From an optimization exercise on the open Yosys and OpenROAD flow, aimed at small area; shortcuts taken in it are not production practice. RTL that was checked went through simulation tests only; none was proved equivalent to the original. Some runs may be left out. An edit can pass the tests and still lose a function that they never use. No functional check of the RTL was part of run 14.

==> constraint.sdc <==
create_clock -name core_clock -period 8.0 [get_ports {clock}]
set_input_delay 1.6000 -clock core_clock [delete_from_list [all_inputs] [get_ports {clock}]]
set_output_delay 1.6000 -clock core_clock [all_outputs]
set_load 0.01 [all_outputs]
==> config.mk <==
export PLATFORM = sky130hd
export DESIGN_NAME = spi_master
export DESIGN_NICKNAME = spi_master
export VERILOG_FILES = /design/flow/design.v
export SDC_FILE = /design/flow/constraint.sdc
export NUM_CORES = 4
export LEC_CHECK = 0
export CAP_MARGIN = 20
export CORE_MARGIN = 2
export CORE_UTILIZATION = 40
export SLEW_MARGIN = 20
==> design.v <==
`timescale 1ns / 1ps
module spi_master #(parameter DATA_WIDTH = 16, parameter ADDRESS_WIDTH = 15)
(
    input   wire                                    clock,
    input   wire                                    reset_n,
    input   wire    [DATA_WIDTH-1:0]                data,
    input   wire    [ADDRESS_WIDTH-1:0]             address,
    input   wire                                    read_write,
    input   wire                                    enable,
    input   wire                                    burst_enable,
    input   wire    [15:0]                          burst_count,
    input   wire    [15:0]                          divider,
    input   wire                                    clock_phase,
    input   wire                                    clock_polarity,
    input   wire                                    master_in_slave_out,
    output  logic                                   serial_clock,
    output  reg     [DATA_WIDTH-1:0]                read_data,
    output  reg                                     busy,
    output  reg                                     slave_select,
    output  reg                                     master_out_slave_in,
    output  reg     [DATA_WIDTH+ADDRESS_WIDTH:0]    read_long_data,
    output  reg                                     read_data_valid,
    output  reg                                     burst_data_ready
);
typedef enum
{
    S_IDLE,
    S_SET_SS,
    S_TRANSMIT_ADDRESS,
    S_TRANSMIT_DATA,
    S_UPDATE_TABLE,
    S_READ_DATA,
    S_STOP
} state_type;
state_type                                      _state;
state_type                                      state;
reg                                             internal_serial_clock;
logic                                           _internal_serial_clock;
logic       [DATA_WIDTH-1:0]                    _read_data;
logic                                           _busy;
logic                                           _slave_select;
logic                                           _master_out_slave_in;
logic       [DATA_WIDTH+ADDRESS_WIDTH:0]        _read_long_data;
logic                                           _read_data_valid;
logic                                           _burst_data_ready;
reg         [7:0]                               process_counter;
logic       [7:0]                               _process_counter;
reg         [7:0]                               bit_counter;
logic       [7:0]                               _bit_counter;
reg                                             saved_clock_phase;
logic                                           _saved_clock_phase;
reg                                             saved_clock_polarity;
logic                                           _saved_clock_polarity;
reg                                             saved_read_write;
logic                                           _saved_read_write;
reg         [15:0]                              saved_burst_count;
logic       [15:0]                              _saved_burst_count;
reg         [15:0]                              divider_counter;
logic       [15:0]                              _divider_counter;
logic                                           divider_tick;
reg         [ADDRESS_WIDTH-1:0]                 saved_address;
logic       [ADDRESS_WIDTH-1:0]                 _saved_address;
reg         [DATA_WIDTH-1:0]                    saved_data;
logic       [DATA_WIDTH-1:0]                    _saved_data;
reg                                             saved_burst_enable;
logic                                           _saved_burst_enable;
reg         [DATA_WIDTH+ADDRESS_WIDTH:0]        write_shift_register;
logic       [DATA_WIDTH+ADDRESS_WIDTH:0]        _write_shift_register;
reg         [DATA_WIDTH+ADDRESS_WIDTH:0]        read_shift_register;
logic       [DATA_WIDTH+ADDRESS_WIDTH:0]        _read_shift_register;
reg                                             end_of_burst_word;
logic                                           _end_of_burst_word;
always_comb begin
    _state                  =   state;
    _process_counter        =   process_counter;
    _internal_serial_clock  =   internal_serial_clock;
    _read_data              =   read_data;
    _busy                   =   busy;
    _slave_select           =   slave_select;
    _master_out_slave_in    =   master_out_slave_in;
    _bit_counter            =   bit_counter;
    _saved_clock_phase      =   saved_clock_phase;
    _saved_clock_polarity   =   saved_clock_polarity;
    _saved_read_write       =   saved_read_write;
    _saved_burst_count      =   saved_burst_count;
    _divider_counter        =   divider_counter;
    _saved_address          =   saved_address;
    _saved_data             =   saved_data;
    _saved_burst_enable     =   saved_burst_enable;
    _write_shift_register   =   write_shift_register;
    _read_shift_register    =   read_shift_register;
    _read_long_data         =   read_long_data;
    _burst_data_ready       =   burst_data_ready;
    _end_of_burst_word      =   end_of_burst_word;
    _read_data_valid        =   0;
    if (saved_clock_polarity == 0) begin
        serial_clock    =   internal_serial_clock;
    end
    else begin
        serial_clock    =   !internal_serial_clock;
    end
    if (divider_counter == divider) begin
        _divider_counter    =   0;
        divider_tick        =   1;
    end
    else begin
        _divider_counter    =   divider_counter + 1;
        divider_tick        =   0;
    end
    case (state)
        S_IDLE: begin
            _saved_clock_phase      =   clock_phase;
            _saved_clock_polarity   =   clock_polarity;
            _saved_read_write       =   read_write;
            _saved_burst_count      =   burst_count;
            _saved_burst_enable     =   burst_enable;
            _saved_address          =   address;
            _saved_data             =   data;
            _busy                   =   busy;
            _internal_serial_clock  =   0;
            _bit_counter            =   0;
            _write_shift_register   =   0;
            _read_shift_register    =   0;
            _process_counter        =   0;
            _end_of_burst_word      =   0;
            if (enable) begin
                _busy   =   1;
                _state  =   S_SET_SS;
            end
        end
        S_SET_SS: begin
            if (divider_tick) begin
                _slave_select           =   0;
                _write_shift_register   =   {saved_address, saved_read_write, saved_data};
                _state                  =   S_TRANSMIT_ADDRESS;
                if (saved_clock_phase == 0) begin
                    _master_out_slave_in    =   saved_address[ADDRESS_WIDTH-1];
                    _write_shift_register   =   {saved_address[ADDRESS_WIDTH-2:0], saved_read_write, saved_data, 1'b0};
                end
            end
        end
        S_TRANSMIT_ADDRESS: begin
            if (divider_tick) begin
                case (process_counter)
                    0: begin
                        _process_counter    =   1;
                        if (saved_clock_phase == 1 && bit_counter != 0) begin
                            _read_shift_register  = {read_shift_register[DATA_WIDTH+ADDRESS_WIDTH-1:0],master_in_slave_out};
                        end
                    end
                    1: begin
                        _internal_serial_clock  =   1;
                        _process_counter        =   2;
                        if (saved_clock_phase == 1) begin
                            _master_out_slave_in    =   write_shift_register[DATA_WIDTH+ADDRESS_WIDTH];
                            _write_shift_register   =   {write_shift_register[DATA_WIDTH+ADDRESS_WIDTH-1:0], 1'b0};
                        end
                    end
                    2: begin
                        _process_counter    =   3;
                        if (saved_clock_phase == 0) begin
                            _read_shift_register  = {read_shift_register[DATA_WIDTH+ADDRESS_WIDTH-1:0],master_in_slave_out};
                        end
                    end
                    3: begin
                        _internal_serial_clock  =   0;
                        _process_counter        =   0;
                        if (saved_clock_phase == 0) begin
                            _master_out_slave_in    =   write_shift_register[DATA_WIDTH+ADDRESS_WIDTH];
                            _write_shift_register   =   {write_shift_register[DATA_WIDTH+ADDRESS_WIDTH-1:0], 1'b0};
                        end
                        if (bit_counter == ADDRESS_WIDTH) begin
                            _bit_counter    =   0;
                            if (saved_read_write == 0) begin
                                _state  =   S_TRANSMIT_DATA;
                            end
                            else begin
                                _state  =   S_READ_DATA;
                            end
                        end
                        else begin
                            _bit_counter = bit_counter + 1;
                        end
                    end
                endcase
            end
        end
        S_TRANSMIT_DATA: begin
            if (divider_tick) begin
                case (process_counter)
                    0: begin
                        _process_counter    =   1;
                        if (bit_counter == (DATA_WIDTH - 1) && saved_burst_enable == 1 && saved_burst_count > 1) begin
                            _burst_data_ready = 1;
                        end
                        if (saved_clock_phase == 1) begin
                            _read_shift_register  = {read_shift_register[DATA_WIDTH+ADDRESS_WIDTH-1:0],master_in_slave_out};
                        end
                    end
                    1: begin
                        _process_counter        =   2;
                        _internal_serial_clock  =   1;
                        if (saved_clock_phase == 1) begin
                            _master_out_slave_in    =   write_shift_register[DATA_WIDTH+ADDRESS_WIDTH];
                            _write_shift_register   =   {write_shift_register[DATA_WIDTH+ADDRESS_WIDTH-1:0], 1'b0};
                        end
                    end
                    2: begin
                        _process_counter    =   3;
                        if (saved_clock_phase == 0) begin
                            _read_shift_register  = {read_shift_register[DATA_WIDTH+ADDRESS_WIDTH-1:0],master_in_slave_out};
                        end
                        if (burst_data_ready == 1) begin
                            _burst_data_ready                                                   = 0;
                            _write_shift_register[DATA_WIDTH+ADDRESS_WIDTH:ADDRESS_WIDTH+1]     = data;
                        end
                    end
                    3: begin
                        _process_counter        =   0;
                        _internal_serial_clock  =   0;
                        if (saved_clock_phase == 0) begin
                            _master_out_slave_in    =   write_shift_register[DATA_WIDTH+ADDRESS_WIDTH];
                            _write_shift_register   =   {write_shift_register[DATA_WIDTH+ADDRESS_WIDTH-1:0], 1'b0};
                        end
                        if (bit_counter == (DATA_WIDTH-1)) begin
                            _bit_counter    =   0;
                            if (saved_burst_enable == 1) begin
                                _saved_burst_count = saved_burst_count - 1;
                                if (saved_burst_count <= 1) begin
                                    _state = S_STOP;
                                end
                            end
                            else begin
                                _state = S_STOP;
                            end
                        end
                        else begin
                            _bit_counter = bit_counter + 1;
                        end
                    end
                endcase
            end
        end
        S_READ_DATA: begin
            if (divider_tick) begin
                case (process_counter)
                    0: begin
                        _process_counter    =   1;
                        _burst_data_ready   =   0;
                        if (saved_clock_phase == 1) begin
                            _read_shift_register  = {read_shift_register[DATA_WIDTH+ADDRESS_WIDTH-1:0],master_in_slave_out};
                        end
                    end
                    1: begin
                        _process_counter        =   2;
                        _internal_serial_clock  =   1;
                        if (saved_clock_phase == 1) begin
                            _master_out_slave_in    =   write_shift_register[DATA_WIDTH+ADDRESS_WIDTH];
                            _write_shift_register   =   {write_shift_register[DATA_WIDTH+ADDRESS_WIDTH-1:0], 1'b0};
                        end
                        if (end_of_burst_word) begin
                            _end_of_burst_word = 0;
                            _read_long_data     =   read_shift_register;
                            _read_data          =   read_shift_register[DATA_WIDTH-1:0];
                            _read_data_valid    =   1;
                        end
                    end
                    2: begin
                        _process_counter    =   3;
                        if (saved_clock_phase == 0) begin
                            _read_shift_register  = {read_shift_register[DATA_WIDTH+ADDRESS_WIDTH-1:0],master_in_slave_out};
                        end
                    end
                    3: begin
                        _process_counter        =   0;
                        _internal_serial_clock  =   0;
                        if (saved_clock_phase == 0) begin
                            _master_out_slave_in    =   write_shift_register[DATA_WIDTH+ADDRESS_WIDTH];
                            _write_shift_register   =   {write_shift_register[DATA_WIDTH+ADDRESS_WIDTH-1:0], 1'b0};
                        end
                        if (bit_counter == DATA_WIDTH - 1) begin
                            _bit_counter    =   0;
                            if (saved_burst_enable) begin
                                _saved_burst_count  =   saved_burst_count - 1;
                                if (saved_clock_phase == 0) begin
                                    _read_long_data     =   read_shift_register;
                                    _read_data          =   read_shift_register[DATA_WIDTH-1:0];
                                    _read_data_valid    =   1;
                                end
                                else begin
                                    _end_of_burst_word = 1;
                                end
                                if (saved_burst_count <= 1) begin
                                    _read_data_valid    =   0;
                                    _state              =   S_STOP;
                                end
                            end
                            else begin
                                _state  =   S_STOP;
                            end
                        end
                        else begin
                            _bit_counter    =   bit_counter + 1;
                        end
                    end
                endcase
            end
        end
        S_STOP: begin
            if (divider_tick) begin
                case (process_counter)
                    0: begin
                        _process_counter    =   1;
                        if (saved_clock_phase == 1) begin
                            _read_shift_register  = {read_shift_register[DATA_WIDTH+ADDRESS_WIDTH-1:0],master_in_slave_out};
                        end
                    end
                    1: begin
                        _read_long_data         = read_shift_register;
                        _read_data              = read_shift_register[DATA_WIDTH-1:0];
                        _read_data_valid        = 1;
                        _slave_select           = 1;
                        _master_out_slave_in    = 0;
                        _process_counter        = 2;
                    end
                    2: begin
                        _process_counter        = 3;
                    end
                    3: begin
                        _process_counter        = 0;
                        _busy                   = 0;
                        _state                  = S_IDLE;
                    end
                endcase
            end
        end
    endcase
end
always_ff @(posedge clock or negedge reset_n) begin
    if (!reset_n) begin
        state                           <=  S_IDLE;
        slave_select                    <=  1;
        process_counter                 <=  0;
        internal_serial_clock           <=  0;
        read_data                       <=  0;
        busy                            <=  0;
        master_out_slave_in             <=  0;
        bit_counter                     <=  0;
        saved_clock_phase               <=  0;
        saved_clock_polarity            <=  0;
        divider_counter                 <=  0;
        saved_read_write                <=  0;
        saved_burst_count               <=  0;
        saved_address                   <=  0;
        saved_data                      <=  0;
        read_shift_register             <=  0;
        write_shift_register            <=  0;
        saved_burst_enable              <=  0;
        read_data_valid                 <=  0;
        read_long_data                  <=  0;
        burst_data_ready                <=  0;
        end_of_burst_word               <=  0;
    end
    else begin
        state                           <=  _state;
        process_counter                 <=  _process_counter;
        internal_serial_clock           <=  _internal_serial_clock;
        read_data                       <=  _read_data;
        busy                            <=  _busy;
        slave_select                    <=  _slave_select;
        master_out_slave_in             <=  _master_out_slave_in;
        bit_counter                     <=  _bit_counter;
        saved_clock_phase               <=  _saved_clock_phase;
        saved_clock_polarity            <=  _saved_clock_polarity;
        divider_counter                 <=  _divider_counter;
        saved_read_write                <=  _saved_read_write;
        saved_burst_count               <=  _saved_burst_count;
        saved_address                   <=  _saved_address;
        saved_data                      <=  _saved_data;
        read_shift_register             <=  _read_shift_register;
        write_shift_register            <=  _write_shift_register;
        saved_burst_enable              <=  _saved_burst_enable;
        read_data_valid                 <=  _read_data_valid;
        read_long_data                  <=  _read_long_data;
        burst_data_ready                <=  _burst_data_ready;
        end_of_burst_word               <=  _end_of_burst_word;
    end
end
endmodule
==> run.sh <==
#!/bin/bash
# synth_recipe.tcl (not shown) runs the flow's synth.tcl, then flattens the netlist and writes it again
# the make line also repeats each setting of config.mk as NAME=value (left out here)
make -C /OpenROAD-flow-scripts/flow DESIGN_CONFIG=/design/flow/config.mk WORK_HOME=/design/flow/orfs CLKGATE_MAP_FILE= SYNTH_SCRIPT=/design/flow/synth_recipe.tcl finish
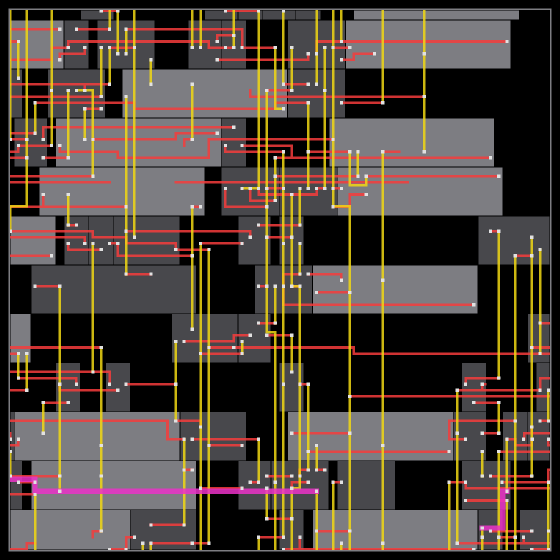
(run_1/closeup.png)
Window x 112 to 142, y 112 to 142 um. Cells in grey, sequential cells in the stronger grey; small squares are vias.
- M1: red
- M2: yellow
- M3: magenta
- most frequent: nand2_1 (14), dfrtp_1 (12), a22o_1 (8)
- sequential cells in the window: 12
- cells with their middle in the window: 49
- netlist names of flops here include: write_shift_register (8), saved_data (4)

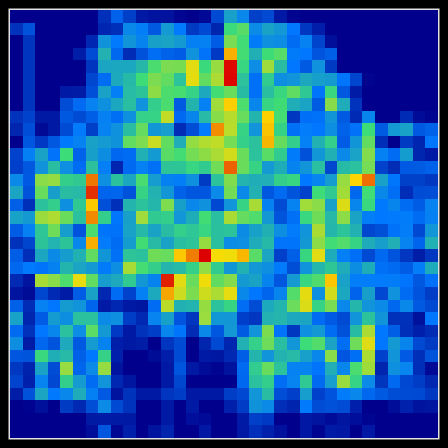
(run_1/route_heat.png)
The die is cut into 34 by 34 equal tiles; dark blue is low, red is high, scaled to the fullest tile. Values are wire area over tile area, all layers added.
- mean over tiles: 0.15
- tiles over half the peak: 14%
- emptiest ninth of the die: north-east

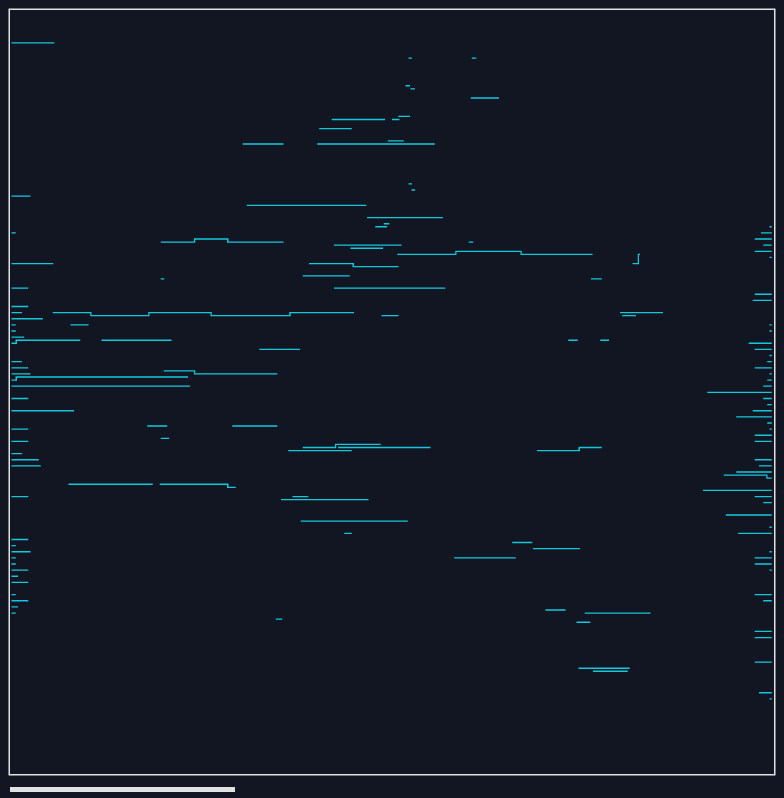
(run_1/m3.png)
The bar under the picture is 50 um long.
- share of all routed wire: 3.8%
- wire length on this layer: 1,010 um
- nets with wire on the layer: 124
- main direction: horizontal

==> qor.csv, run 1 <==
metric,value,unit
drtAntennaViolNets,0,
fill_cells,2534,
crit_buf_inv,1,
fp.dieArea,28700,um^2
drc,0,
critPathMaxStageDelay,1.00,ns
coreArea,27000,um^2
start_util,0.406,
wl,27000,um
syn_avg_cell_area,9.45,um^2
htreeDepth,4,
areaGrowthSynthToFinish,17.1,%
worst_skew_pair.late_latency,0.44,ns
fp.dieH,169,um
hold_buffers,0,
yosysUniqueCellTypes,70,
diodes,0,
finalHoldViolCount,0,
fin_crit_sh,0.550,
clkTransAtPathRegs,0.07,ns
grt_max_degree,83,
synth_top_area_frac,0.416,
io_pins,125,
fmax,227,MHz
crit_path_max_fanout,31,
design_area,12800,um^2
synthCells,1159,
worstSetupStartpointType,input pin,
postCtsSetupBuffers,0,
antenna_found_initial,0,
cts_buffer_depth,2,
cp-end-kind,register,
ys.flop_type,dfrtp_1,
ys_async_sr_fraction,1.00,
status,timing/DRC/antenna clean,
gp_congestion,0.785,
rsz0062_at_grt,no,
relSlewSlack,0.280,
criticalPathCategory,input pin to register,
drt-initial-drc-count,521,
portBuffers,124,
dp_hpwl,17500,um
grt_pass1_wl,45000,um
rows,60,
run 1: area by class of cell:
class                   instances  area (um^2)  area share
inverters                      14         52.6     0.00410
flip-flops and latches        183         4580       0.357
well taps                     341          427      0.0333
clock inverters                15          160      0.0125
multi-input cells             858         5810       0.453
clock buffers                  17          425      0.0332
repair buffers                140         1370       0.106
run 1: routing by layer:
metal | routed length (um) | global-route usage
met1 | 13500 | 0.278
met2 | 12200 | 0.301
met3 | 1010 | 0.0303
met4 | 284 | 0.0479
met5 | 0 | 0
run 1: per-stage QoR:
stage	util	cells	hold slack [ns]	worst slack (ns)
2_1_floorplan	-	1159	0.448	4.67
3_3_place_gp	0.454	1536	0.467	3.13
3_5_place_dp	0.454	1536	0.484	3.10
4_1_cts	0.476	1568	0.507	3.57
5_1_grt	0.476	1568	0.520	3.30
6_report	0.476	1568	0.501	3.60
run 1: cell families after synthesis:
family,after synthesis,share of synthesized area
buffers and inverters,118,0.0540
muxes,129,0.137
adders and majority gates,9,0.0103
xor gates and xnor gates,35,0.0287
AOI/OAI and AO/OA,333,0.211
DFF,183,0.418
and+or+nand+nor,352,0.140
run 1: worst paths after layout:
kind / start / to / depth (start not counted)
setup / recovery: divider[12] / saved_burst_count[11] / 7
min in group asynchronous: reset_n / read_long_data[16] / 1
max in group asynchronous: reset_n / saved_clock_phase / 2
hold reg to reg: saved_burst_count[14] / saved_burst_count[14] / 1
setup reg to reg: saved_clock_phase / read_shift_register[4] / 7
hold / removal: saved_burst_count[14] / saved_burst_count[14] / 1
run 1: state kept, by name (all words and copies together), names as in the netlist:
signal                 flops
saved_address             15
busy                       1
saved_burst_enable         1
divider_counter           16
slave_select               1
bit_counter                8
saved_read_write           1
end_of_burst_word          1
saved_clock_polarity       1
read_data_valid            1
read_long_data            32
burst_data_ready           1
saved_data                16
process_counter            2
write_shift_register      32
saved_clock_phase          1
master_out_slave_in        1
internal_serial_clock      1
saved_burst_count         16
read_shift_register       32
state                      3
## Run 2: files that changed since run 1, shown whole
==> design.v <==
`timescale 1ns / 1ps
module spi_master #(parameter DATA_WIDTH = 16, parameter ADDRESS_WIDTH = 15)
(
    input   wire                                    clock,
    input   wire                                    reset_n,
    input   wire    [DATA_WIDTH-1:0]                data,
    input   wire    [ADDRESS_WIDTH-1:0]             address,
    input   wire                                    read_write,
    input   wire                                    enable,
    input   wire                                    burst_enable,
    input   wire    [15:0]                          burst_count,
    input   wire    [15:0]                          divider,
    input   wire                                    clock_phase,
    input   wire                                    clock_polarity,
    input   wire                                    master_in_slave_out,
    output  logic                                   serial_clock,
    output  logic   [DATA_WIDTH-1:0]                read_data,
    output  logic                                   busy,
    output  logic                                   slave_select,
    output  reg                                     master_out_slave_in,
    output  reg     [DATA_WIDTH+ADDRESS_WIDTH:0]    read_long_data,
    output  reg                                     read_data_valid,
    output  logic                                   burst_data_ready
);
localparam [2:0] S_IDLE             = 3'b000;
localparam [2:0] S_SET_SS           = 3'b001;
localparam [2:0] S_STOP             = 3'b010;
localparam [2:0] S_TRANSMIT_ADDRESS = 3'b100;
localparam [2:0] S_TRANSMIT_DATA    = 3'b110;
localparam [2:0] S_READ_DATA        = 3'b111;
reg     [2:0]   state;
reg     [1:0]   pc;
reg     [3:0]   bc;
reg     [15:0]  divider_counter;
reg     [15:0]  saved_burst_count;
reg     [15:0]  d_field;             
reg     [31:0]  shift_register;
reg             saved_clock_phase;
reg             saved_clock_polarity;
reg             saved_burst_enable;
reg             later_word;          
logic           tick;
logic           st_idle, st_setss, st_stop, st_addr, st_write, st_read, st_act, st_dr;
logic           pc0, pc1, pc2, pc3, bc0, bc15, end_word;
logic           gt1;
logic           shift_out, shift_in, reload, wrap;
logic           cap_a, cap_b, cap_c;
logic   [3:0]   idx;
logic           out_bit;
logic   [2:0]   next_state;
always_comb begin
    tick     = (divider_counter == divider);
    st_idle  = (state == S_IDLE);
    st_setss = (state == S_SET_SS);
    st_stop  = (state == S_STOP);
    st_addr  = (state == S_TRANSMIT_ADDRESS);
    st_write = (state == S_TRANSMIT_DATA);
    st_read  = (state == S_READ_DATA);
    st_act   = state[2];
    st_dr    = state[2] & state[1];
    pc0      = (pc == 2'd0);
    pc1      = (pc == 2'd1);
    pc2      = (pc == 2'd2);
    pc3      = (pc == 2'd3);
    bc0      = (bc == 4'd0);
    bc15     = (bc == 4'd15);
    end_word = tick & pc3 & bc15;
    gt1      = |saved_burst_count[15:1];
    busy             = !st_idle;
    slave_select     = !(st_act | (st_stop & !pc[1]));
    serial_clock     = (st_act & pc[1]) ^ saved_clock_polarity;
    burst_data_ready = st_write & bc15 & (pc[0] ^ pc[1]) & saved_burst_enable & gt1;
    read_data        = read_long_data[DATA_WIDTH-1:0];
    reload    = tick & pc2 & burst_data_ready;
    shift_out = tick & (saved_clock_phase ? (st_act & pc1) : (pc3 & (st_act | st_setss)));
    shift_in  = tick & (saved_clock_phase ? (pc0 & (st_dr | st_stop | (st_addr & !bc0)))
                                          : (pc2 & st_act));
    wrap  = !saved_clock_phase & bc15 & st_dr;
    idx   = saved_clock_phase ? ~bc : ~(bc + 4'd1);
    if (wrap)
        out_bit = st_write & saved_burst_enable & gt1 & d_field[15];
    else if (st_dr & later_word)
        out_bit = st_write & d_field[idx];
    else
        out_bit = shift_register[31];
    cap_a = tick & st_read & pc1 & bc0 & later_word & saved_burst_enable & saved_clock_phase;
    cap_b = end_word & st_read & saved_burst_enable & !saved_clock_phase;
    cap_c = tick & st_stop & pc1;
    next_state = state;
    case (state)
        S_IDLE:             if (enable) next_state = S_SET_SS;
        S_SET_SS:           if (tick) next_state = S_TRANSMIT_ADDRESS;
        S_TRANSMIT_ADDRESS: if (end_word) next_state = master_out_slave_in ? S_READ_DATA : S_TRANSMIT_DATA;
        S_TRANSMIT_DATA,
        S_READ_DATA:        if (end_word & (!saved_burst_enable | !gt1)) next_state = S_STOP;
        S_STOP:             if (tick & pc3) next_state = S_IDLE;
        default:            next_state = S_IDLE;
    endcase
end
always_ff @(posedge clock or negedge reset_n) begin
    if (!reset_n) begin
        state                   <=  S_IDLE;
        divider_counter         <=  0;
        saved_clock_polarity    <=  0;
        master_out_slave_in     <=  0;
        read_long_data          <=  0;
        read_data_valid         <=  0;
    end
    else begin
        state               <=  next_state;
        divider_counter     <=  tick ? 16'd0 : divider_counter + 16'd1;
        if (st_idle)
            saved_clock_polarity <= clock_polarity;
        if (shift_out)
            master_out_slave_in <= out_bit;
        else if (cap_c)
            master_out_slave_in <= 0;
        if (cap_a | cap_b | cap_c)
            read_long_data  <=  shift_register;
        read_data_valid     <=  cap_a | cap_c | (cap_b & gt1);
    end
end
always_ff @(posedge clock) begin
    if (st_idle) begin
        {bc, pc}            <=  6'd63;
        saved_clock_phase   <=  clock_phase;
        saved_burst_enable  <=  burst_enable;
        saved_burst_count   <=  burst_count;
    end
    else begin
        if (tick)
            {bc, pc}        <=  {bc, pc} + 6'd1;
        if (end_word & st_dr)
            saved_burst_count <= saved_burst_count - 16'd1;
    end
    if (reload)
        d_field             <=  data;
    if (st_idle)
        shift_register      <=  {address, read_write, data};
    else if (shift_in)
        shift_register      <=  {shift_register[30:0], master_in_slave_out};
    later_word              <=  st_dr & (later_word | end_word);
end
endmodule
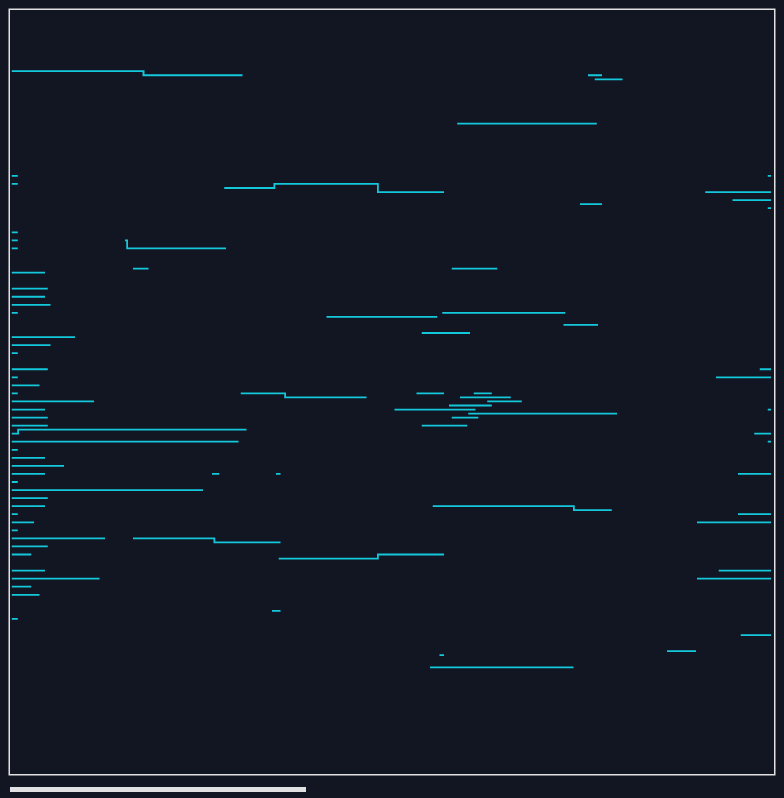
(run_2/m3.png)
The bar under the picture is 50 um long.
- main direction: horizontal
- share of all routed wire: 5.6%
- nets with wire on the layer: 75

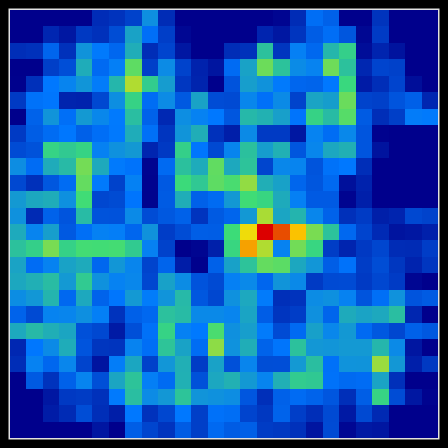
(run_2/route_heat.png)
The die is cut into 26 by 26 equal tiles; dark blue is low, red is high, scaled to the fullest tile. Values are wire area over tile area, all layers added.
- tiles over half the peak: 4.9%
- mean over tiles: 0.13
- emptiest ninth of the die: east

==> qor.csv, run 2 <==
metric,value,unit
status,timing/DRC/antenna clean,
instances_no_fill,903,
rr_endpoint,saved_burst_count[2],
syn_avg_cell_area,10.9,um^2
rsz0062_at_grt,no,
rows,45,
drt-initial-drc-count,210,
critPathCapture,burst_data_ready,
dp_hpwl,9720,um
finalHoldViolCount,0,
drc,0,
grt_max_degree,55,
crit_path_max_fanout,4,
antenna_found_initial,0,
fmax,228,MHz
coreArea,15300,um^2
areaGrowthSynthToFinish,30.6,%
synthCells,571,
ys.flop_type,edfxtp_1,
yosysUniqueCellTypes,52,
start_util,0.410,
worst_skew_pair.late_latency,0.41,ns
synth_top_area_frac,0.317,
critPathMaxStageDelay,0.58,ns
fp.dieH,129,um
whs_path_depth,2,
drtAntennaViolNets,0,
## run 2: cell families after synthesis
family | share of synthesized area
simple gates | 0.170
flops | 0.556
buf+inv | 0.0450
xor+xnor | 0.0713
compound gates | 0.0499
mux | 0.0919
fa+ha+maj | 0.0160
## run 2: layout make-up
cell class	instances	area, um^2
Inverter	13	48.8
Fill cell	1350	7100
Clock buffer	22	444
Multi-Input combinational cell	389	2500
Clock inverter	10	116
Timing Repair Buffer	131	1310
Sequential cell	127	3470
Tap cell	211	264
## run 2: metal layers
metal	track usage	wire, um	up-vias
met5	0	0	-
met4	0.0671	194	0
met3	0.0528	769	18
met2	0.284	6610	109
met1	0.228	6260	2152
li1	-	-	2171
## run 2: worst min path at each step
stage | start | to
after CTS | later_word | later_word
final | later_word | later_word
after global placement | later_word | later_word
after floorplan | later_word | later_word
after global routing | later_word | later_word
after detailed placement | later_word | later_word
## run 2: tightest hold or removal path: stages (launching register included)
cell,delay (ns)
dfxtp_1,0.31
inv_1,0.05
a21oi_1,0.05
## run 2: metrics by stage
| stage | worst slack, ns | util | hold WS (ns) | instance area, um^2 |
|---|---|---|---|---|
| CTS | 3.60 | 0.535 | 0.461 | 8160 |
| global placement | 3.47 | 0.496 | 0.440 | 7570 |
| finish | 3.62 | 0.535 | 0.462 | 8160 |
| floorplan | 3.91 | - | 0.426 | 6250 |
| global route | 3.49 | 0.535 | 0.490 | 8160 |
| detailed placement | 3.60 | 0.498 | 0.452 | 7600 |
==> run 3: changes to the inputs <==
--- a/design.v
+++ b/design.v
@@ -33,7 +33,7 @@
 reg     [3:0]   bc;
 reg     [15:0]  divider_counter;
 reg     [15:0]  saved_burst_count;
-reg     [15:0]  d_field;             
+reg             shifted_out;
 reg     [31:0]  shift_register;
 reg             saved_clock_phase;
 reg             saved_clock_polarity;
@@ -45,7 +45,6 @@
 logic           gt1;
 logic           shift_out, shift_in, reload, wrap;
 logic           cap_a, cap_b, cap_c;
-logic   [3:0]   idx;
 logic           out_bit;
 logic   [2:0]   next_state;
 always_comb begin
@@ -76,11 +75,12 @@
     shift_in  = tick & (saved_clock_phase ? (pc0 & (st_dr | st_stop | (st_addr & !bc0)))
                                           : (pc2 & st_act));
     wrap  = !saved_clock_phase & bc15 & st_dr;
-    idx   = saved_clock_phase ? ~bc : ~(bc + 4'd1);
     if (wrap)
-        out_bit = st_write & saved_burst_enable & gt1 & d_field[15];
-    else if (st_dr & later_word)
-        out_bit = st_write & d_field[idx];
+        out_bit = st_write & saved_burst_enable & gt1 & shift_register[31];
+    else if (st_read & later_word)
+        out_bit = 1'b0;
+    else if (st_write & later_word & saved_clock_phase)
+        out_bit = shifted_out;
     else
         out_bit = shift_register[31];
     cap_a = tick & st_read & pc1 & bc0 & later_word & saved_burst_enable & saved_clock_phase;
@@ -133,12 +133,18 @@
         if (end_word & st_dr)
             saved_burst_count <= saved_burst_count - 16'd1;
     end
-    if (reload)
-        d_field             <=  data;
     if (st_idle)
-        shift_register      <=  {address, read_write, data};
+        shift_register[31:16] <=  {address, read_write};
+    else if (reload)
+        shift_register[31:16] <=  data;
     else if (shift_in)
-        shift_register      <=  {shift_register[30:0], master_in_slave_out};
+        shift_register[31:16] <=  shift_register[30:15];
+    if (st_idle)
+        shift_register[15:0]  <=  data;
+    else if (shift_in)
+        shift_register[15:0]  <=  {shift_register[14:0], master_in_slave_out};
+    if (shift_in)
+        shifted_out         <=  shift_register[31];
     later_word              <=  st_dr & (later_word | end_word);
 end
 endmodule
==> flow/run.sh (new file) <==
#!/bin/bash
set -euo pipefail
export BUFFER_PORTS_ARGS="-buffer_cell sky130_fd_sc_hd__buf_1"
export CTS_ARGS="-sink_clustering_enable -repair_clock_nets -dont_use_dummy_load -buf_list sky130_fd_sc_hd__clkbuf_8"
bash standard.sh > standard.log 2>&1
==> standard.sh (new file) <==
#!/bin/bash
# synth_recipe.tcl (not shown) runs the flow's synth.tcl, then flattens the netlist and writes it again
# the make line also repeats each setting of config.mk as NAME=value (left out here)
make -C /OpenROAD-flow-scripts/flow DESIGN_CONFIG=/design/flow/config.mk WORK_HOME=/design/flow/orfs CLKGATE_MAP_FILE= SYNTH_SCRIPT=/design/flow/synth_recipe.tcl "${@:-finish}"
removed: run.sh
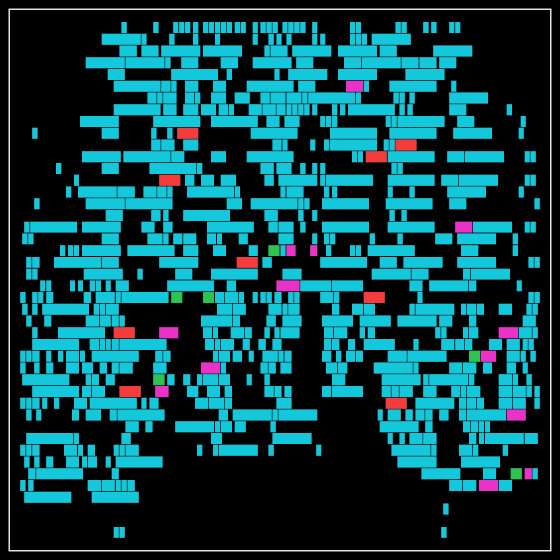
(run_3/sizing.png)
- x3 and x4: green (cells 6; share 0.93%; most used buf_4)
- x6 and larger: red (cells 9; share 1.4%; most used clkbuf_8)
- x1 and smaller: cyan (cells 620; share 96%; most used buf_1)
- x2: magenta (cells 13; share 2.0%; most used nor4_2)

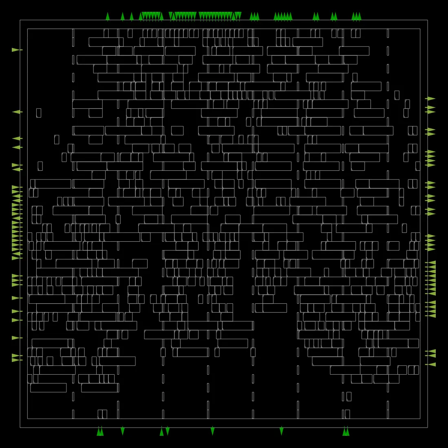
(run_3/placed.png)
Rows: 44
# fillers: 1,416
TAP cells: 184
FF+latch count: 112

==> qor.csv, run 3 <==
metric,value,unit
status,timing/DRC/antenna clean,
hold_buffers,0,
design_area,6460,um^2
yosysUniqueCellTypes,56,
clkTransAtPathRegs,0.11,ns
htreeDepth,3,
finalHoldViolCount,0,
synthXorXnorAreaFrac,0.0627,
synthMuxAreaShare,0.0631,
syn_avg_cell_area,10.5,um^2
ys_seq_area_frac,0.515,
ys_async_sr_fraction,0.482,
fmax,244,MHz
largestRegisters,"read_long_data: 32 flops, shift_register: 32 flops",
synthCells,559,
criticalPathCategory,input pin to register,
rsz0062_at_grt,no,
gp_congestion,0.869,
synth_top_family_by_area,simple AND/OR/NAND/NOR gates,
grt_max_degree,70,
synth_compound_area_frac,0.127,
cts_tree,done,
worstSetupStartpointType,input pin,
drt-initial-drc-count,442,
io_pins,125,
drtAntennaViolNets,0,
dp_hpwl,9270,um
relSlewSlack,0.439,
postCtsSetupBuffers,0,
portBuffers,124,
whs_path_depth,1,
hold_start,shift_register[16],
drc,0,
crit-reg2reg-launch,state[2],
diodes,0,
cp-end-kind,register,
start_util,0.407,
synth_fa_ha_area_frac,0.0128,
rr_worst_depth,5,
wl,13300,um
worst_skew_pair.late_latency,0.38,ns
cts_buffer_depth,2,
placed_area,6330,um^2
grt_pass1_wl,22000,um
areaGrowthSynthToFinish,10.1,%
antenna_found_initial,0,
synth_top_area_frac,0.261,
crit_path_max_fanout,17,
rr_endpoint,shift_register[20],
run 3: changes by cell type after synthesis, sizes merged, moves of 6 or more:
cell,previous run,this run
buf,24,32
nand2,140,90
inv,12,25
o22a,0,16
a41o,0,17
nand4,9,3
mux2i,9,1
xnor2,38,15
edfxtp,66,51
a31oi,1,19
xor2,12,27
run 3: worst max path at each step:
stage / to / slack [ns] / cells past startpoint
finish: shift_register[20] / 3.90 / 6
CTS: shift_register[21] / 3.86 / 6
global route: shift_register[20] / 3.47 / 6
detailed placement: shift_register[22] / 3.50 / 6
global placement: shift_register[22] / 3.61 / 6
floorplan: saved_burst_count[0] / 3.73 / 5
run 3: cell families (layout without fill, tap and decap cells):
logic type	count (synthesis)	in the layout
AO/OA/AOI/OAI	102	102
buffers and inverters	75	164
AND/OR/NAND/NOR	189	189
flip-flops	112	112
adder cells (fa/ha/maj)	6	6
XOR/XNOR	42	42
multiplexers	33	33
run 3: layer usage:
metal | vias up | share of wire | global-route usage | routed length, um
met5 | - | 0 | 0 | 0
met1 | 2124 | 0.47 | 0.258 | 6290
met2 | 146 | 0.45 | 0.262 | 6000
li1 | 2171 | - | - | -
met3 | 13 | 0.064 | 0.0287 | 849
met4 | 0 | 0.015 | 0.0510 | 195
run 3: worst max-delay path: stages:
cell	delay (ns)
buf_1	0.08
xor2_1	0.16
nor4_2	0.35
nand4_1	0.61
a311oi_1	0.64
or3_1	0.65
run 3: area by class of cell:
type / count / area [um^2] / area share
multi-input cells: 372 / 2480 / 0.383
clock buffers: 9 / 124 / 0.0192
inverters: 25 / 95.1 / 0.0147
flip-flops and latches: 112 / 3020 / 0.468
repair buffers: 130 / 512 / 0.0792
well taps: 184 / 230 / 0.0356
run 3: metrics by stage:
step | hold WS (ns) | cells | util | setup WS [ns]
3_5_place_dp | 0.475 | 823 | 0.439 | 3.50
4_1_cts | 0.485 | 832 | 0.448 | 3.86
5_1_grt | 0.519 | 832 | 0.448 | 3.47
2_1_floorplan | 0.459 | 559 | - | 3.73
3_3_place_gp | 0.475 | 823 | 0.439 | 3.61
6_report | 0.485 | 832 | 0.448 | 3.90
==> run 4: changes to the inputs <==
==> flow/run.sh (replaced) <==
#!/bin/bash
# The standard layout (standard.sh), with these changes:
#  - synthesis maps the logic with an area-oriented ABC script (flow/area.abc);
#    flow/my_synth.tcl is synth_recipe.tcl with only the ABC script swapped
#  - the port buffers are the smallest buffer (buf_1) instead of the resizer's pick
#  - clock tree synthesis without dummy loads and with clkbuf_8 clock buffers
set -euo pipefail
HERE=$(pwd)
sed "s#SYNTH_SCRIPT=[^ ]*#SYNTH_SCRIPT=$HERE/flow/my_synth.tcl#" standard.sh > my_standard.sh
export MY_ABC_SCRIPT=$HERE/flow/area.abc
export BUFFER_PORTS_ARGS="-buffer_cell sky130_fd_sc_hd__buf_1"
export CTS_ARGS="-sink_clustering_enable -repair_clock_nets -dont_use_dummy_load -buf_list sky130_fd_sc_hd__clkbuf_8"
bash my_standard.sh > standard.log 2>&1
==> flow/area.abc (new file) <==
strash
dch -f
amap
topo
==> flow/my_synth.tcl (new file) <==
proc synth {args} { yosys synth -nofsm -noshare {*}$args }
proc abc {args} {
  set i [lsearch -exact $args -script]
  if {$i >= 0} { lset args [expr {$i + 1}] $::env(MY_ABC_SCRIPT) }
  yosys abc {*}$args
}
source $::env(SCRIPTS_DIR)/synth.tcl
# left out here: clear keep_hierarchy, flatten, clean up, hide names made inside functions, write 1_2_yosys.v
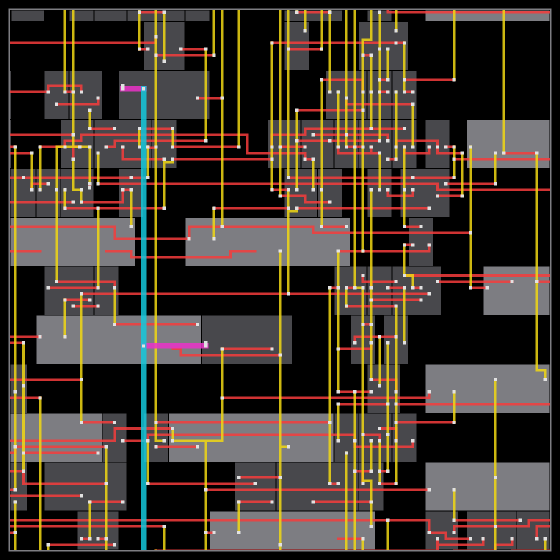
(run_4/closeup.png)
Window x 74 to 104, y 74 to 104 um. Cells in grey, sequential cells in the stronger grey; small squares are vias.
- M3: magenta
- M1: red
- M2: yellow
- M4: cyan
- sequential cells in the window: 9
- cells with their middle in the window: 59
- most frequent: nor2_1 (11), dfrtp_1 (8), nand2_1 (7)
- netlist names of flops here include: divider_counter (7)

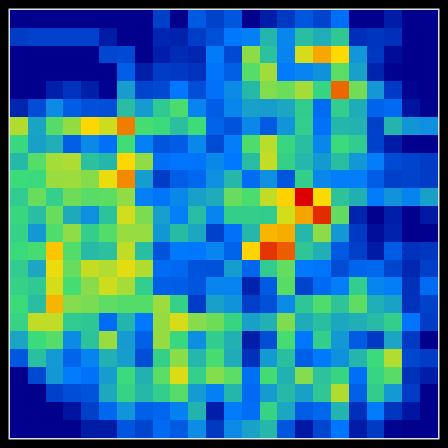
(run_4/route_heat.png)
The die is cut into 24 by 24 equal tiles; dark blue is low, red is high, scaled to the fullest tile. Values are wire area over tile area, all layers added.
- densest ninth of the die: west
- fullest tile: 0.45
- nearly empty tiles: 11%
- mean over tiles: 0.14
- emptiest ninth of the die: north-west

==> qor.csv, run 4 <==
metric,value,unit
synthMuxAreaShare,0,
critPathTopFamily,simple AND/OR/NAND/NOR gates,
fp.dieArea,14100,um^2
cp.depth,9,
synth_top_area_frac,0.291,
rr_worst_depth,10,
rr_endpoint,shift_register[30],
crit_path_max_fanout,19,
cts_tree,done,
clkTransAtPathRegs,0.12,ns
status,timing/DRC/antenna clean,
crit_buf_inv,4,
dp_slack,2.29,ns
crit-reg2reg-launch,saved_burst_count[11],
ys_seq_area_frac,0.575,
crit_chain,"buf_1, clkinv_1, o221ai_1, a2111oi_0, nand4_1, clkinv_1, nand3_1, clkinv_1, or3_1",
synth_compound_area_frac,0.241,
coreArea,12700,um^2
cpMaxStageDelayCell,or3_1,
critPathCapture,shift_register[30],
worstSetupStartpointType,input pin,
yosysUniqueCellTypes,37,
diodes,0,
grt_pass1_wl,20200,um
worst_skew_pair.late_latency,0.39,ns
ys.flop_type,dfrtp_1,
fin_crit_sh,0.672,
fp.dieH,119,um
yosys.area_share.simple,0.108,
rsz0062_at_grt,no,
relSlewSlack,0.346,
## run 4: cell types whose count changed in the layout (fill, tap and decap cells not counted), sizes merged, moves of 25 or more
| cell | delta |
|---|---|
| mux2 | -32 |
| xor2 | -25 |
| nand2 | -54 |
| clkinv | +45 |
| nor2 | +27 |
| o22a | +70 |
## run 4: worst register-to-register path, delay by kind of cell (launching register included)
family | cells | cell delay [ns]
flip-flops | 1 | 0.43
buffers and inverters | 1 | 0.75
AND/OR/NAND/NOR | 9 | 3.03
## run 4: worst min-delay path by stage
stage               depth (start not counted)  slack (ns)                from     endpoint
floorplan                                   0        0.43  shift_register[31]  shifted_out
global placement                            0        0.45  shift_register[31]  shifted_out
detailed placement                          0        0.45  shift_register[31]  shifted_out
CTS                                         0        0.49  shift_register[31]  shifted_out
global route                                0        0.50  shift_register[31]  shifted_out
finish                                      0        0.50  shift_register[31]  shifted_out
## run 4: layout make-up
class                   instances  share of cell area
clock buffers                   9              0.0207
inverters                      46              0.0288
multi-input cells             307               0.327
flip-flops and latches        112               0.505
well taps                     172              0.0360
repair buffers                128              0.0830
## run 4: metal layers
layer	GRT usage	part of all wire
met1	0.245	0.47
met3	0.0386	0.052
met2	0.291	0.46
met5	0	0
met4	0.0685	0.014
## run 4: stage by stage
step / util / area (um^2) / instances / hold slack (ns)
2_1_floorplan: - / 5260 / 481 / 0.435
3_3_place_gp: 0.461 / 5860 / 765 / 0.455
3_5_place_dp: 0.461 / 5860 / 765 / 0.450
4_1_cts: 0.470 / 5990 / 774 / 0.494
5_1_grt: 0.470 / 5990 / 774 / 0.504
6_report: 0.470 / 5990 / 774 / 0.499
## run 4: logic make-up after synthesis
group	Yosys count
AOI/OAI and AO/OA	169
xor gates and xnor gates	4
adders and majority gates	6
buffers and inverters	62
DFF	112
and+or+nand+nor	128
==> run 5: changes to the inputs <==
--- a/design.v
+++ b/design.v
@@ -38,11 +38,12 @@
 reg             saved_clock_phase;
 reg             saved_clock_polarity;
 reg             saved_burst_enable;
+reg             borrow;
 reg             later_word;          
 logic           tick;
 logic           st_idle, st_setss, st_stop, st_addr, st_write, st_read, st_act, st_dr;
 logic           pc0, pc1, pc2, pc3, bc0, bc15, end_word;
-logic           gt1;
+logic           gt1, rotate, borrow_in;
 logic           shift_out, shift_in, reload, wrap;
 logic           cap_a, cap_b, cap_c;
 logic           out_bit;
@@ -65,6 +66,8 @@
     bc15     = (bc == 4'd15);
     end_word = tick & pc3 & bc15;
     gt1      = |saved_burst_count[15:1];
+    rotate   = tick & pc3 & st_act;
+    borrow_in = (st_dr & bc15) | borrow;
     busy             = !st_idle;
     slave_select     = !(st_act | (st_stop & !pc[1]));
     serial_clock     = (st_act & pc[1]) ^ saved_clock_polarity;
@@ -125,14 +128,18 @@
         {bc, pc}            <=  6'd63;
         saved_clock_phase   <=  clock_phase;
         saved_burst_enable  <=  burst_enable;
-        saved_burst_count   <=  burst_count;
+        saved_burst_count   <=  {burst_count[0], burst_count[15:1]};
     end
     else begin
         if (tick)
             {bc, pc}        <=  {bc, pc} + 6'd1;
-        if (end_word & st_dr)
-            saved_burst_count <= saved_burst_count - 16'd1;
+        if (rotate)
+            saved_burst_count <= {saved_burst_count[0] ^ borrow_in, saved_burst_count[15:1]};
     end
+    if (st_idle)
+        borrow              <=  1'b0;
+    else if (rotate)
+        borrow              <=  borrow_in & !saved_burst_count[0];
     if (st_idle)
         shift_register[31:16] <=  {address, read_write};
     else if (reload)
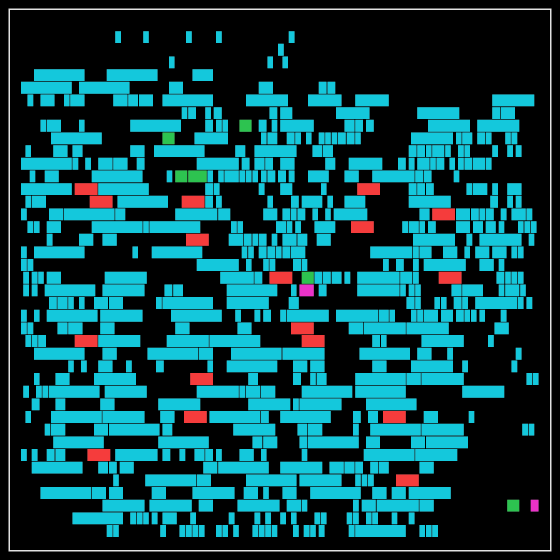
(run_5/sizing.png)
- x1 and smaller: cyan (cells 545; share 96%; most used buf_1)
- x2: magenta (cells 2; share 0.35%)
- x3 and x4: green (cells 6; share 1.1%; most used buf_4)
- x6 and larger: red (cells 17; share 3.0%; most used clkbuf_8)

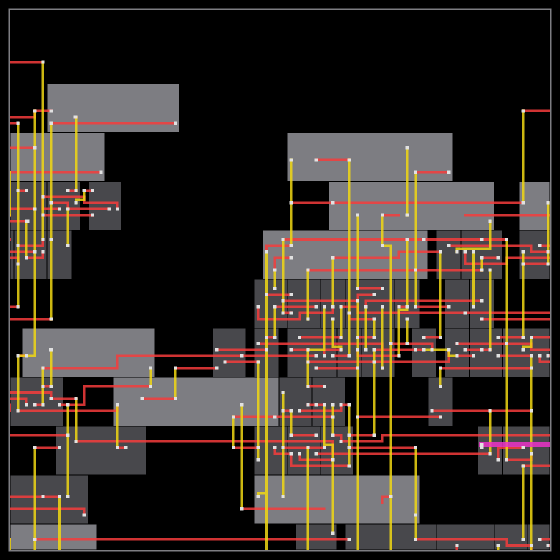
(run_5/closeup.png)
Window x 72 to 102, y 72 to 102 um. Cells in grey, sequential cells in the stronger grey; small squares are vias.
- M1: red
- M2: yellow
- M3: magenta
- netlist names of flops here include: divider_counter (5), bc (2), pc (2)
- sequential cells in the window: 9
- most frequent: a21oi_1 (6), clkinv_1 (5), dfrtp_1 (5)
- cells with their middle in the window: 49

==> qor.csv, run 5 <==
metric,value,unit
finalHoldViolCount,0,
status,timing/DRC/antenna clean,
synth_top_area_frac,0.305,
yosysUniqueCellTypes,33,
grt_pass1_wl,19600,um
worstSetupStartpointType,input pin,
whs,0.466,ns
grt_max_degree,72,
critPathMaxStageDelay,0.85,ns
ys_async_sr_fraction,0.478,
hold_buffers,0,
worst_skew_pair.late_latency,0.42,ns
critPathTopFamily,simple AND/OR/NAND/NOR gates,
fin_crit_sh,0.639,
fp.dieH,116,um
largestRegisters,"read_long_data: 32 flops, shift_register: 32 flops",
clkTransAtPathRegs,0.06,ns
rows,40,
areaGrowthSynthToFinish,16.7,%
rsz0062_at_grt,no,
placed_cells,721,
wl,12000,um
drc,0,
coreArea,12100,um^2
dp_hpwl,8100,um
rr_worst_depth,12,
crit_path_max_fanout,34,
ys.flop_type,dfrtp_1,
relSlewSlack,0.316,
cp-end-kind,register,
htreeDepth,4,
cts_buffer_depth,2,
[run 5: stage by stage]
step                      setup slack [ns]  utilization
after detailed placement              2.46        0.464
after global placement                2.70        0.464
after floorplan                       2.05            -
final                                 2.89        0.483
after CTS                             2.92        0.483
after global routing                  2.55        0.483
[run 5: kinds of logic after synthesis]
kind of cell	share of synthesized area
buffers and inverters	0.0501
flip-flops	0.607
AND/OR/NAND/NOR	0.100
XOR/XNOR	0.0122
AO/OA/AOI/OAI	0.216
adder cells (fa/ha/maj)	0.0150
[run 5: path summary, 6_finish.rpt]
check | start | to | slack [ns]
max | divider[14] | read_long_data[21] | 2.89
min | borrow | borrow | 0.47
max reg2reg | divider_counter[14] | read_long_data[21] | 3.74
min reg2reg | borrow | borrow | 0.47
max in group asynchronous | reset_n | divider_counter[6] | 6.20
min in group asynchronous | reset_n | divider_counter[2] | 1.32
[run 5: metal layers]
metal | GRT usage | up-vias | wire length (um)
met5 | 0 | - | 0
li1 | - | 1927 | -
met1 | 0.252 | 1901 | 5580
met4 | 0.0762 | 0 | 109
met3 | 0.0544 | 8 | 661
met2 | 0.299 | 108 | 5640
[run 5: cell type report]
| class | instances | area, um^2 |
|---|---|---|
| clock buffer | 17 | 234 |
| inverter | 35 | 131 |
| timing repair buffer | 129 | 504 |
| fill | 1178 | 6260 |
| sequential | 113 | 3040 |
| tap | 168 | 210 |
| multi-input combinational | 276 | 1730 |
[run 5: worst register-to-register path: stages (launching register included)]
cell       delay (ns)
dfrtp_1          0.38
clkinv_1         0.07
nor2_1           0.04
a21oi_1          0.10
o221ai_1         0.14
a2111oi_0        0.35
nand4_1          0.51
or3_1            0.56
nand4b_1         0.20
nand2_1          0.08
buf_4            0.37
clkinv_1         0.85
o22a_1           0.46
==> run 6: changes to the inputs <==
--- a/flow/run.sh
+++ b/flow/run.sh
@@ -9,5 +9,5 @@
 sed "s#SYNTH_SCRIPT=[^ ]*#SYNTH_SCRIPT=$HERE/flow/my_synth.tcl#" standard.sh > my_standard.sh
 export MY_ABC_SCRIPT=$HERE/flow/area.abc
 export BUFFER_PORTS_ARGS="-buffer_cell sky130_fd_sc_hd__buf_1"
-export CTS_ARGS="-sink_clustering_enable -repair_clock_nets -dont_use_dummy_load -buf_list sky130_fd_sc_hd__clkbuf_8"
+export CTS_ARGS="-sink_clustering_enable -repair_clock_nets -dont_use_dummy_load -buf_list sky130_fd_sc_hd__clkbuf_8 -sink_clustering_size 20 -sink_clustering_max_diameter 100"
 bash my_standard.sh > standard.log 2>&1
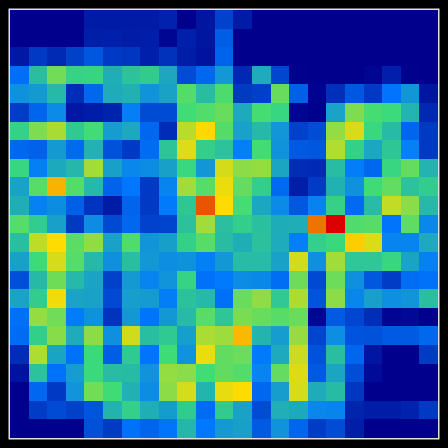
(run_6/route_heat.png)
The die is cut into 23 by 23 equal tiles; dark blue is low, red is high, scaled to the fullest tile. Values are wire area over tile area, all layers added.
- fullest tile: 0.46
- densest ninth of the die: south
- tiles over half the peak: 19%
- mean over tiles: 0.14
- emptiest ninth of the die: north-east

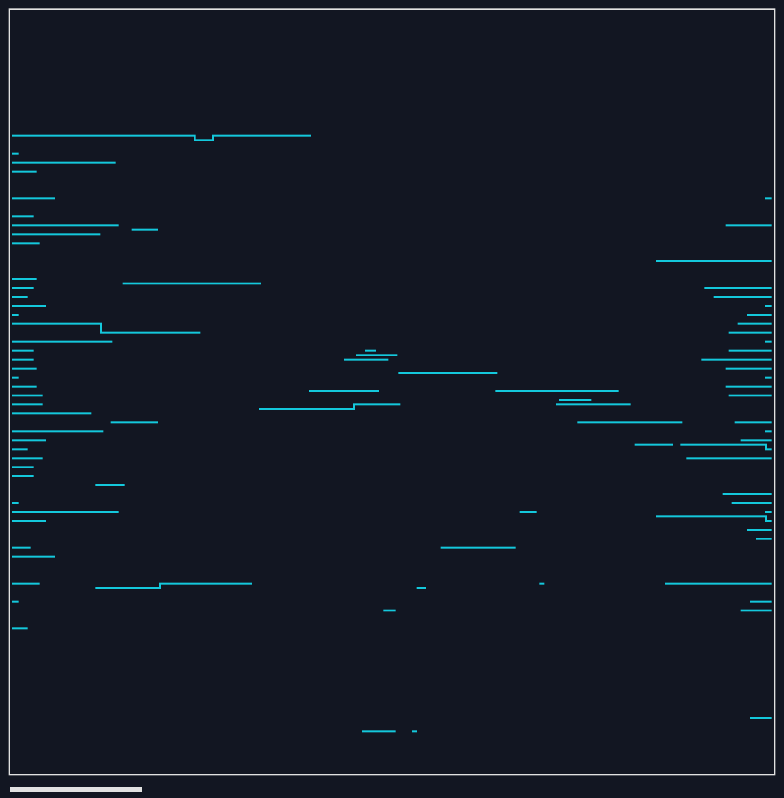
(run_6/m3.png)
The bar under the picture is 20 um long.
- share of all routed wire: 5.5%
- wire length on this layer: 661 um
- main direction: horizontal
- nets with wire on the layer: 83

==> qor.csv, run 6 <==
metric,value,unit
areaGrowthSynthToFinish,16.7,%
rows,40,
ys_seq_area_frac,0.607,
crit_path_max_fanout,34,
gp_congestion,0.879,
antenna_found_initial,0,
syn_avg_cell_area,11.4,um^2
synthCells,440,
drc,0,
hold_buffers,0,
io_pins,125,
whs,0.466,ns
hold_start,borrow,
yosysUniqueCellTypes,33,
synth_top_family_by_area,compound AO/OA/AOI/OAI gates,
multi_input_area,1730,um^2
setup_slack,2.89,ns
reg2reg_slack,3.74,ns
portBuffers,124,
wl,12000,um
synthMuxAreaShare,0,
rr_worst_depth,12,
ys_async_sr_fraction,0.478,
start_util,0.414,
cts_tree,done,
fin_crit_sh,0.639,
fp.dieArea,13500,um^2
worst_skew_pair.late_latency,0.42,ns
largestRegisters,"read_long_data: 32 flops, shift_register: 32 flops",
status,timing/DRC/antenna clean,
synth_top_area_frac,0.305,
grt_pass1_wl,19600,um
critPathCapture,read_long_data[21],
fmax,196,MHz
yosys.area_share.simple,0.100,
instances_no_fill,738,
finalHoldViolCount,0,
postCtsSetupBuffers,0,
coreArea,12100,um^2
placed_cells,721,
[run 6: cell type report]
cell class / instances / area share
inverter: 35 / 0.0224
tap: 168 / 0.0359
timing repair buffer: 129 / 0.0861
sequential: 113 / 0.520
multi-input combinational: 276 / 0.296
clock buffer: 17 / 0.0400
[run 6: layer usage]
| layer | wire length [um] | part of all wire | track usage | vias up |
|---|---|---|---|---|
| met2 | 5640 | 0.47 | 0.299 | 108 |
| met4 | 109 | 0.0091 | 0.0762 | 0 |
| met1 | 5580 | 0.47 | 0.252 | 1901 |
| met5 | 0 | 0 | 0 | - |
| li1 | - | - | - | 1927 |
| met3 | 661 | 0.055 | 0.0544 | 8 |
[run 6: worst max-delay path, stage by stage]
cell and delay, ns:
buf_1 0.10, nor2_1 0.06, a21oi_1 0.10, o221ai_1 0.14, a2111oi_0 0.35, nand4_1 0.51, or3_1 0.56, nand4b_1 0.20
nand2_1 0.08, buf_4 0.37, clkinv_1 0.85, o22a_1 0.44
[run 6: stage by stage]
stage | area, um^2
after floorplan | 5020
after global placement | 5620
after detailed placement | 5620
after CTS | 5860
after global routing | 5860
final | 5860
[run 6: cell families after synthesis]
| kind of cell | Yosys count |
|---|---|
| buffers and inverters | 51 |
| adders and majority gates | 6 |
| AOI/OAI and AO/OA | 151 |
| and+or+nand+nor | 112 |
| DFF | 113 |
| xor gates and xnor gates | 7 |
[run 6: worst min-delay path by stage]
stage / endpoint / slack [ns] / depth (start not counted)
after global placement: shifted_out / 0.44 / 0
after CTS: shifted_out / 0.47 / 0
after detailed placement: shifted_out / 0.45 / 0
after global routing: later_word / 0.49 / 2
after floorplan: later_word / 0.43 / 2
final: borrow / 0.47 / 2
==> run 7: changes to the inputs <==
--- a/flow/run.sh
+++ b/flow/run.sh
@@ -9,5 +9,5 @@
 sed "s#SYNTH_SCRIPT=[^ ]*#SYNTH_SCRIPT=$HERE/flow/my_synth.tcl#" standard.sh > my_standard.sh
 export MY_ABC_SCRIPT=$HERE/flow/area.abc
 export BUFFER_PORTS_ARGS="-buffer_cell sky130_fd_sc_hd__buf_1"
-export CTS_ARGS="-sink_clustering_enable -repair_clock_nets -dont_use_dummy_load -buf_list sky130_fd_sc_hd__clkbuf_8 -sink_clustering_size 20 -sink_clustering_max_diameter 100"
+export CTS_ARGS="-sink_clustering_enable -repair_clock_nets -dont_use_dummy_load -buf_list sky130_fd_sc_hd__clkbuf_8 -sink_buffer_max_cap_derate 1.0"
 bash my_standard.sh > standard.log 2>&1
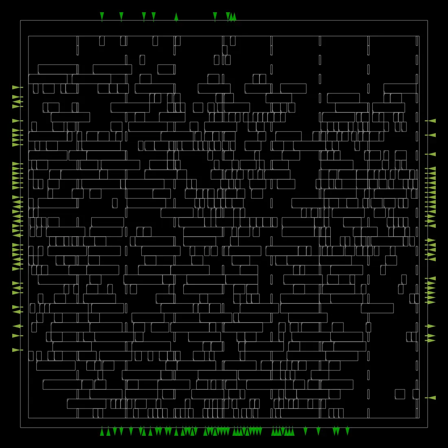
(run_7/placed.png)
Seq/total area: 0.520
Rows: 40
Layout Utilization: 0.483
TAP cells: 168
total core area: 12,100 um^2

==> qor.csv, run 7 <==
metric,value,unit
crit-reg2reg-launch,divider_counter[14],
reg2reg_slack,3.74,ns
yosysUniqueCellTypes,33,
synthXorXnorAreaFrac,0.0122,
htreeDepth,4,
dp_hpwl,8100,um
drt-initial-drc-count,221,
grt_max_degree,72,
fp.dieArea,13500,um^2
largestRegisters,"read_long_data: 32 flops, shift_register: 32 flops",
setup_slack,2.89,ns
ys_seq_area_frac,0.607,
setup.worst_path.start,divider[14],
ys_async_sr_fraction,0.478,
whs_endpoint,borrow,
grt_pass1_wl,19600,um
worst_skew_pair.late_latency,0.42,ns
status,timing/DRC/antenna clean,
portBuffers,124,
yosys.area_share.simple,0.100,
clkTransAtPathRegs,0.06,ns
fp.dieH,116,um
antenna_found_initial,0,
relSlewSlack,0.316,
rr_endpoint,read_long_data[21],
drc,0,
synth_compound_area_frac,0.216,
hold_start,borrow,
synth_fa_ha_area_frac,0.0150,
gp_congestion,0.879,
worstSetupStartpointType,input pin,
fmax,196,MHz
hold_buffers,0,
io_pins,125,
areaGrowthSynthToFinish,16.7,%
criticalPathCategory,input pin to register,
rsz0062_at_grt,no,
postCtsSetupBuffers,0,
placed_area,5620,um^2
synthMuxAreaShare,0,
start_util,0.414,
design_area,5860,um^2
drtAntennaViolNets,0,
crit_path_max_fanout,34,
cts_tree,done,
whs_path_depth,2,
[run 7: cell counts after synthesis]
Identical to the previous run, type by type.
[run 7: through the flow]
step                      hold slack, ns  cells
after floorplan                    0.434    440
after global placement             0.443    721
after detailed placement           0.452    721
after CTS                          0.466    738
after global routing               0.486    738
final                              0.466    738
[run 7: kinds of logic (layout without fill, tap and decap cells)]
group / count (synthesis) / in the layout
XOR/XNOR: 7 / 7
AO/OA/AOI/OAI: 151 / 151
AND/OR/NAND/NOR: 112 / 112
adder cells (fa/ha/maj): 6 / 6
buffers and inverters: 51 / 181
flip-flops: 113 / 113
[run 7: cell type report]
cell class / instances / area (um^2) / area share
clock buffer: 17 / 234 / 0.0400
inverter: 35 / 131 / 0.0224
multi-input combinational: 276 / 1730 / 0.296
sequential: 113 / 3040 / 0.520
tap: 168 / 210 / 0.0359
timing repair buffer: 129 / 504 / 0.0861
[run 7: worst max-delay path, stage by stage]
cell       delay, ns
buf_1           0.10
nor2_1          0.06
a21oi_1         0.10
o221ai_1        0.14
a2111oi_0       0.35
nand4_1         0.51
or3_1           0.56
nand4b_1        0.20
nand2_1         0.08
buf_4           0.37
clkinv_1        0.85
o22a_1          0.44
[run 7: worst max path at each step]
stage | endpoint | slack [ns] | depth (start not counted)
after detailed placement | read_long_data[21] | 2.46 | 12
after global placement | read_long_data[0] | 2.70 | 12
final | read_long_data[21] | 2.89 | 12
after CTS | read_long_data[21] | 2.92 | 12
after floorplan | busy | 2.05 | 4
after global routing | read_long_data[16] | 2.55 | 12
[run 7: layer usage]
| metal | track usage | part of all wire | vias up |
|---|---|---|---|
| met5 | 0 | 0 | - |
| met4 | 0.0762 | 0.0091 | 0 |
| met3 | 0.0544 | 0.055 | 8 |
| met2 | 0.299 | 0.47 | 108 |
| met1 | 0.252 | 0.47 | 1901 |
| li1 | - | - | 1927 |
==> run 8: changes to the inputs <==
--- a/design.v
+++ b/design.v
@@ -25,9 +25,11 @@
 localparam [2:0] S_IDLE             = 3'b000;
 localparam [2:0] S_SET_SS           = 3'b001;
 localparam [2:0] S_STOP             = 3'b010;
-localparam [2:0] S_TRANSMIT_ADDRESS = 3'b100;
-localparam [2:0] S_TRANSMIT_DATA    = 3'b110;
-localparam [2:0] S_READ_DATA        = 3'b111;
+localparam [2:0] S_TRANSMIT_ADDRESS = 3'b011;
+localparam [2:0] S_TRANSMIT_DATA    = 3'b100;
+localparam [2:0] S_TRANSMIT_DATA_L  = 3'b101;
+localparam [2:0] S_READ_DATA        = 3'b110;
+localparam [2:0] S_READ_DATA_L      = 3'b111;
 reg     [2:0]   state;
 reg     [1:0]   pc;
 reg     [3:0]   bc;
@@ -39,8 +41,7 @@
 reg             saved_clock_polarity;
 reg             saved_burst_enable;
 reg             borrow;
-reg             later_word;          
-logic           tick;
+logic           tick, later_word;
 logic           st_idle, st_setss, st_stop, st_addr, st_write, st_read, st_act, st_dr;
 logic           pc0, pc1, pc2, pc3, bc0, bc15, end_word;
 logic           gt1, rotate, borrow_in;
@@ -54,10 +55,11 @@
     st_setss = (state == S_SET_SS);
     st_stop  = (state == S_STOP);
     st_addr  = (state == S_TRANSMIT_ADDRESS);
-    st_write = (state == S_TRANSMIT_DATA);
-    st_read  = (state == S_READ_DATA);
-    st_act   = state[2];
-    st_dr    = state[2] & state[1];
+    st_write = state[2] & !state[1];
+    st_read  = state[2] & state[1];
+    st_act   = state[2] | (state[1] & state[0]);
+    st_dr    = state[2];
+    later_word = state[2] & state[0];    
     pc0      = (pc == 2'd0);
     pc1      = (pc == 2'd1);
     pc2      = (pc == 2'd2);
@@ -95,7 +97,9 @@
         S_SET_SS:           if (tick) next_state = S_TRANSMIT_ADDRESS;
         S_TRANSMIT_ADDRESS: if (end_word) next_state = master_out_slave_in ? S_READ_DATA : S_TRANSMIT_DATA;
         S_TRANSMIT_DATA,
-        S_READ_DATA:        if (end_word & (!saved_burst_enable | !gt1)) next_state = S_STOP;
+        S_TRANSMIT_DATA_L,
+        S_READ_DATA,
+        S_READ_DATA_L:      if (end_word) next_state = (!saved_burst_enable | !gt1) ? S_STOP : {state[2:1], 1'b1};
         S_STOP:             if (tick & pc3) next_state = S_IDLE;
         default:            next_state = S_IDLE;
     endcase
@@ -152,6 +156,5 @@
         shift_register[15:0]  <=  {shift_register[14:0], master_in_slave_out};
     if (shift_in)
         shifted_out         <=  shift_register[31];
-    later_word              <=  st_dr & (later_word | end_word);
 end
 endmodule
--- a/flow/run.sh
+++ b/flow/run.sh
@@ -9,5 +9,5 @@
 sed "s#SYNTH_SCRIPT=[^ ]*#SYNTH_SCRIPT=$HERE/flow/my_synth.tcl#" standard.sh > my_standard.sh
 export MY_ABC_SCRIPT=$HERE/flow/area.abc
 export BUFFER_PORTS_ARGS="-buffer_cell sky130_fd_sc_hd__buf_1"
-export CTS_ARGS="-sink_clustering_enable -repair_clock_nets -dont_use_dummy_load -buf_list sky130_fd_sc_hd__clkbuf_8 -sink_buffer_max_cap_derate 1.0"
+export CTS_ARGS="-sink_clustering_enable -repair_clock_nets -dont_use_dummy_load -buf_list sky130_fd_sc_hd__clkbuf_8"
 bash my_standard.sh > standard.log 2>&1
--- a/config.mk
+++ b/config.mk
@@ -5,7 +5,7 @@
 export SDC_FILE = /design/flow/constraint.sdc
 export NUM_CORES = 4
 export LEC_CHECK = 0
-export CAP_MARGIN = 20
+export CAP_MARGIN = 0
 export CORE_MARGIN = 2
 export CORE_UTILIZATION = 40
-export SLEW_MARGIN = 20
+export SLEW_MARGIN = 0
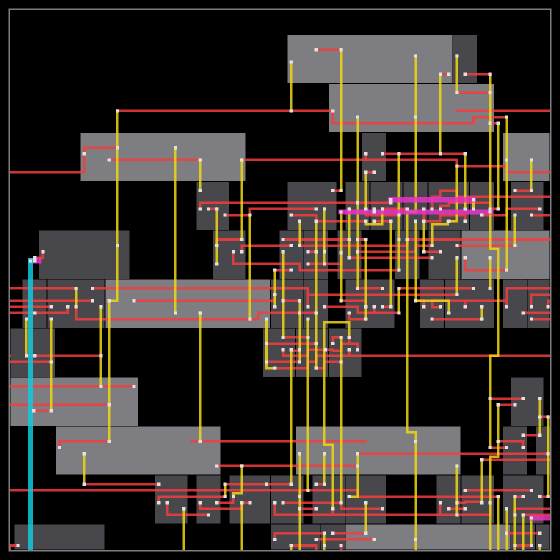
(run_8/closeup.png)
Window x 72 to 102, y 72 to 102 um. Cells in grey, sequential cells in the stronger grey; small squares are vias.
- M4: cyan
- M3: magenta
- M2: yellow
- M1: red
- sequential cells in the window: 9
- most frequent: dfrtp_1 (8), clkinv_1 (7), nor2_1 (7)
- netlist names of flops here include: divider_counter (8), pc (1)
- cells with their middle in the window: 54

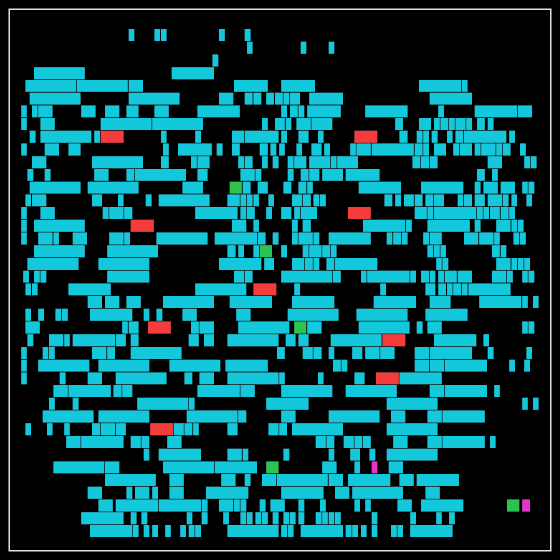
(run_8/sizing.png)
- x3 and x4: green (cells 5; share 0.90%; most used buf_4)
- x6 and larger: red (cells 9; share 1.6%; most used clkbuf_8)
- x2: magenta (cells 2; share 0.36%)
- x1 and smaller: cyan (cells 541; share 97%; most used buf_1)

==> qor.csv, run 8 <==
metric,value,unit
dp_hpwl,8050,um
rr_worst_depth,10,
status,timing/DRC/antenna clean,
top_layer,met4,
ys_seq_area_frac,0.608,
cts_tree,done,
grt_pass1_wl,19000,um
syn_avg_cell_area,11.4,um^2
io_pins,125,
fin_crit_sh,0.655,
wl_met1,5560,um
ys.flop_type,dfrtp_1,
setup.worst_path.start,divider[15],
largestRegisters,"read_long_data: 32 flops, shift_register: 32 flops",
yosysUniqueCellTypes,35,
criticalPathCategory,input pin to register,
placed_cells,716,
gp_congestion,0.799,
synth_top_area_frac,0.308,
crit_path_max_fanout,21,
htreeDepth,3,
fmax,191,MHz
fp.dieH,116,um
hold_buffers,0,
ys_async_sr_fraction,0.482,
start_util,0.412,
crit-reg2reg-launch,divider_counter[14],
setup_slack,2.76,ns
cp-end-kind,register,
antenna_found_initial,0,
worstSetupStartpointType,input pin,
wl,11600,um
clkTransAtPathRegs,0.10,ns
hold_start,borrow,
fp.dieArea,13300,um^2
relSlewSlack,0.379,
whs,0.495,ns
-- run 8: changes by cell type after synthesis, moves of 2 or more --
cell     delta
or4_1       +2
nor4_1      -3
a32oi_1     +2
nand3_1     -4
nor2_1      -2
nand2_1     +6
a21oi_1     -3
a22oi_1     +2
or2_0       +2
nand4_1     +2
-- run 8: cell type report --
type	count	area, um^2
clock buffers	9	124
flip-flops and latches	112	3020
fillers	1186	6370
well taps	168	210
repair buffers	129	504
inverters	34	128
multi-input cells	273	1700
-- run 8: final timing paths --
path	end	slack, ns
worst max-delay path	shift_register[21]	2.76
worst min-delay path	borrow	0.49
worst max register to register	shift_register[21]	3.67
worst min register to register	borrow	0.49
max in group asynchronous	divider_counter[9]	6.15
min in group asynchronous	read_long_data[9]	1.35
-- run 8: stage by stage --
stage | area, um^2
6_report | 5690
5_1_grt | 5690
4_1_cts | 5690
3_5_place_dp | 5570
3_3_place_gp | 5570
2_1_floorplan | 4970
-- run 8: cell families after synthesis --
group | after synthesis | share of synthesized area
buffers and inverters | 50 | 0.0498
and+or+nand+nor | 111 | 0.0986
xor gates and xnor gates | 7 | 0.0123
AOI/OAI and AO/OA | 149 | 0.217
DFF | 112 | 0.608
adders and majority gates | 6 | 0.0151
-- run 8: critical path, cell delays in order --
cell,delay [ns]
buf_1,0.10
clkinv_1,0.06
o221ai_1,0.19
a2111oi_0,0.08
nand4_1,0.36
clkinv_1,0.62
nand3_1,0.78
clkinv_1,0.65
or3_1,0.80
-- run 8: routing by layer --
layer	vias to the layer above	track usage
met4	0	0.0514
met2	117	0.278
met1	1835	0.268
met5	-	0
met3	10	0.0356
li1	1889	-
==> run 9: changes to the inputs <==
--- a/config.mk
+++ b/config.mk
@@ -5,7 +5,7 @@
 export SDC_FILE = /design/flow/constraint.sdc
 export NUM_CORES = 4
 export LEC_CHECK = 0
-export CAP_MARGIN = 0
+export CAP_MARGIN = 20
 export CORE_MARGIN = 2
 export CORE_UTILIZATION = 40
-export SLEW_MARGIN = 0
+export SLEW_MARGIN = 20
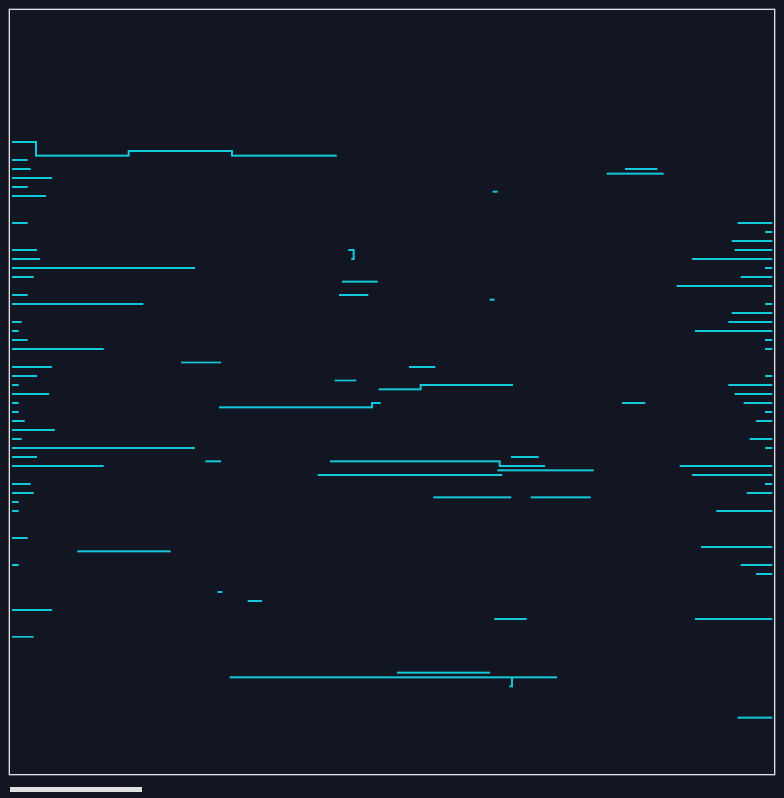
(run_9/m3.png)
The bar under the picture is 20 um long.
- wire length on this layer: 678 um
- longest straight run: 49.2 um
- nets with wire on the layer: 87
- share of all routed wire: 5.8%

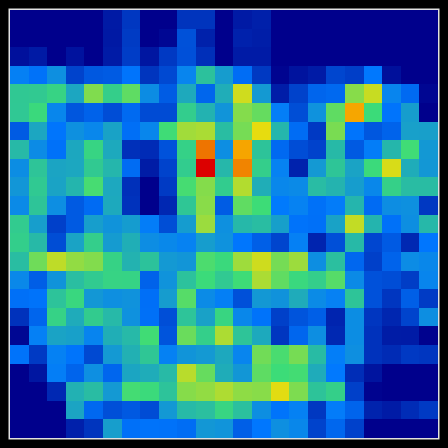
(run_9/route_heat.png)
The die is cut into 23 by 23 equal tiles; dark blue is low, red is high, scaled to the fullest tile. Values are wire area over tile area, all layers added.
- nearly empty tiles: 14%
- fullest tile: 0.50
- mean over tiles: 0.14

==> qor.csv, run 9 <==
metric,value,unit
yosys.area_share.simple,0.0986,
finalHoldViolCount,0,
placed_cells,716,
wl,11600,um
placed_area,5570,um^2
status,timing/DRC/antenna clean,
cp-end-kind,register,
synthMuxAreaShare,0,
hold_buffers,0,
antenna_found_initial,0,
ys_seq_elements,112,
criticalPathCategory,input pin to register,
fmax,191,MHz
synth_top_family_by_area,compound AO/OA/AOI/OAI gates,
gp_congestion,0.799,
synth_compound_area_frac,0.217,
fin_crit_sh,0.655,
fp.dieArea,13300,um^2
crit_chain,"buf_1, clkinv_1, o221ai_1, a2111oi_0, nand4_1, clkinv_1, nand3_1, clkinv_1, or3_1",
diodes,0,
cts_buffer_depth,2,
critPathMaxStageDelay,0.80,ns
fill_cells,1186,
grt_max_degree,55,
synth_fa_ha_area_frac,0.0151,
worst_skew_pair.late_latency,0.37,ns
io_pins,125,
start_util,0.412,
drc,0,
rsz0062_at_grt,no,
grt_pass1_wl,19000,um
crit_path_max_fanout,21,
setup_viol,0,
postCtsSetupBuffers,0,
relSlewSlack,0.379,
largestRegisters,"read_long_data: 32 flops, shift_register: 32 flops",
fp.dieH,116,um
cpMaxStageDelayCell,or3_1,
drt-initial-drc-count,240,
worstSetupStartpointType,input pin,
ys.flop_type,dfrtp_1,
multi_input_area,1700,um^2
synthXorXnorAreaFrac,0.0123,
htreeDepth,3,
design_area,5690,um^2
instances_no_fill,725,
cts_tree,done,
coreArea,12100,um^2
rows,40,
portBuffers,124,
dp_hpwl,8050,um
synth_top_area_frac,0.308,
areaGrowthSynthToFinish,14.4,%
clkTransAtPathRegs,0.10,ns
syn_nets,512,
## run 9: cell counts in the layout (fill, tap and decap cells not counted)
Identical to the previous run, type by type.
## run 9: cells by family (layout without fill, tap and decap cells)
kind of cell    count (synthesis)  count (layout)
flops                         112             112
fa+ha+maj                       6               6
xor+xnor                        7               7
buf+inv                        50             172
compound gates                149             149
simple gates                  111             111
## run 9: worst max-delay path, delay by kind of cell
family | cells | cell delay, ns
simple gates | 3 | 1.94
buf+inv | 4 | 1.43
compound gates | 2 | 0.27
## run 9: worst paths after layout
| path | from | endpoint | slack (ns) | cells after the start |
|---|---|---|---|---|
| worst max-delay path | divider[15] | shift_register[21] | 2.76 | 9 |
| worst min-delay path | borrow | borrow | 0.49 | 2 |
| worst max register to register | divider_counter[14] | shift_register[21] | 3.67 | 10 |
| worst min register to register | borrow | borrow | 0.49 | 2 |
| max in group asynchronous | reset_n | divider_counter[9] | 6.15 | 2 |
| min in group asynchronous | reset_n | read_long_data[9] | 1.35 | 2 |
## run 9: per-stage QoR
step           setup WS, ns  hold slack (ns)
3_3_place_gp           2.58            0.455
3_5_place_dp           2.37            0.455
5_1_grt                2.38            0.521
4_1_cts                2.77            0.501
6_report               2.76            0.495
2_1_floorplan          3.24            0.435
## run 9: area by class of cell
type / count / area share
Inverter: 34 / 0.0224
Multi-Input combinational cell: 273 / 0.299
Clock buffer: 9 / 0.0218
Timing Repair Buffer: 129 / 0.0886
Tap cell: 168 / 0.0369
Sequential cell: 112 / 0.531
## run 9: routing by layer
metal  vias to the layer above  global-route usage  part of all wire
met5                         -                   0                 0
met4                         0              0.0514            0.0096
met3                        10              0.0356             0.058
met2                       117               0.278              0.45
met1                      1835               0.268              0.48
li1                       1889                   -                 -
==> run 10: changes to the inputs <==
--- a/config.mk
+++ b/config.mk
@@ -7,5 +7,5 @@
 export LEC_CHECK = 0
 export CAP_MARGIN = 20
 export CORE_MARGIN = 2
-export CORE_UTILIZATION = 40
+export CORE_UTILIZATION = 60
 export SLEW_MARGIN = 20
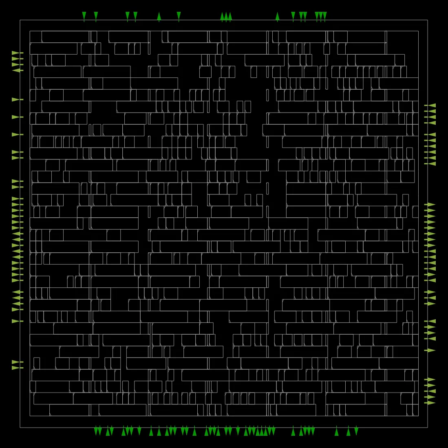
(run_10/placed.png)
Seq/total area: 0.538
Layout Utilization: 0.690
Finished Layout Cells: 662
Rows: 33
TAP cells: 105

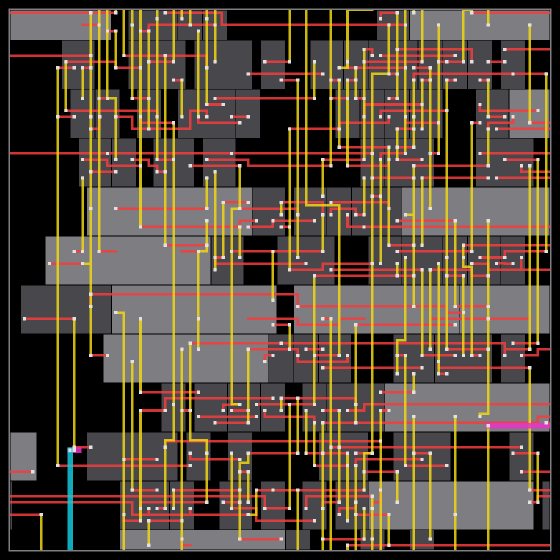
(run_10/closeup.png)
Window x 56 to 86, y 56 to 86 um. Cells in grey, sequential cells in the stronger grey; small squares are vias.
- M2: yellow
- M4: cyan
- M3: magenta
- M1: red
- cells with their middle in the window: 79
- netlist names of flops here include: divider_counter (10), read_long_data (1)
- sequential cells in the window: 11
- most frequent: nor2_1 (14), dfrtp_1 (11)

==> qor.csv, run 10 <==
metric,value,unit
status,timing/DRC/antenna clean,
gp_congestion,0.927,
antenna_found_initial,0,
postCtsSetupBuffers,0,
fp.dieArea,9040,um^2
areaGrowthSynthToFinish,12.9,%
syn_avg_cell_area,11.4,um^2
cp-end-kind,register,
finalHoldViolCount,0,
fp.dieH,95.1,um
hold_buffers,0,
clkTransAtPathRegs,0.09,ns
fin_crit_sh,0.663,
ys_async_sr_fraction,0.482,
htreeDepth,3,
ys_seq_area_frac,0.608,
worst_skew_pair.late_latency,0.36,ns
grt_pass1_wl,17500,um
crit_chain,"buf_1, clkinv_1, o221ai_1, a2111oi_0, nand4_1, clkinv_1, nand3_1, clkinv_1, or3_1",
diodes,0,
crit_top_cell,clkinv_1,
criticalPathCategory,input pin to register,
wl,11100,um
io_pins,125,
cap_violations,0,
crit_path_max_fanout,21,
synth_top_area_frac,0.308,
ys.flop_type,dfrtp_1,
drt-initial-drc-count,192,
drtAntennaViolNets,0,
synthCells,435,
yosysUniqueCellTypes,35,
largestRegisters,"read_long_data: 32 flops, shift_register: 32 flops",
coreArea,8130,um^2
rsz0062_at_grt,no,
grt_max_degree,72,
portBuffers,124,
relSlewSlack,0.391,
whs,0.482,ns
dp_hpwl,7630,um
start_util,0.612,
critPathMaxStageDelay,0.82,ns
worstSetupStartpointType,input pin,
cts_buffer_depth,2,
cpMaxStageDelayCell,nand3_1,
cts_tree,done,
==> run 10: cell counts in the layout (fill, tap and decap cells not counted) <==
No cell type changed its count.
==> run 10: per-stage QoR <==
stage | instance area, um^2 | util | setup WS [ns] | std cells
3_3_place_gp | 5490 | 0.675 | 2.61 | 653
4_1_cts | 5610 | 0.690 | 2.74 | 662
2_1_floorplan | 4970 | - | 3.24 | 435
5_1_grt | 5610 | 0.690 | 2.18 | 662
6_report | 5610 | 0.690 | 2.70 | 662
3_5_place_dp | 5490 | 0.675 | 2.38 | 653
==> run 10: critical path, delay by kind of cell <==
family	cells	cell delay (ns)
AO/OA/AOI/OAI	2	0.28
AND/OR/NAND/NOR	3	1.98
buffers and inverters	4	1.45
==> run 10: logic make-up (layout without fill, tap and decap cells) <==
kind of cell / Yosys count / in the layout / share of synthesized area
flops: 112 / 112 / 0.608
xor+xnor: 7 / 7 / 0.0123
buf+inv: 50 / 172 / 0.0498
simple gates: 111 / 111 / 0.0986
compound gates: 149 / 149 / 0.217
fa+ha+maj: 6 / 6 / 0.0151
==> run 10: final cells by class <==
cell class	instances	area, um^2
flip-flops and latches	112	3020
fillers	654	2520
multi-input cells	273	1700
repair buffers	129	504
well taps	105	131
inverters	34	128
clock buffers	9	124
==> run 10: worst paths after layout <==
check,start,to,slack (ns),cells past startpoint
max,divider[15],shift_register[16],2.70,9
min,shift_register[31],shifted_out,0.48,0
max in group asynchronous,reset_n,divider_counter[0],6.14,2
min in group asynchronous,reset_n,read_long_data[8],1.36,2
max reg2reg,divider_counter[14],shift_register[16],3.62,10
min reg2reg,shift_register[31],shifted_out,0.48,0
==> run 10: routing by layer <==
layer  wire length (um)  part of all wire  vias up  GRT usage
met2               5380              0.49      135      0.417
met4                167             0.015        0     0.0966
met1               4990              0.45     1901      0.344
met5                  0                 0        -          0
met3                542             0.049       12     0.0332
li1                   -                 -     1891          -
==> run 11: changes to the inputs <==
--- a/flow/run.sh
+++ b/flow/run.sh
@@ -9,5 +9,5 @@
 sed "s#SYNTH_SCRIPT=[^ ]*#SYNTH_SCRIPT=$HERE/flow/my_synth.tcl#" standard.sh > my_standard.sh
 export MY_ABC_SCRIPT=$HERE/flow/area.abc
 export BUFFER_PORTS_ARGS="-buffer_cell sky130_fd_sc_hd__buf_1"
-export CTS_ARGS="-sink_clustering_enable -repair_clock_nets -dont_use_dummy_load -buf_list sky130_fd_sc_hd__clkbuf_8"
+export CTS_ARGS="-sink_clustering_enable -repair_clock_nets -dont_use_dummy_load -buf_list sky130_fd_sc_hd__clkbuf_16"
 bash my_standard.sh > standard.log 2>&1
--- a/config.mk
+++ b/config.mk
@@ -7,5 +7,5 @@
 export LEC_CHECK = 0
 export CAP_MARGIN = 20
 export CORE_MARGIN = 2
-export CORE_UTILIZATION = 60
+export CORE_UTILIZATION = 40
 export SLEW_MARGIN = 20
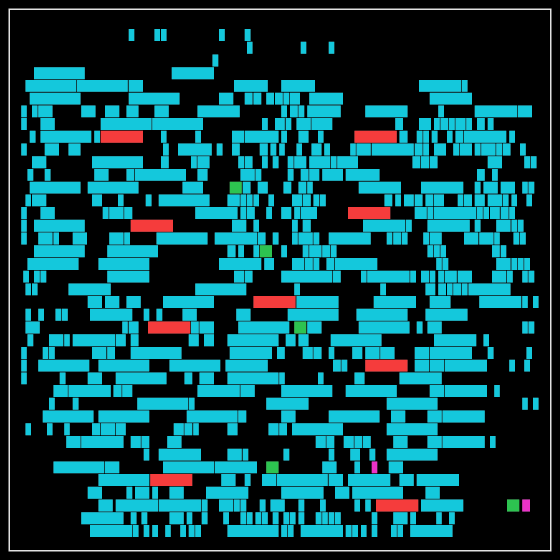
(run_11/sizing.png)
- x2: magenta (cells 2; share 0.36%)
- x1 and smaller: cyan (cells 541; share 97%; most used buf_1)
- x3 and x4: green (cells 5; share 0.90%; most used buf_4)
- x6 and larger: red (cells 9; share 1.6%; most used clkbuf_16)

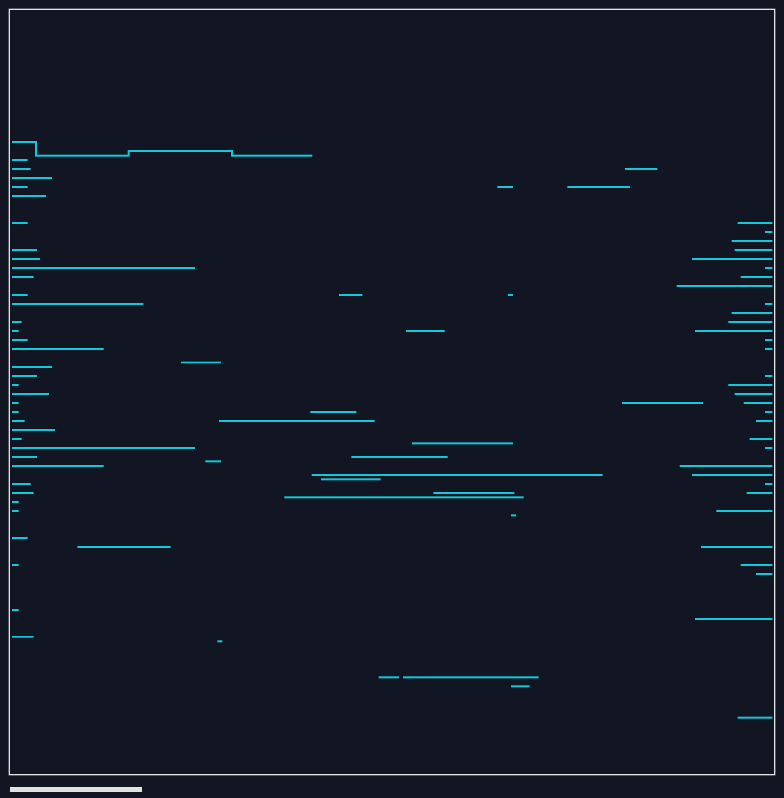
(run_11/m3.png)
The bar under the picture is 20 um long.
- longest straight run: 43.7 um
- share of all routed wire: 5.5%

==> qor.csv, run 11 <==
metric,value,unit
antenna_found_initial,0,
io_pins,125,
grt_most_used_layer,met2,
placed_cells,716,
relSlewSlack,0.370,
instances_no_fill,725,
htreeDepth,3,
criticalPathCategory,input pin to register,
status,timing/DRC/antenna clean,
setup.worst_path.start,divider[15],
ys_seq_area_frac,0.608,
drc,0,
rsz0062_at_grt,no,
whs,0.486,ns
synth_top_area_frac,0.308,
areaGrowthSynthToFinish,16.5,%
fp.dieArea,13300,um^2
grt_pass1_wl,19200,um
fmax,190,MHz
finalCoreUtilization,0.480,
clkTransAtPathRegs,0.07,ns
postCtsSetupBuffers,0,
ys.flop_type,dfrtp_1,
dp_hpwl,8050,um
[run 11: cell count changes in the layout (fill, tap and decap cells not counted)]
cell and change:
clkbuf_8 -9, clkbuf_16 +9
[run 11: cells by family after synthesis]
| group | after synthesis | synth area share |
|---|---|---|
| adders and majority gates | 6 | 0.0151 |
| and+or+nand+nor | 111 | 0.0986 |
| xor gates and xnor gates | 7 | 0.0123 |
| buffers and inverters | 50 | 0.0498 |
| AOI/OAI and AO/OA | 149 | 0.217 |
| DFF | 112 | 0.608 |
[run 11: worst min path at each step]
stage | startpoint | end | slack (ns) | depth (start not counted)
global placement | shift_register[31] | shifted_out | 0.45 | 0
CTS | shift_register[31] | shifted_out | 0.49 | 0
floorplan | shift_register[31] | shifted_out | 0.43 | 0
global route | shift_register[31] | shifted_out | 0.50 | 0
detailed placement | shift_register[31] | shifted_out | 0.46 | 0
finish | shift_register[31] | shifted_out | 0.49 | 0
[run 11: routing by layer]
| metal | part of all wire | wire [um] | up-vias |
|---|---|---|---|
| li1 | - | - | 1899 |
| met1 | 0.48 | 5600 | 1830 |
| met2 | 0.45 | 5320 | 108 |
| met3 | 0.055 | 641 | 11 |
| met4 | 0.013 | 156 | 0 |
| met5 | 0 | 0 | - |
[run 11: area by class of cell]
cell class / count / area, um^2 / area share
multi-input combinational: 273 / 1700 / 0.294
sequential: 112 / 3020 / 0.522
clock buffer: 9 / 225 / 0.0389
tap: 168 / 210 / 0.0363
timing repair buffer: 129 / 504 / 0.0870
inverter: 34 / 128 / 0.0220
[run 11: critical path: stages]
cell and delay (ns):
buf_1 0.10, clkinv_1 0.06, o221ai_1 0.19, a2111oi_0 0.08, nand4_1 0.36, clkinv_1 0.61
nand3_1 0.78, clkinv_1 0.65, or3_1 0.81
==> run 12: changes to the inputs <==
--- a/flow/run.sh
+++ b/flow/run.sh
@@ -9,5 +9,5 @@
 sed "s#SYNTH_SCRIPT=[^ ]*#SYNTH_SCRIPT=$HERE/flow/my_synth.tcl#" standard.sh > my_standard.sh
 export MY_ABC_SCRIPT=$HERE/flow/area.abc
 export BUFFER_PORTS_ARGS="-buffer_cell sky130_fd_sc_hd__buf_1"
-export CTS_ARGS="-sink_clustering_enable -repair_clock_nets -dont_use_dummy_load -buf_list sky130_fd_sc_hd__clkbuf_16"
+export CTS_ARGS="-repair_clock_nets -dont_use_dummy_load -buf_list sky130_fd_sc_hd__clkbuf_8"
 bash my_standard.sh > standard.log 2>&1
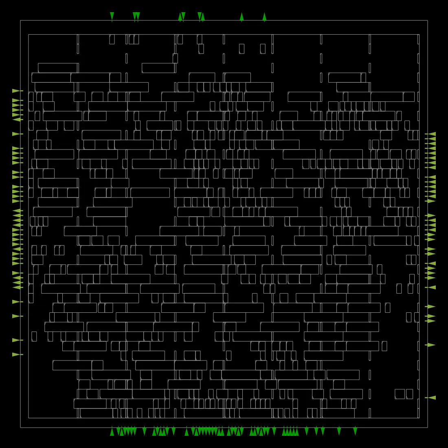
(run_12/placed.png)
TAP cells: 168
Layout Utilization: 0.472
total core area: 12,100 um^2
Seq/total area: 0.531
Finished Layout Cells: 725

==> qor.csv, run 12 <==
metric,value,unit
synthCells,435,
wl,11600,um
io_pins,125,
synthXorXnorAreaFrac,0.0123,
grt_max_degree,55,
fin_crit_sh,0.655,
syn_nets,512,
yosys.area_share.simple,0.0986,
ys_async_sr_fraction,0.482,
cap_violations,0,
relSlewSlack,0.379,
areaGrowthSynthToFinish,14.4,%
antenna_found_initial,0,
finalHoldViolCount,0,
start_util,0.412,
fmax,191,MHz
ys_seq_elements,112,
htreeDepth,3,
critPathCapture,shift_register[21],
rsz0062_at_grt,no,
synth_top_area_frac,0.308,
setup_slack,2.76,ns
clkTransAtPathRegs,0.10,ns
yosysUniqueCellTypes,35,
cp-end-kind,register,
ys_seq_area_frac,0.608,
postCtsSetupBuffers,0,
cts_tree,done,
portBuffers,124,
setup.worst_path.start,divider[15],
status,timing/DRC/antenna clean,
synthMuxAreaShare,0,
worstSetupStartpointType,input pin,
fp.dieArea,13300,um^2
cts_buffer_depth,2,
drtAntennaViolNets,0,
synth_fa_ha_area_frac,0.0151,
crit_path_max_fanout,21,
synth_compound_area_frac,0.217,
dp_hpwl,8050,um
dp_slack,2.37,ns
synth_top_family_by_area,compound AO/OA/AOI/OAI gates,
rr_worst_depth,10,
grt_pass1_wl,19000,um
hold_buffers,0,
reg2reg_slack,3.67,ns
## run 12: critical path: stages
cell	delay [ns]
buf_1	0.10
clkinv_1	0.06
o221ai_1	0.19
a2111oi_0	0.08
nand4_1	0.36
clkinv_1	0.62
nand3_1	0.78
clkinv_1	0.65
or3_1	0.80
## run 12: cell type report
class / instances / area [um^2]
flip-flops and latches: 112 / 3020
well taps: 168 / 210
inverters: 34 / 128
clock buffers: 9 / 124
repair buffers: 129 / 504
fillers: 1186 / 6370
multi-input cells: 273 / 1700
## run 12: cells by family after synthesis
group,Yosys count
and+or+nand+nor,111
adders and majority gates,6
DFF,112
xor gates and xnor gates,7
buffers and inverters,50
AOI/OAI and AO/OA,149
## run 12: worst min path at each step
stage | start | end | slack, ns | cells past startpoint
4_1_cts | borrow | borrow | 0.50 | 2
3_5_place_dp | shift_register[31] | shifted_out | 0.46 | 0
2_1_floorplan | shift_register[31] | shifted_out | 0.43 | 0
5_1_grt | shift_register[31] | shifted_out | 0.52 | 0
3_3_place_gp | shift_register[31] | shifted_out | 0.45 | 0
6_report | borrow | borrow | 0.49 | 2
## run 12: per-layer routing
| layer | routed length (um) | vias to the layer above | global-route usage | share of wire |
|---|---|---|---|---|
| met1 | 5560 | 1835 | 0.268 | 0.48 |
| met3 | 678 | 10 | 0.0356 | 0.058 |
| li1 | - | 1889 | - | - |
| met2 | 5260 | 117 | 0.278 | 0.45 |
| met4 | 111 | 0 | 0.0514 | 0.0096 |
| met5 | 0 | - | 0 | 0 |
## run 12: through the flow
step	instance area (um^2)
after CTS	5690
after floorplan	4970
after global routing	5690
after detailed placement	5570
after global placement	5570
final	5690
==> run 13: changes to the inputs <==
--- a/design.v
+++ b/design.v
@@ -31,7 +31,7 @@
 localparam [2:0] S_READ_DATA        = 3'b110;
 localparam [2:0] S_READ_DATA_L      = 3'b111;
 reg     [2:0]   state;
-reg     [1:0]   pc;
+reg     [1:0]   pc;                  
 reg     [3:0]   bc;
 reg     [15:0]  divider_counter;
 reg     [15:0]  saved_burst_count;
@@ -60,10 +60,10 @@
     st_act   = state[2] | (state[1] & state[0]);
     st_dr    = state[2];
     later_word = state[2] & state[0];    
-    pc0      = (pc == 2'd0);
-    pc1      = (pc == 2'd1);
-    pc2      = (pc == 2'd2);
-    pc3      = (pc == 2'd3);
+    pc0      = (pc == 2'b00);
+    pc1      = (pc == 2'b01);
+    pc2      = (pc == 2'b11);
+    pc3      = (pc == 2'b10);
     bc0      = (bc == 4'd0);
     bc15     = (bc == 4'd15);
     end_word = tick & pc3 & bc15;
@@ -73,7 +73,7 @@
     busy             = !st_idle;
     slave_select     = !(st_act | (st_stop & !pc[1]));
     serial_clock     = (st_act & pc[1]) ^ saved_clock_polarity;
-    burst_data_ready = st_write & bc15 & (pc[0] ^ pc[1]) & saved_burst_enable & gt1;
+    burst_data_ready = st_write & bc15 & pc[0] & saved_burst_enable & gt1;
     read_data        = read_long_data[DATA_WIDTH-1:0];
     reload    = tick & pc2 & burst_data_ready;
     shift_out = tick & (saved_clock_phase ? (st_act & pc1) : (pc3 & (st_act | st_setss)));
@@ -129,14 +129,18 @@
 end
 always_ff @(posedge clock) begin
     if (st_idle) begin
-        {bc, pc}            <=  6'd63;
+        bc                  <=  4'd15;
+        pc                  <=  2'b10;
         saved_clock_phase   <=  clock_phase;
         saved_burst_enable  <=  burst_enable;
         saved_burst_count   <=  {burst_count[0], burst_count[15:1]};
     end
     else begin
-        if (tick)
-            {bc, pc}        <=  {bc, pc} + 6'd1;
+        if (tick) begin
+            pc              <=  {pc[0], !pc[1]};
+            if (pc3)
+                bc          <=  bc + 4'd1;
+        end
         if (rotate)
             saved_burst_count <= {saved_burst_count[0] ^ borrow_in, saved_burst_count[15:1]};
     end
--- a/flow/run.sh
+++ b/flow/run.sh
@@ -9,5 +9,5 @@
 sed "s#SYNTH_SCRIPT=[^ ]*#SYNTH_SCRIPT=$HERE/flow/my_synth.tcl#" standard.sh > my_standard.sh
 export MY_ABC_SCRIPT=$HERE/flow/area.abc
 export BUFFER_PORTS_ARGS="-buffer_cell sky130_fd_sc_hd__buf_1"
-export CTS_ARGS="-repair_clock_nets -dont_use_dummy_load -buf_list sky130_fd_sc_hd__clkbuf_8"
+export CTS_ARGS="-sink_clustering_enable -repair_clock_nets -dont_use_dummy_load -buf_list sky130_fd_sc_hd__clkbuf_8"
 bash my_standard.sh > standard.log 2>&1
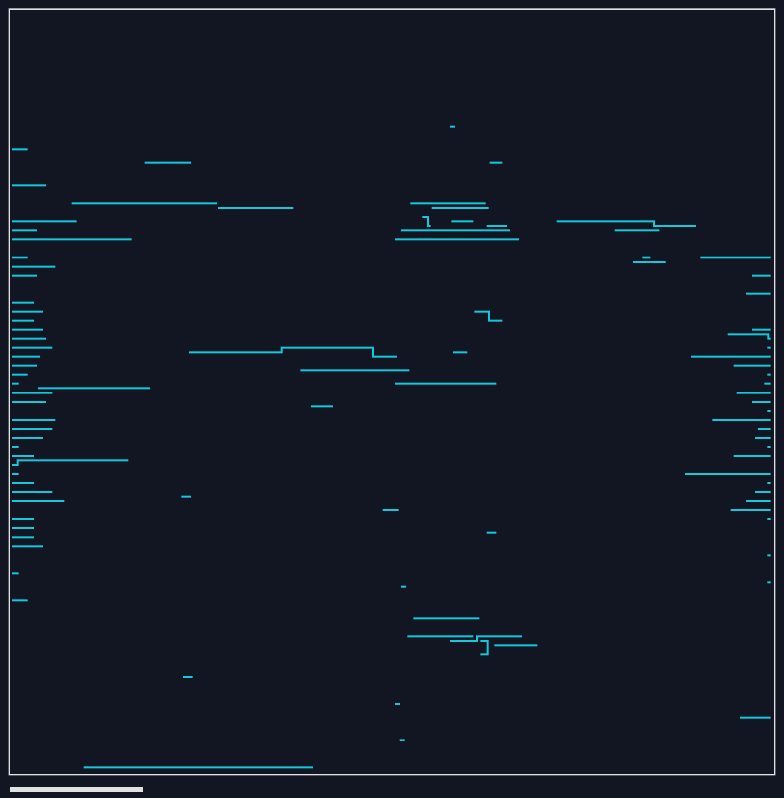
(run_13/m3.png)
The bar under the picture is 20 um long.
- nets with wire on the layer: 86
- longest straight run: 34.3 um

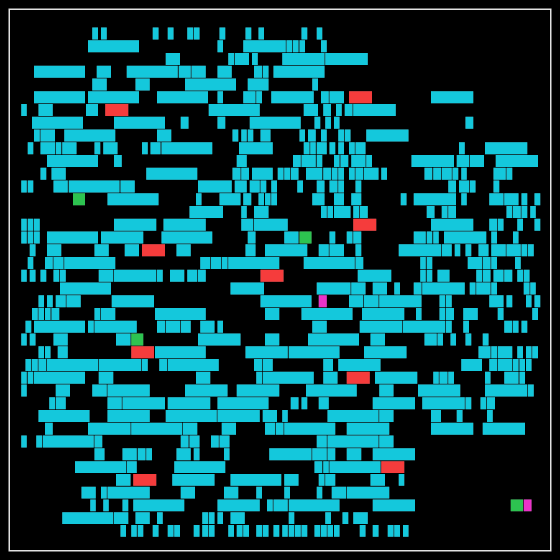
(run_13/sizing.png)
- x2: magenta (cells 2; share 0.36%)
- x6 and larger: red (cells 9; share 1.6%; most used clkbuf_8)
- x1 and smaller: cyan (cells 536; share 97%; most used buf_1)
- x3 and x4: green (cells 4; share 0.73%; most used buf_4)

==> qor.csv, run 13 <==
metric,value,unit
start_util,0.410,
synth_fa_ha_area_frac,0.0101,
synth_top_area_frac,0.310,
crit_path_max_fanout,20,
status,timing/DRC/antenna clean,
synthXorXnorAreaFrac,0.0106,
hold_buffers,0,
setup_viol,0,
fill_cells,1173,
worstSetupStartpointType,input pin,
synth_compound_area_frac,0.219,
yosysUniqueCellTypes,34,
whs_path_depth,1,
finalHoldViolCount,0,
cts_tree,done,
yosys.area_share.simple,0.101,
ys_async_sr_fraction,0.482,
areaGrowthSynthToFinish,14.4,%
syn_nets,505,
diodes,0,
fin_crit_sh,0.677,
clkTransAtPathRegs,0.09,ns
fmax,185,MHz
critPathTopFamily,simple AND/OR/NAND/NOR gates,
rsz0062_at_grt,no,
rr_worst_depth,8,
portBuffers,124,
gp_congestion,0.878,
rows,40,
## run 13: logic make-up after synthesis
kind of cell	count (synthesis)
AO/OA/AOI/OAI	146
XOR/XNOR	6
flip-flops	112
buffers and inverters	47
adder cells (fa/ha/maj)	4
AND/OR/NAND/NOR	115
## run 13: final cells by class
cell class              instances  area, um^2  area share
flip-flops and latches        112        3020       0.535
clock buffers                   9         124      0.0219
multi-input cells             271        1680       0.298
repair buffers                128         497      0.0878
well taps                     168         210      0.0372
inverters                      31         118      0.0208
## run 13: final timing paths
| kind | from | to | slack (ns) |
|---|---|---|---|
| worst max-delay path | divider[3] | shift_register[31] | 2.58 |
| max in group asynchronous | reset_n | divider_counter[14] | 6.17 |
| min in group asynchronous | reset_n | divider_counter[3] | 1.34 |
| worst min register to register | divider_counter[15] | divider_counter[15] | 0.51 |
| worst max register to register | divider_counter[3] | shift_register[31] | 3.51 |
| worst min-delay path | divider_counter[15] | divider_counter[15] | 0.51 |
## run 13: stage by stage
stage	cells	hold slack (ns)
detailed placement	710	0.494
floorplan	430	0.451
global placement	710	0.468
CTS	719	0.517
finish	719	0.511
global route	719	0.536
## run 13: worst register-to-register path, cell delays in order, from the launching register on
cell and delay (ns):
dfrtp_1 0.36, clkinv_1 0.11, o221ai_1 0.21, a2111oi_0 0.09, nand4_1 0.27, clkinv_1 0.56, nand4_1 0.88, clkinv_1 0.74
or3_1 0.88
## run 13: layer usage
metal / vias up / routed length, um / GRT usage
met3: 17 / 573 / 0.0316
met2: 123 / 5750 / 0.306
met1: 1897 / 5420 / 0.255
met5: - / 0 / 0
met4: 0 / 273 / 0.0811
li1: 1874 / - / -
==> run 14: changes to the inputs <==
--- a/design.v
+++ b/design.v
@@ -45,7 +45,7 @@
 logic           st_idle, st_setss, st_stop, st_addr, st_write, st_read, st_act, st_dr;
 logic           pc0, pc1, pc2, pc3, bc0, bc15, end_word;
 logic           gt1, rotate, borrow_in;
-logic           shift_out, shift_in, reload, wrap;
+logic           shift_out, shift_in, shift_top, reload, wrap;
 logic           cap_a, cap_b, cap_c;
 logic           out_bit;
 logic   [2:0]   next_state;
@@ -76,15 +76,20 @@
     burst_data_ready = st_write & bc15 & pc[0] & saved_burst_enable & gt1;
     read_data        = read_long_data[DATA_WIDTH-1:0];
     reload    = tick & pc2 & burst_data_ready;
+    shift_top = shift_in & !st_addr;
     shift_out = tick & (saved_clock_phase ? (st_act & pc1) : (pc3 & (st_act | st_setss)));
     shift_in  = tick & (saved_clock_phase ? (pc0 & (st_dr | st_stop | (st_addr & !bc0)))
                                           : (pc2 & st_act));
-    wrap  = !saved_clock_phase & bc15 & st_dr;
-    if (wrap)
+    wrap  = !saved_clock_phase & bc15;
+    if (st_setss | (st_addr & !wrap))
+        out_bit = shift_register[15];
+    else if (st_addr)
+        out_bit = shift_register[31];
+    else if (wrap)
         out_bit = st_write & saved_burst_enable & gt1 & shift_register[31];
     else if (st_read & later_word)
         out_bit = 1'b0;
-    else if (st_write & later_word & saved_clock_phase)
+    else if (saved_clock_phase)
         out_bit = shifted_out;
     else
         out_bit = shift_register[31];
@@ -148,14 +153,12 @@
         borrow              <=  1'b0;
     else if (rotate)
         borrow              <=  borrow_in & !saved_burst_count[0];
-    if (st_idle)
-        shift_register[31:16] <=  {address, read_write};
-    else if (reload)
+    if (st_idle | reload)
         shift_register[31:16] <=  data;
-    else if (shift_in)
+    else if (shift_top)
         shift_register[31:16] <=  shift_register[30:15];
     if (st_idle)
-        shift_register[15:0]  <=  data;
+        shift_register[15:0]  <=  {address, read_write};
     else if (shift_in)
         shift_register[15:0]  <=  {shift_register[14:0], master_in_slave_out};
     if (shift_in)
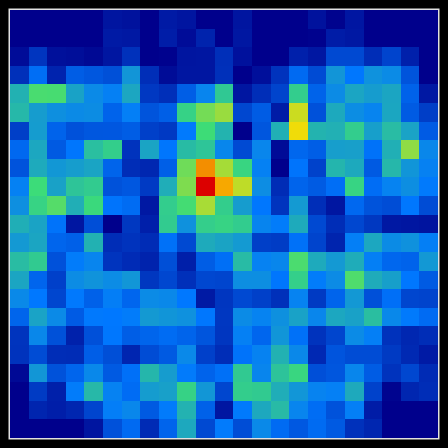
(run_14/route_heat.png)
The die is cut into 23 by 23 equal tiles; dark blue is low, red is high, scaled to the fullest tile. Values are wire area over tile area, all layers added.
- nearly empty tiles: 11%
- mean over tiles: 0.13
- emptiest ninth of the die: north

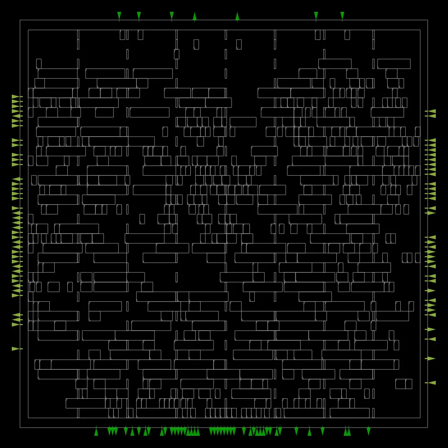
(run_14/placed.png)
total core area: 12,000 um^2
Finished Layout Cells: 674
Layout Utilization: 0.465

==> qor.csv, run 14 <==
metric,value,unit
syn_avg_cell_area,12.0,um^2
ys_seq_area_frac,0.621,
cts_tree,done,
cp-end-kind,register,
rows,40,
drc,0,
gp_congestion,0.883,
areaGrowthSynthToFinish,14.3,%
synthCells,406,
drt-initial-drc-count,163,
rsz0062_at_grt,no,
fmax,190,MHz
finalHoldViolCount,0,
start_util,0.407,
drtAntennaViolNets,0,
crit_path_max_fanout,34,
wl,10800,um
criticalPathCategory,input pin to register,
yosysUniqueCellTypes,36,
antenna_found_initial,0,
worst_skew_pair.late_latency,0.37,ns
fin_crit_sh,0.659,
dp_hpwl,7420,um
grt_max_degree,55,
postCtsSetupBuffers,0,
fp.dieH,114,um
largestRegisters,"read_long_data: 32 flops, shift_register: 32 flops",
synth_top_area_frac,0.315,
ys_seq_elements,112,
clkTransAtPathRegs,0.10,ns
setup_viol,0,
hold_buffers,0,
worstSetupStartpointType,input pin,
cts_buffer_depth,2,
ys.flop_type,dfrtp_1,
ys_async_sr_fraction,0.482,
status,timing/DRC/antenna clean,
relSlewSlack,0.347,
htreeDepth,3,
## run 14: cell types whose count changed in the layout (fill, tap and decap cells not counted), sizes merged, moves of 2 or more
cell    delta
a21oi      -2
clkinv     +3
nand2     -19
nor2       +6
nor4       +2
o211ai     +3
o21ai     -12
o221ai     -2
o22a      +15
o22ai     -15
o32a       -2
o32ai      -2
## run 14: area by class of cell
type / count / area (um^2)
repair buffers: 128 / 497
well taps: 147 / 184
fillers: 1160 / 6400
clock buffers: 9 / 124
inverters: 34 / 128
multi-input cells: 244 / 1610
flip-flops and latches: 112 / 3020
## run 14: layer usage
metal  track usage  part of all wire
met5             0                 0
met4        0.0732             0.020
met3        0.0408             0.062
met2         0.265              0.44
met1         0.234              0.47
## run 14: worst max-delay path, stage by stage
cell and delay [ns]:
buf_1 0.10, nor2_1 0.06, a21oi_1 0.11, o221ai_1 0.11, a2111oi_0 0.32, nand4_1 0.39
nor3_1 0.37, clkinv_1 0.32, or3_1 0.40, nand2_1 0.08, buf_4 0.35, clkinv_1 0.84
o22a_1 0.50
## run 14: per-stage QoR
stage / worst slack, ns / instance area, um^2 / instances
global route: 2.13 / 5560 / 674
CTS: 2.69 / 5560 / 674
detailed placement: 2.25 / 5440 / 665
global placement: 2.43 / 5440 / 665
floorplan: 2.88 / 4870 / 406
finish: 2.73 / 5560 / 674
## run 14: cell families (layout without fill, tap and decap cells)
| group | count (synthesis) | in the layout | synth area share |
|---|---|---|---|
| AOI/OAI and AO/OA | 133 | 133 | 0.215 |
| DFF | 112 | 112 | 0.621 |
| and+or+nand+nor | 101 | 101 | 0.0915 |
| buffers and inverters | 50 | 171 | 0.0509 |
| xor gates and xnor gates | 6 | 6 | 0.0108 |
| adders and majority gates | 4 | 4 | 0.0103 |
## run 14: path summary, 6_finish.rpt
kind	startpoint	to	slack (ns)	cells past startpoint
min in group asynchronous	reset_n	read_long_data[20]	1.34	2
min	shift_register[31]	shifted_out	0.48	0
max in group asynchronous	reset_n	saved_clock_polarity	6.16	2
max reg2reg	divider_counter[14]	read_long_data[26]	3.59	12
max	divider[14]	read_long_data[26]	2.73	13
min reg2reg	shift_register[31]	shifted_out	0.48	0
==> run 15: changes to the inputs <==
--- a/design.v
+++ b/design.v
@@ -76,10 +76,10 @@
     burst_data_ready = st_write & bc15 & pc[0] & saved_burst_enable & gt1;
     read_data        = read_long_data[DATA_WIDTH-1:0];
     reload    = tick & pc2 & burst_data_ready;
-    shift_top = shift_in & !st_addr;
     shift_out = tick & (saved_clock_phase ? (st_act & pc1) : (pc3 & (st_act | st_setss)));
     shift_in  = tick & (saved_clock_phase ? (pc0 & (st_dr | st_stop | (st_addr & !bc0)))
                                           : (pc2 & st_act));
+    shift_top = shift_in & !st_addr;
     wrap  = !saved_clock_phase & bc15;
     if (st_setss | (st_addr & !wrap))
         out_bit = shift_register[15];
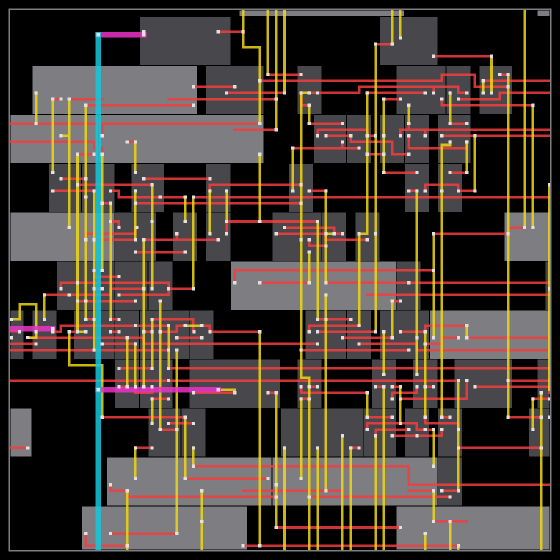
(run_15/closeup.png)
Window x 71 to 101, y 71 to 101 um. Cells in grey, sequential cells in the stronger grey; small squares are vias.
- M4: cyan
- M1: red
- M2: yellow
- M3: magenta
- cells with their middle in the window: 62
- sequential cells in the window: 10
- netlist names of flops here include: divider_counter (10)
- most frequent: nor2_1 (13), dfrtp_1 (10), nand2_1 (8)

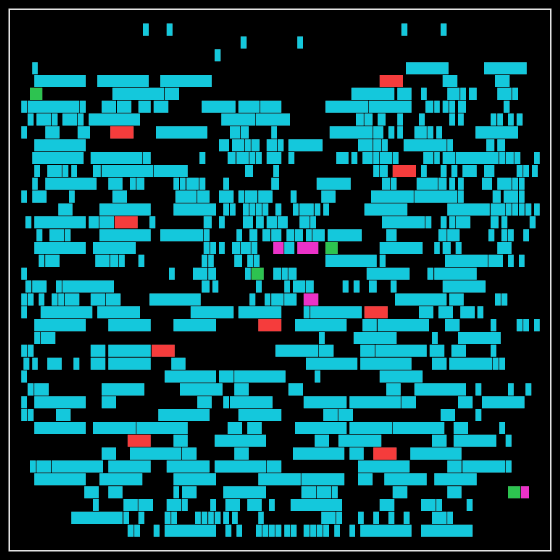
(run_15/sizing.png)
- x1 and smaller: cyan (cells 510; share 97%; most used buf_1)
- x3 and x4: green (cells 4; share 0.76%; most used buf_4)
- x2: magenta (cells 4; share 0.76%)
- x6 and larger: red (cells 9; share 1.7%; most used clkbuf_8)

==> qor.csv, run 15 <==
metric,value,unit
rr_endpoint,read_long_data[26],
largestRegisters,"read_long_data: 32 flops, shift_register: 32 flops",
grt_pass1_wl,17500,um
placed_area,5440,um^2
setup_viol,0,
gp_congestion,0.883,
ys_async_sr_fraction,0.482,
crit_chain,"buf_1, nor2_1, a21oi_1, o221ai_1, a2111oi_0, nand4_1, nor3_1, clkinv_1, or3_1, nand2_1, buf_4, clkinv_1, o22a_1",
synthCells,406,
relSlewSlack,0.347,
ys_seq_area_frac,0.621,
drc,0,
cap_violations,0,
areaGrowthSynthToFinish,14.3,%
hold_start,shift_register[31],
cpMaxStageDelayCell,clkinv_1,
dp_hpwl,7420,um
clkTransAtPathRegs,0.10,ns
critPathTopFamily,buffers and inverters,
design_area,5560,um^2
io_pins,125,
rr_worst_depth,12,
status,timing/DRC/antenna clean,
cts_buffer_depth,2,
cp-end-kind,register,
crit_path_max_fanout,34,
hold_buffers,0,
finalHoldViolCount,0,
criticalPathCategory,input pin to register,
-- run 15: cell counts after synthesis --
No cell type changed its count.
-- run 15: metal layers --
metal  vias up  GRT usage  share of wire
met1      1717      0.234           0.47
li1       1776          -              -
met4         0     0.0732          0.020
met2       119      0.265           0.44
met3        15     0.0408          0.062
met5         -          0              0
-- run 15: how the worst max path moves through the flow --
stage	start	to	slack (ns)	cells after the start
finish	divider[14]	read_long_data[26]	2.73	13
global route	divider[2]	read_long_data[26]	2.13	12
CTS	divider[14]	read_long_data[26]	2.69	13
detailed placement	divider[14]	read_long_data[26]	2.25	13
global placement	divider[14]	read_long_data[26]	2.43	13
floorplan	divider[14]	read_long_data[26]	2.88	11
-- run 15: kinds of logic (layout without fill, tap and decap cells) --
group | count (synthesis) | count (layout) | synth area share
AO/OA/AOI/OAI | 133 | 133 | 0.215
XOR/XNOR | 6 | 6 | 0.0108
adder cells (fa/ha/maj) | 4 | 4 | 0.0103
buffers and inverters | 50 | 171 | 0.0509
flip-flops | 112 | 112 | 0.621
AND/OR/NAND/NOR | 101 | 101 | 0.0915
-- run 15: final cells by class --
type | instances | area share
flip-flops and latches | 112 | 0.543
multi-input cells | 244 | 0.289
repair buffers | 128 | 0.0893
well taps | 147 | 0.0331
inverters | 34 | 0.0229
clock buffers | 9 | 0.0223
-- run 15: per-stage QoR --
step / setup WS [ns] / util / hold slack, ns
2_1_floorplan: 2.88 / - / 0.435
3_3_place_gp: 2.43 / 0.455 / 0.453
3_5_place_dp: 2.25 / 0.455 / 0.466
4_1_cts: 2.69 / 0.465 / 0.483
5_1_grt: 2.13 / 0.465 / 0.509
6_report: 2.73 / 0.465 / 0.482

==> re-timing with driven ports <==
How much do the figures lean on ideal ports? The routed layouts below were timed once more, with nothing changed but the port constraints. Step 1 sets driving cells, clkbuf_16 on the clock port and buf_2 on the other inputs (assumed; they add their load-dependent delay and slew). Step 2, shift: input delay + t, output delay - t, t = (earliest + latest rising clock arrival at the registers) / 2. This alone moves slack from input paths to output paths. Slacks: ideal ports / drivers / drivers and shift; pairs: ideal ports / drivers.
run | t, ns | setup slack, ns | hold WS [ns]
run 1 | 0.477 | 3.597 / 3.620 / 3.143 | 0.501 / 0.501 / 0.501
run 2 | 0.449 | 3.618 / 3.579 / 3.618 | 0.462 / 0.462 / 0.462
run 3 | 0.398 | 3.900 / 3.916 / 3.518 | 0.485 / 0.485 / 0.485
run 4 | 0.409 | 2.626 / 2.638 / 2.229 | 0.499 / 0.499 / 0.499
run 5 | 0.440 | 2.889 / 2.898 / 2.458 | 0.466 / 0.466 / 0.466
run 6 | 0.440 | 2.889 / 2.898 / 2.458 | 0.466 / 0.466 / 0.466
run 7 | 0.440 | 2.889 / 2.898 / 2.458 | 0.466 / 0.466 / 0.466
run 8 | 0.386 | 2.761 / 2.765 / 2.379 | 0.495 / 0.495 / 0.495
run 9 | 0.386 | 2.761 / 2.765 / 2.379 | 0.495 / 0.495 / 0.495
run 10 | 0.379 | 2.697 / 2.707 / 2.328 | 0.482 / 0.482 / 0.482
run 11 | 0.377 | 2.741 / 2.748 / 2.371 | 0.486 / 0.486 / 0.486
run 12 | 0.386 | 2.761 / 2.765 / 2.379 | 0.495 / 0.495 / 0.495
run 13 | 0.403 | 2.584 / 2.593 / 2.190 | 0.511 / 0.511 / 0.511
run 14 | 0.396 | 2.732 / 2.740 / 2.344 | 0.482 / 0.482 / 0.482
run 15 | 0.396 | 2.732 / 2.740 / 2.344 | 0.482 / 0.482 / 0.482
After both steps every run listed still meets setup and hold. The setup slack of run 1, which loses most, moves by +0.023 ns with the drivers and by -0.454 ns with both steps.
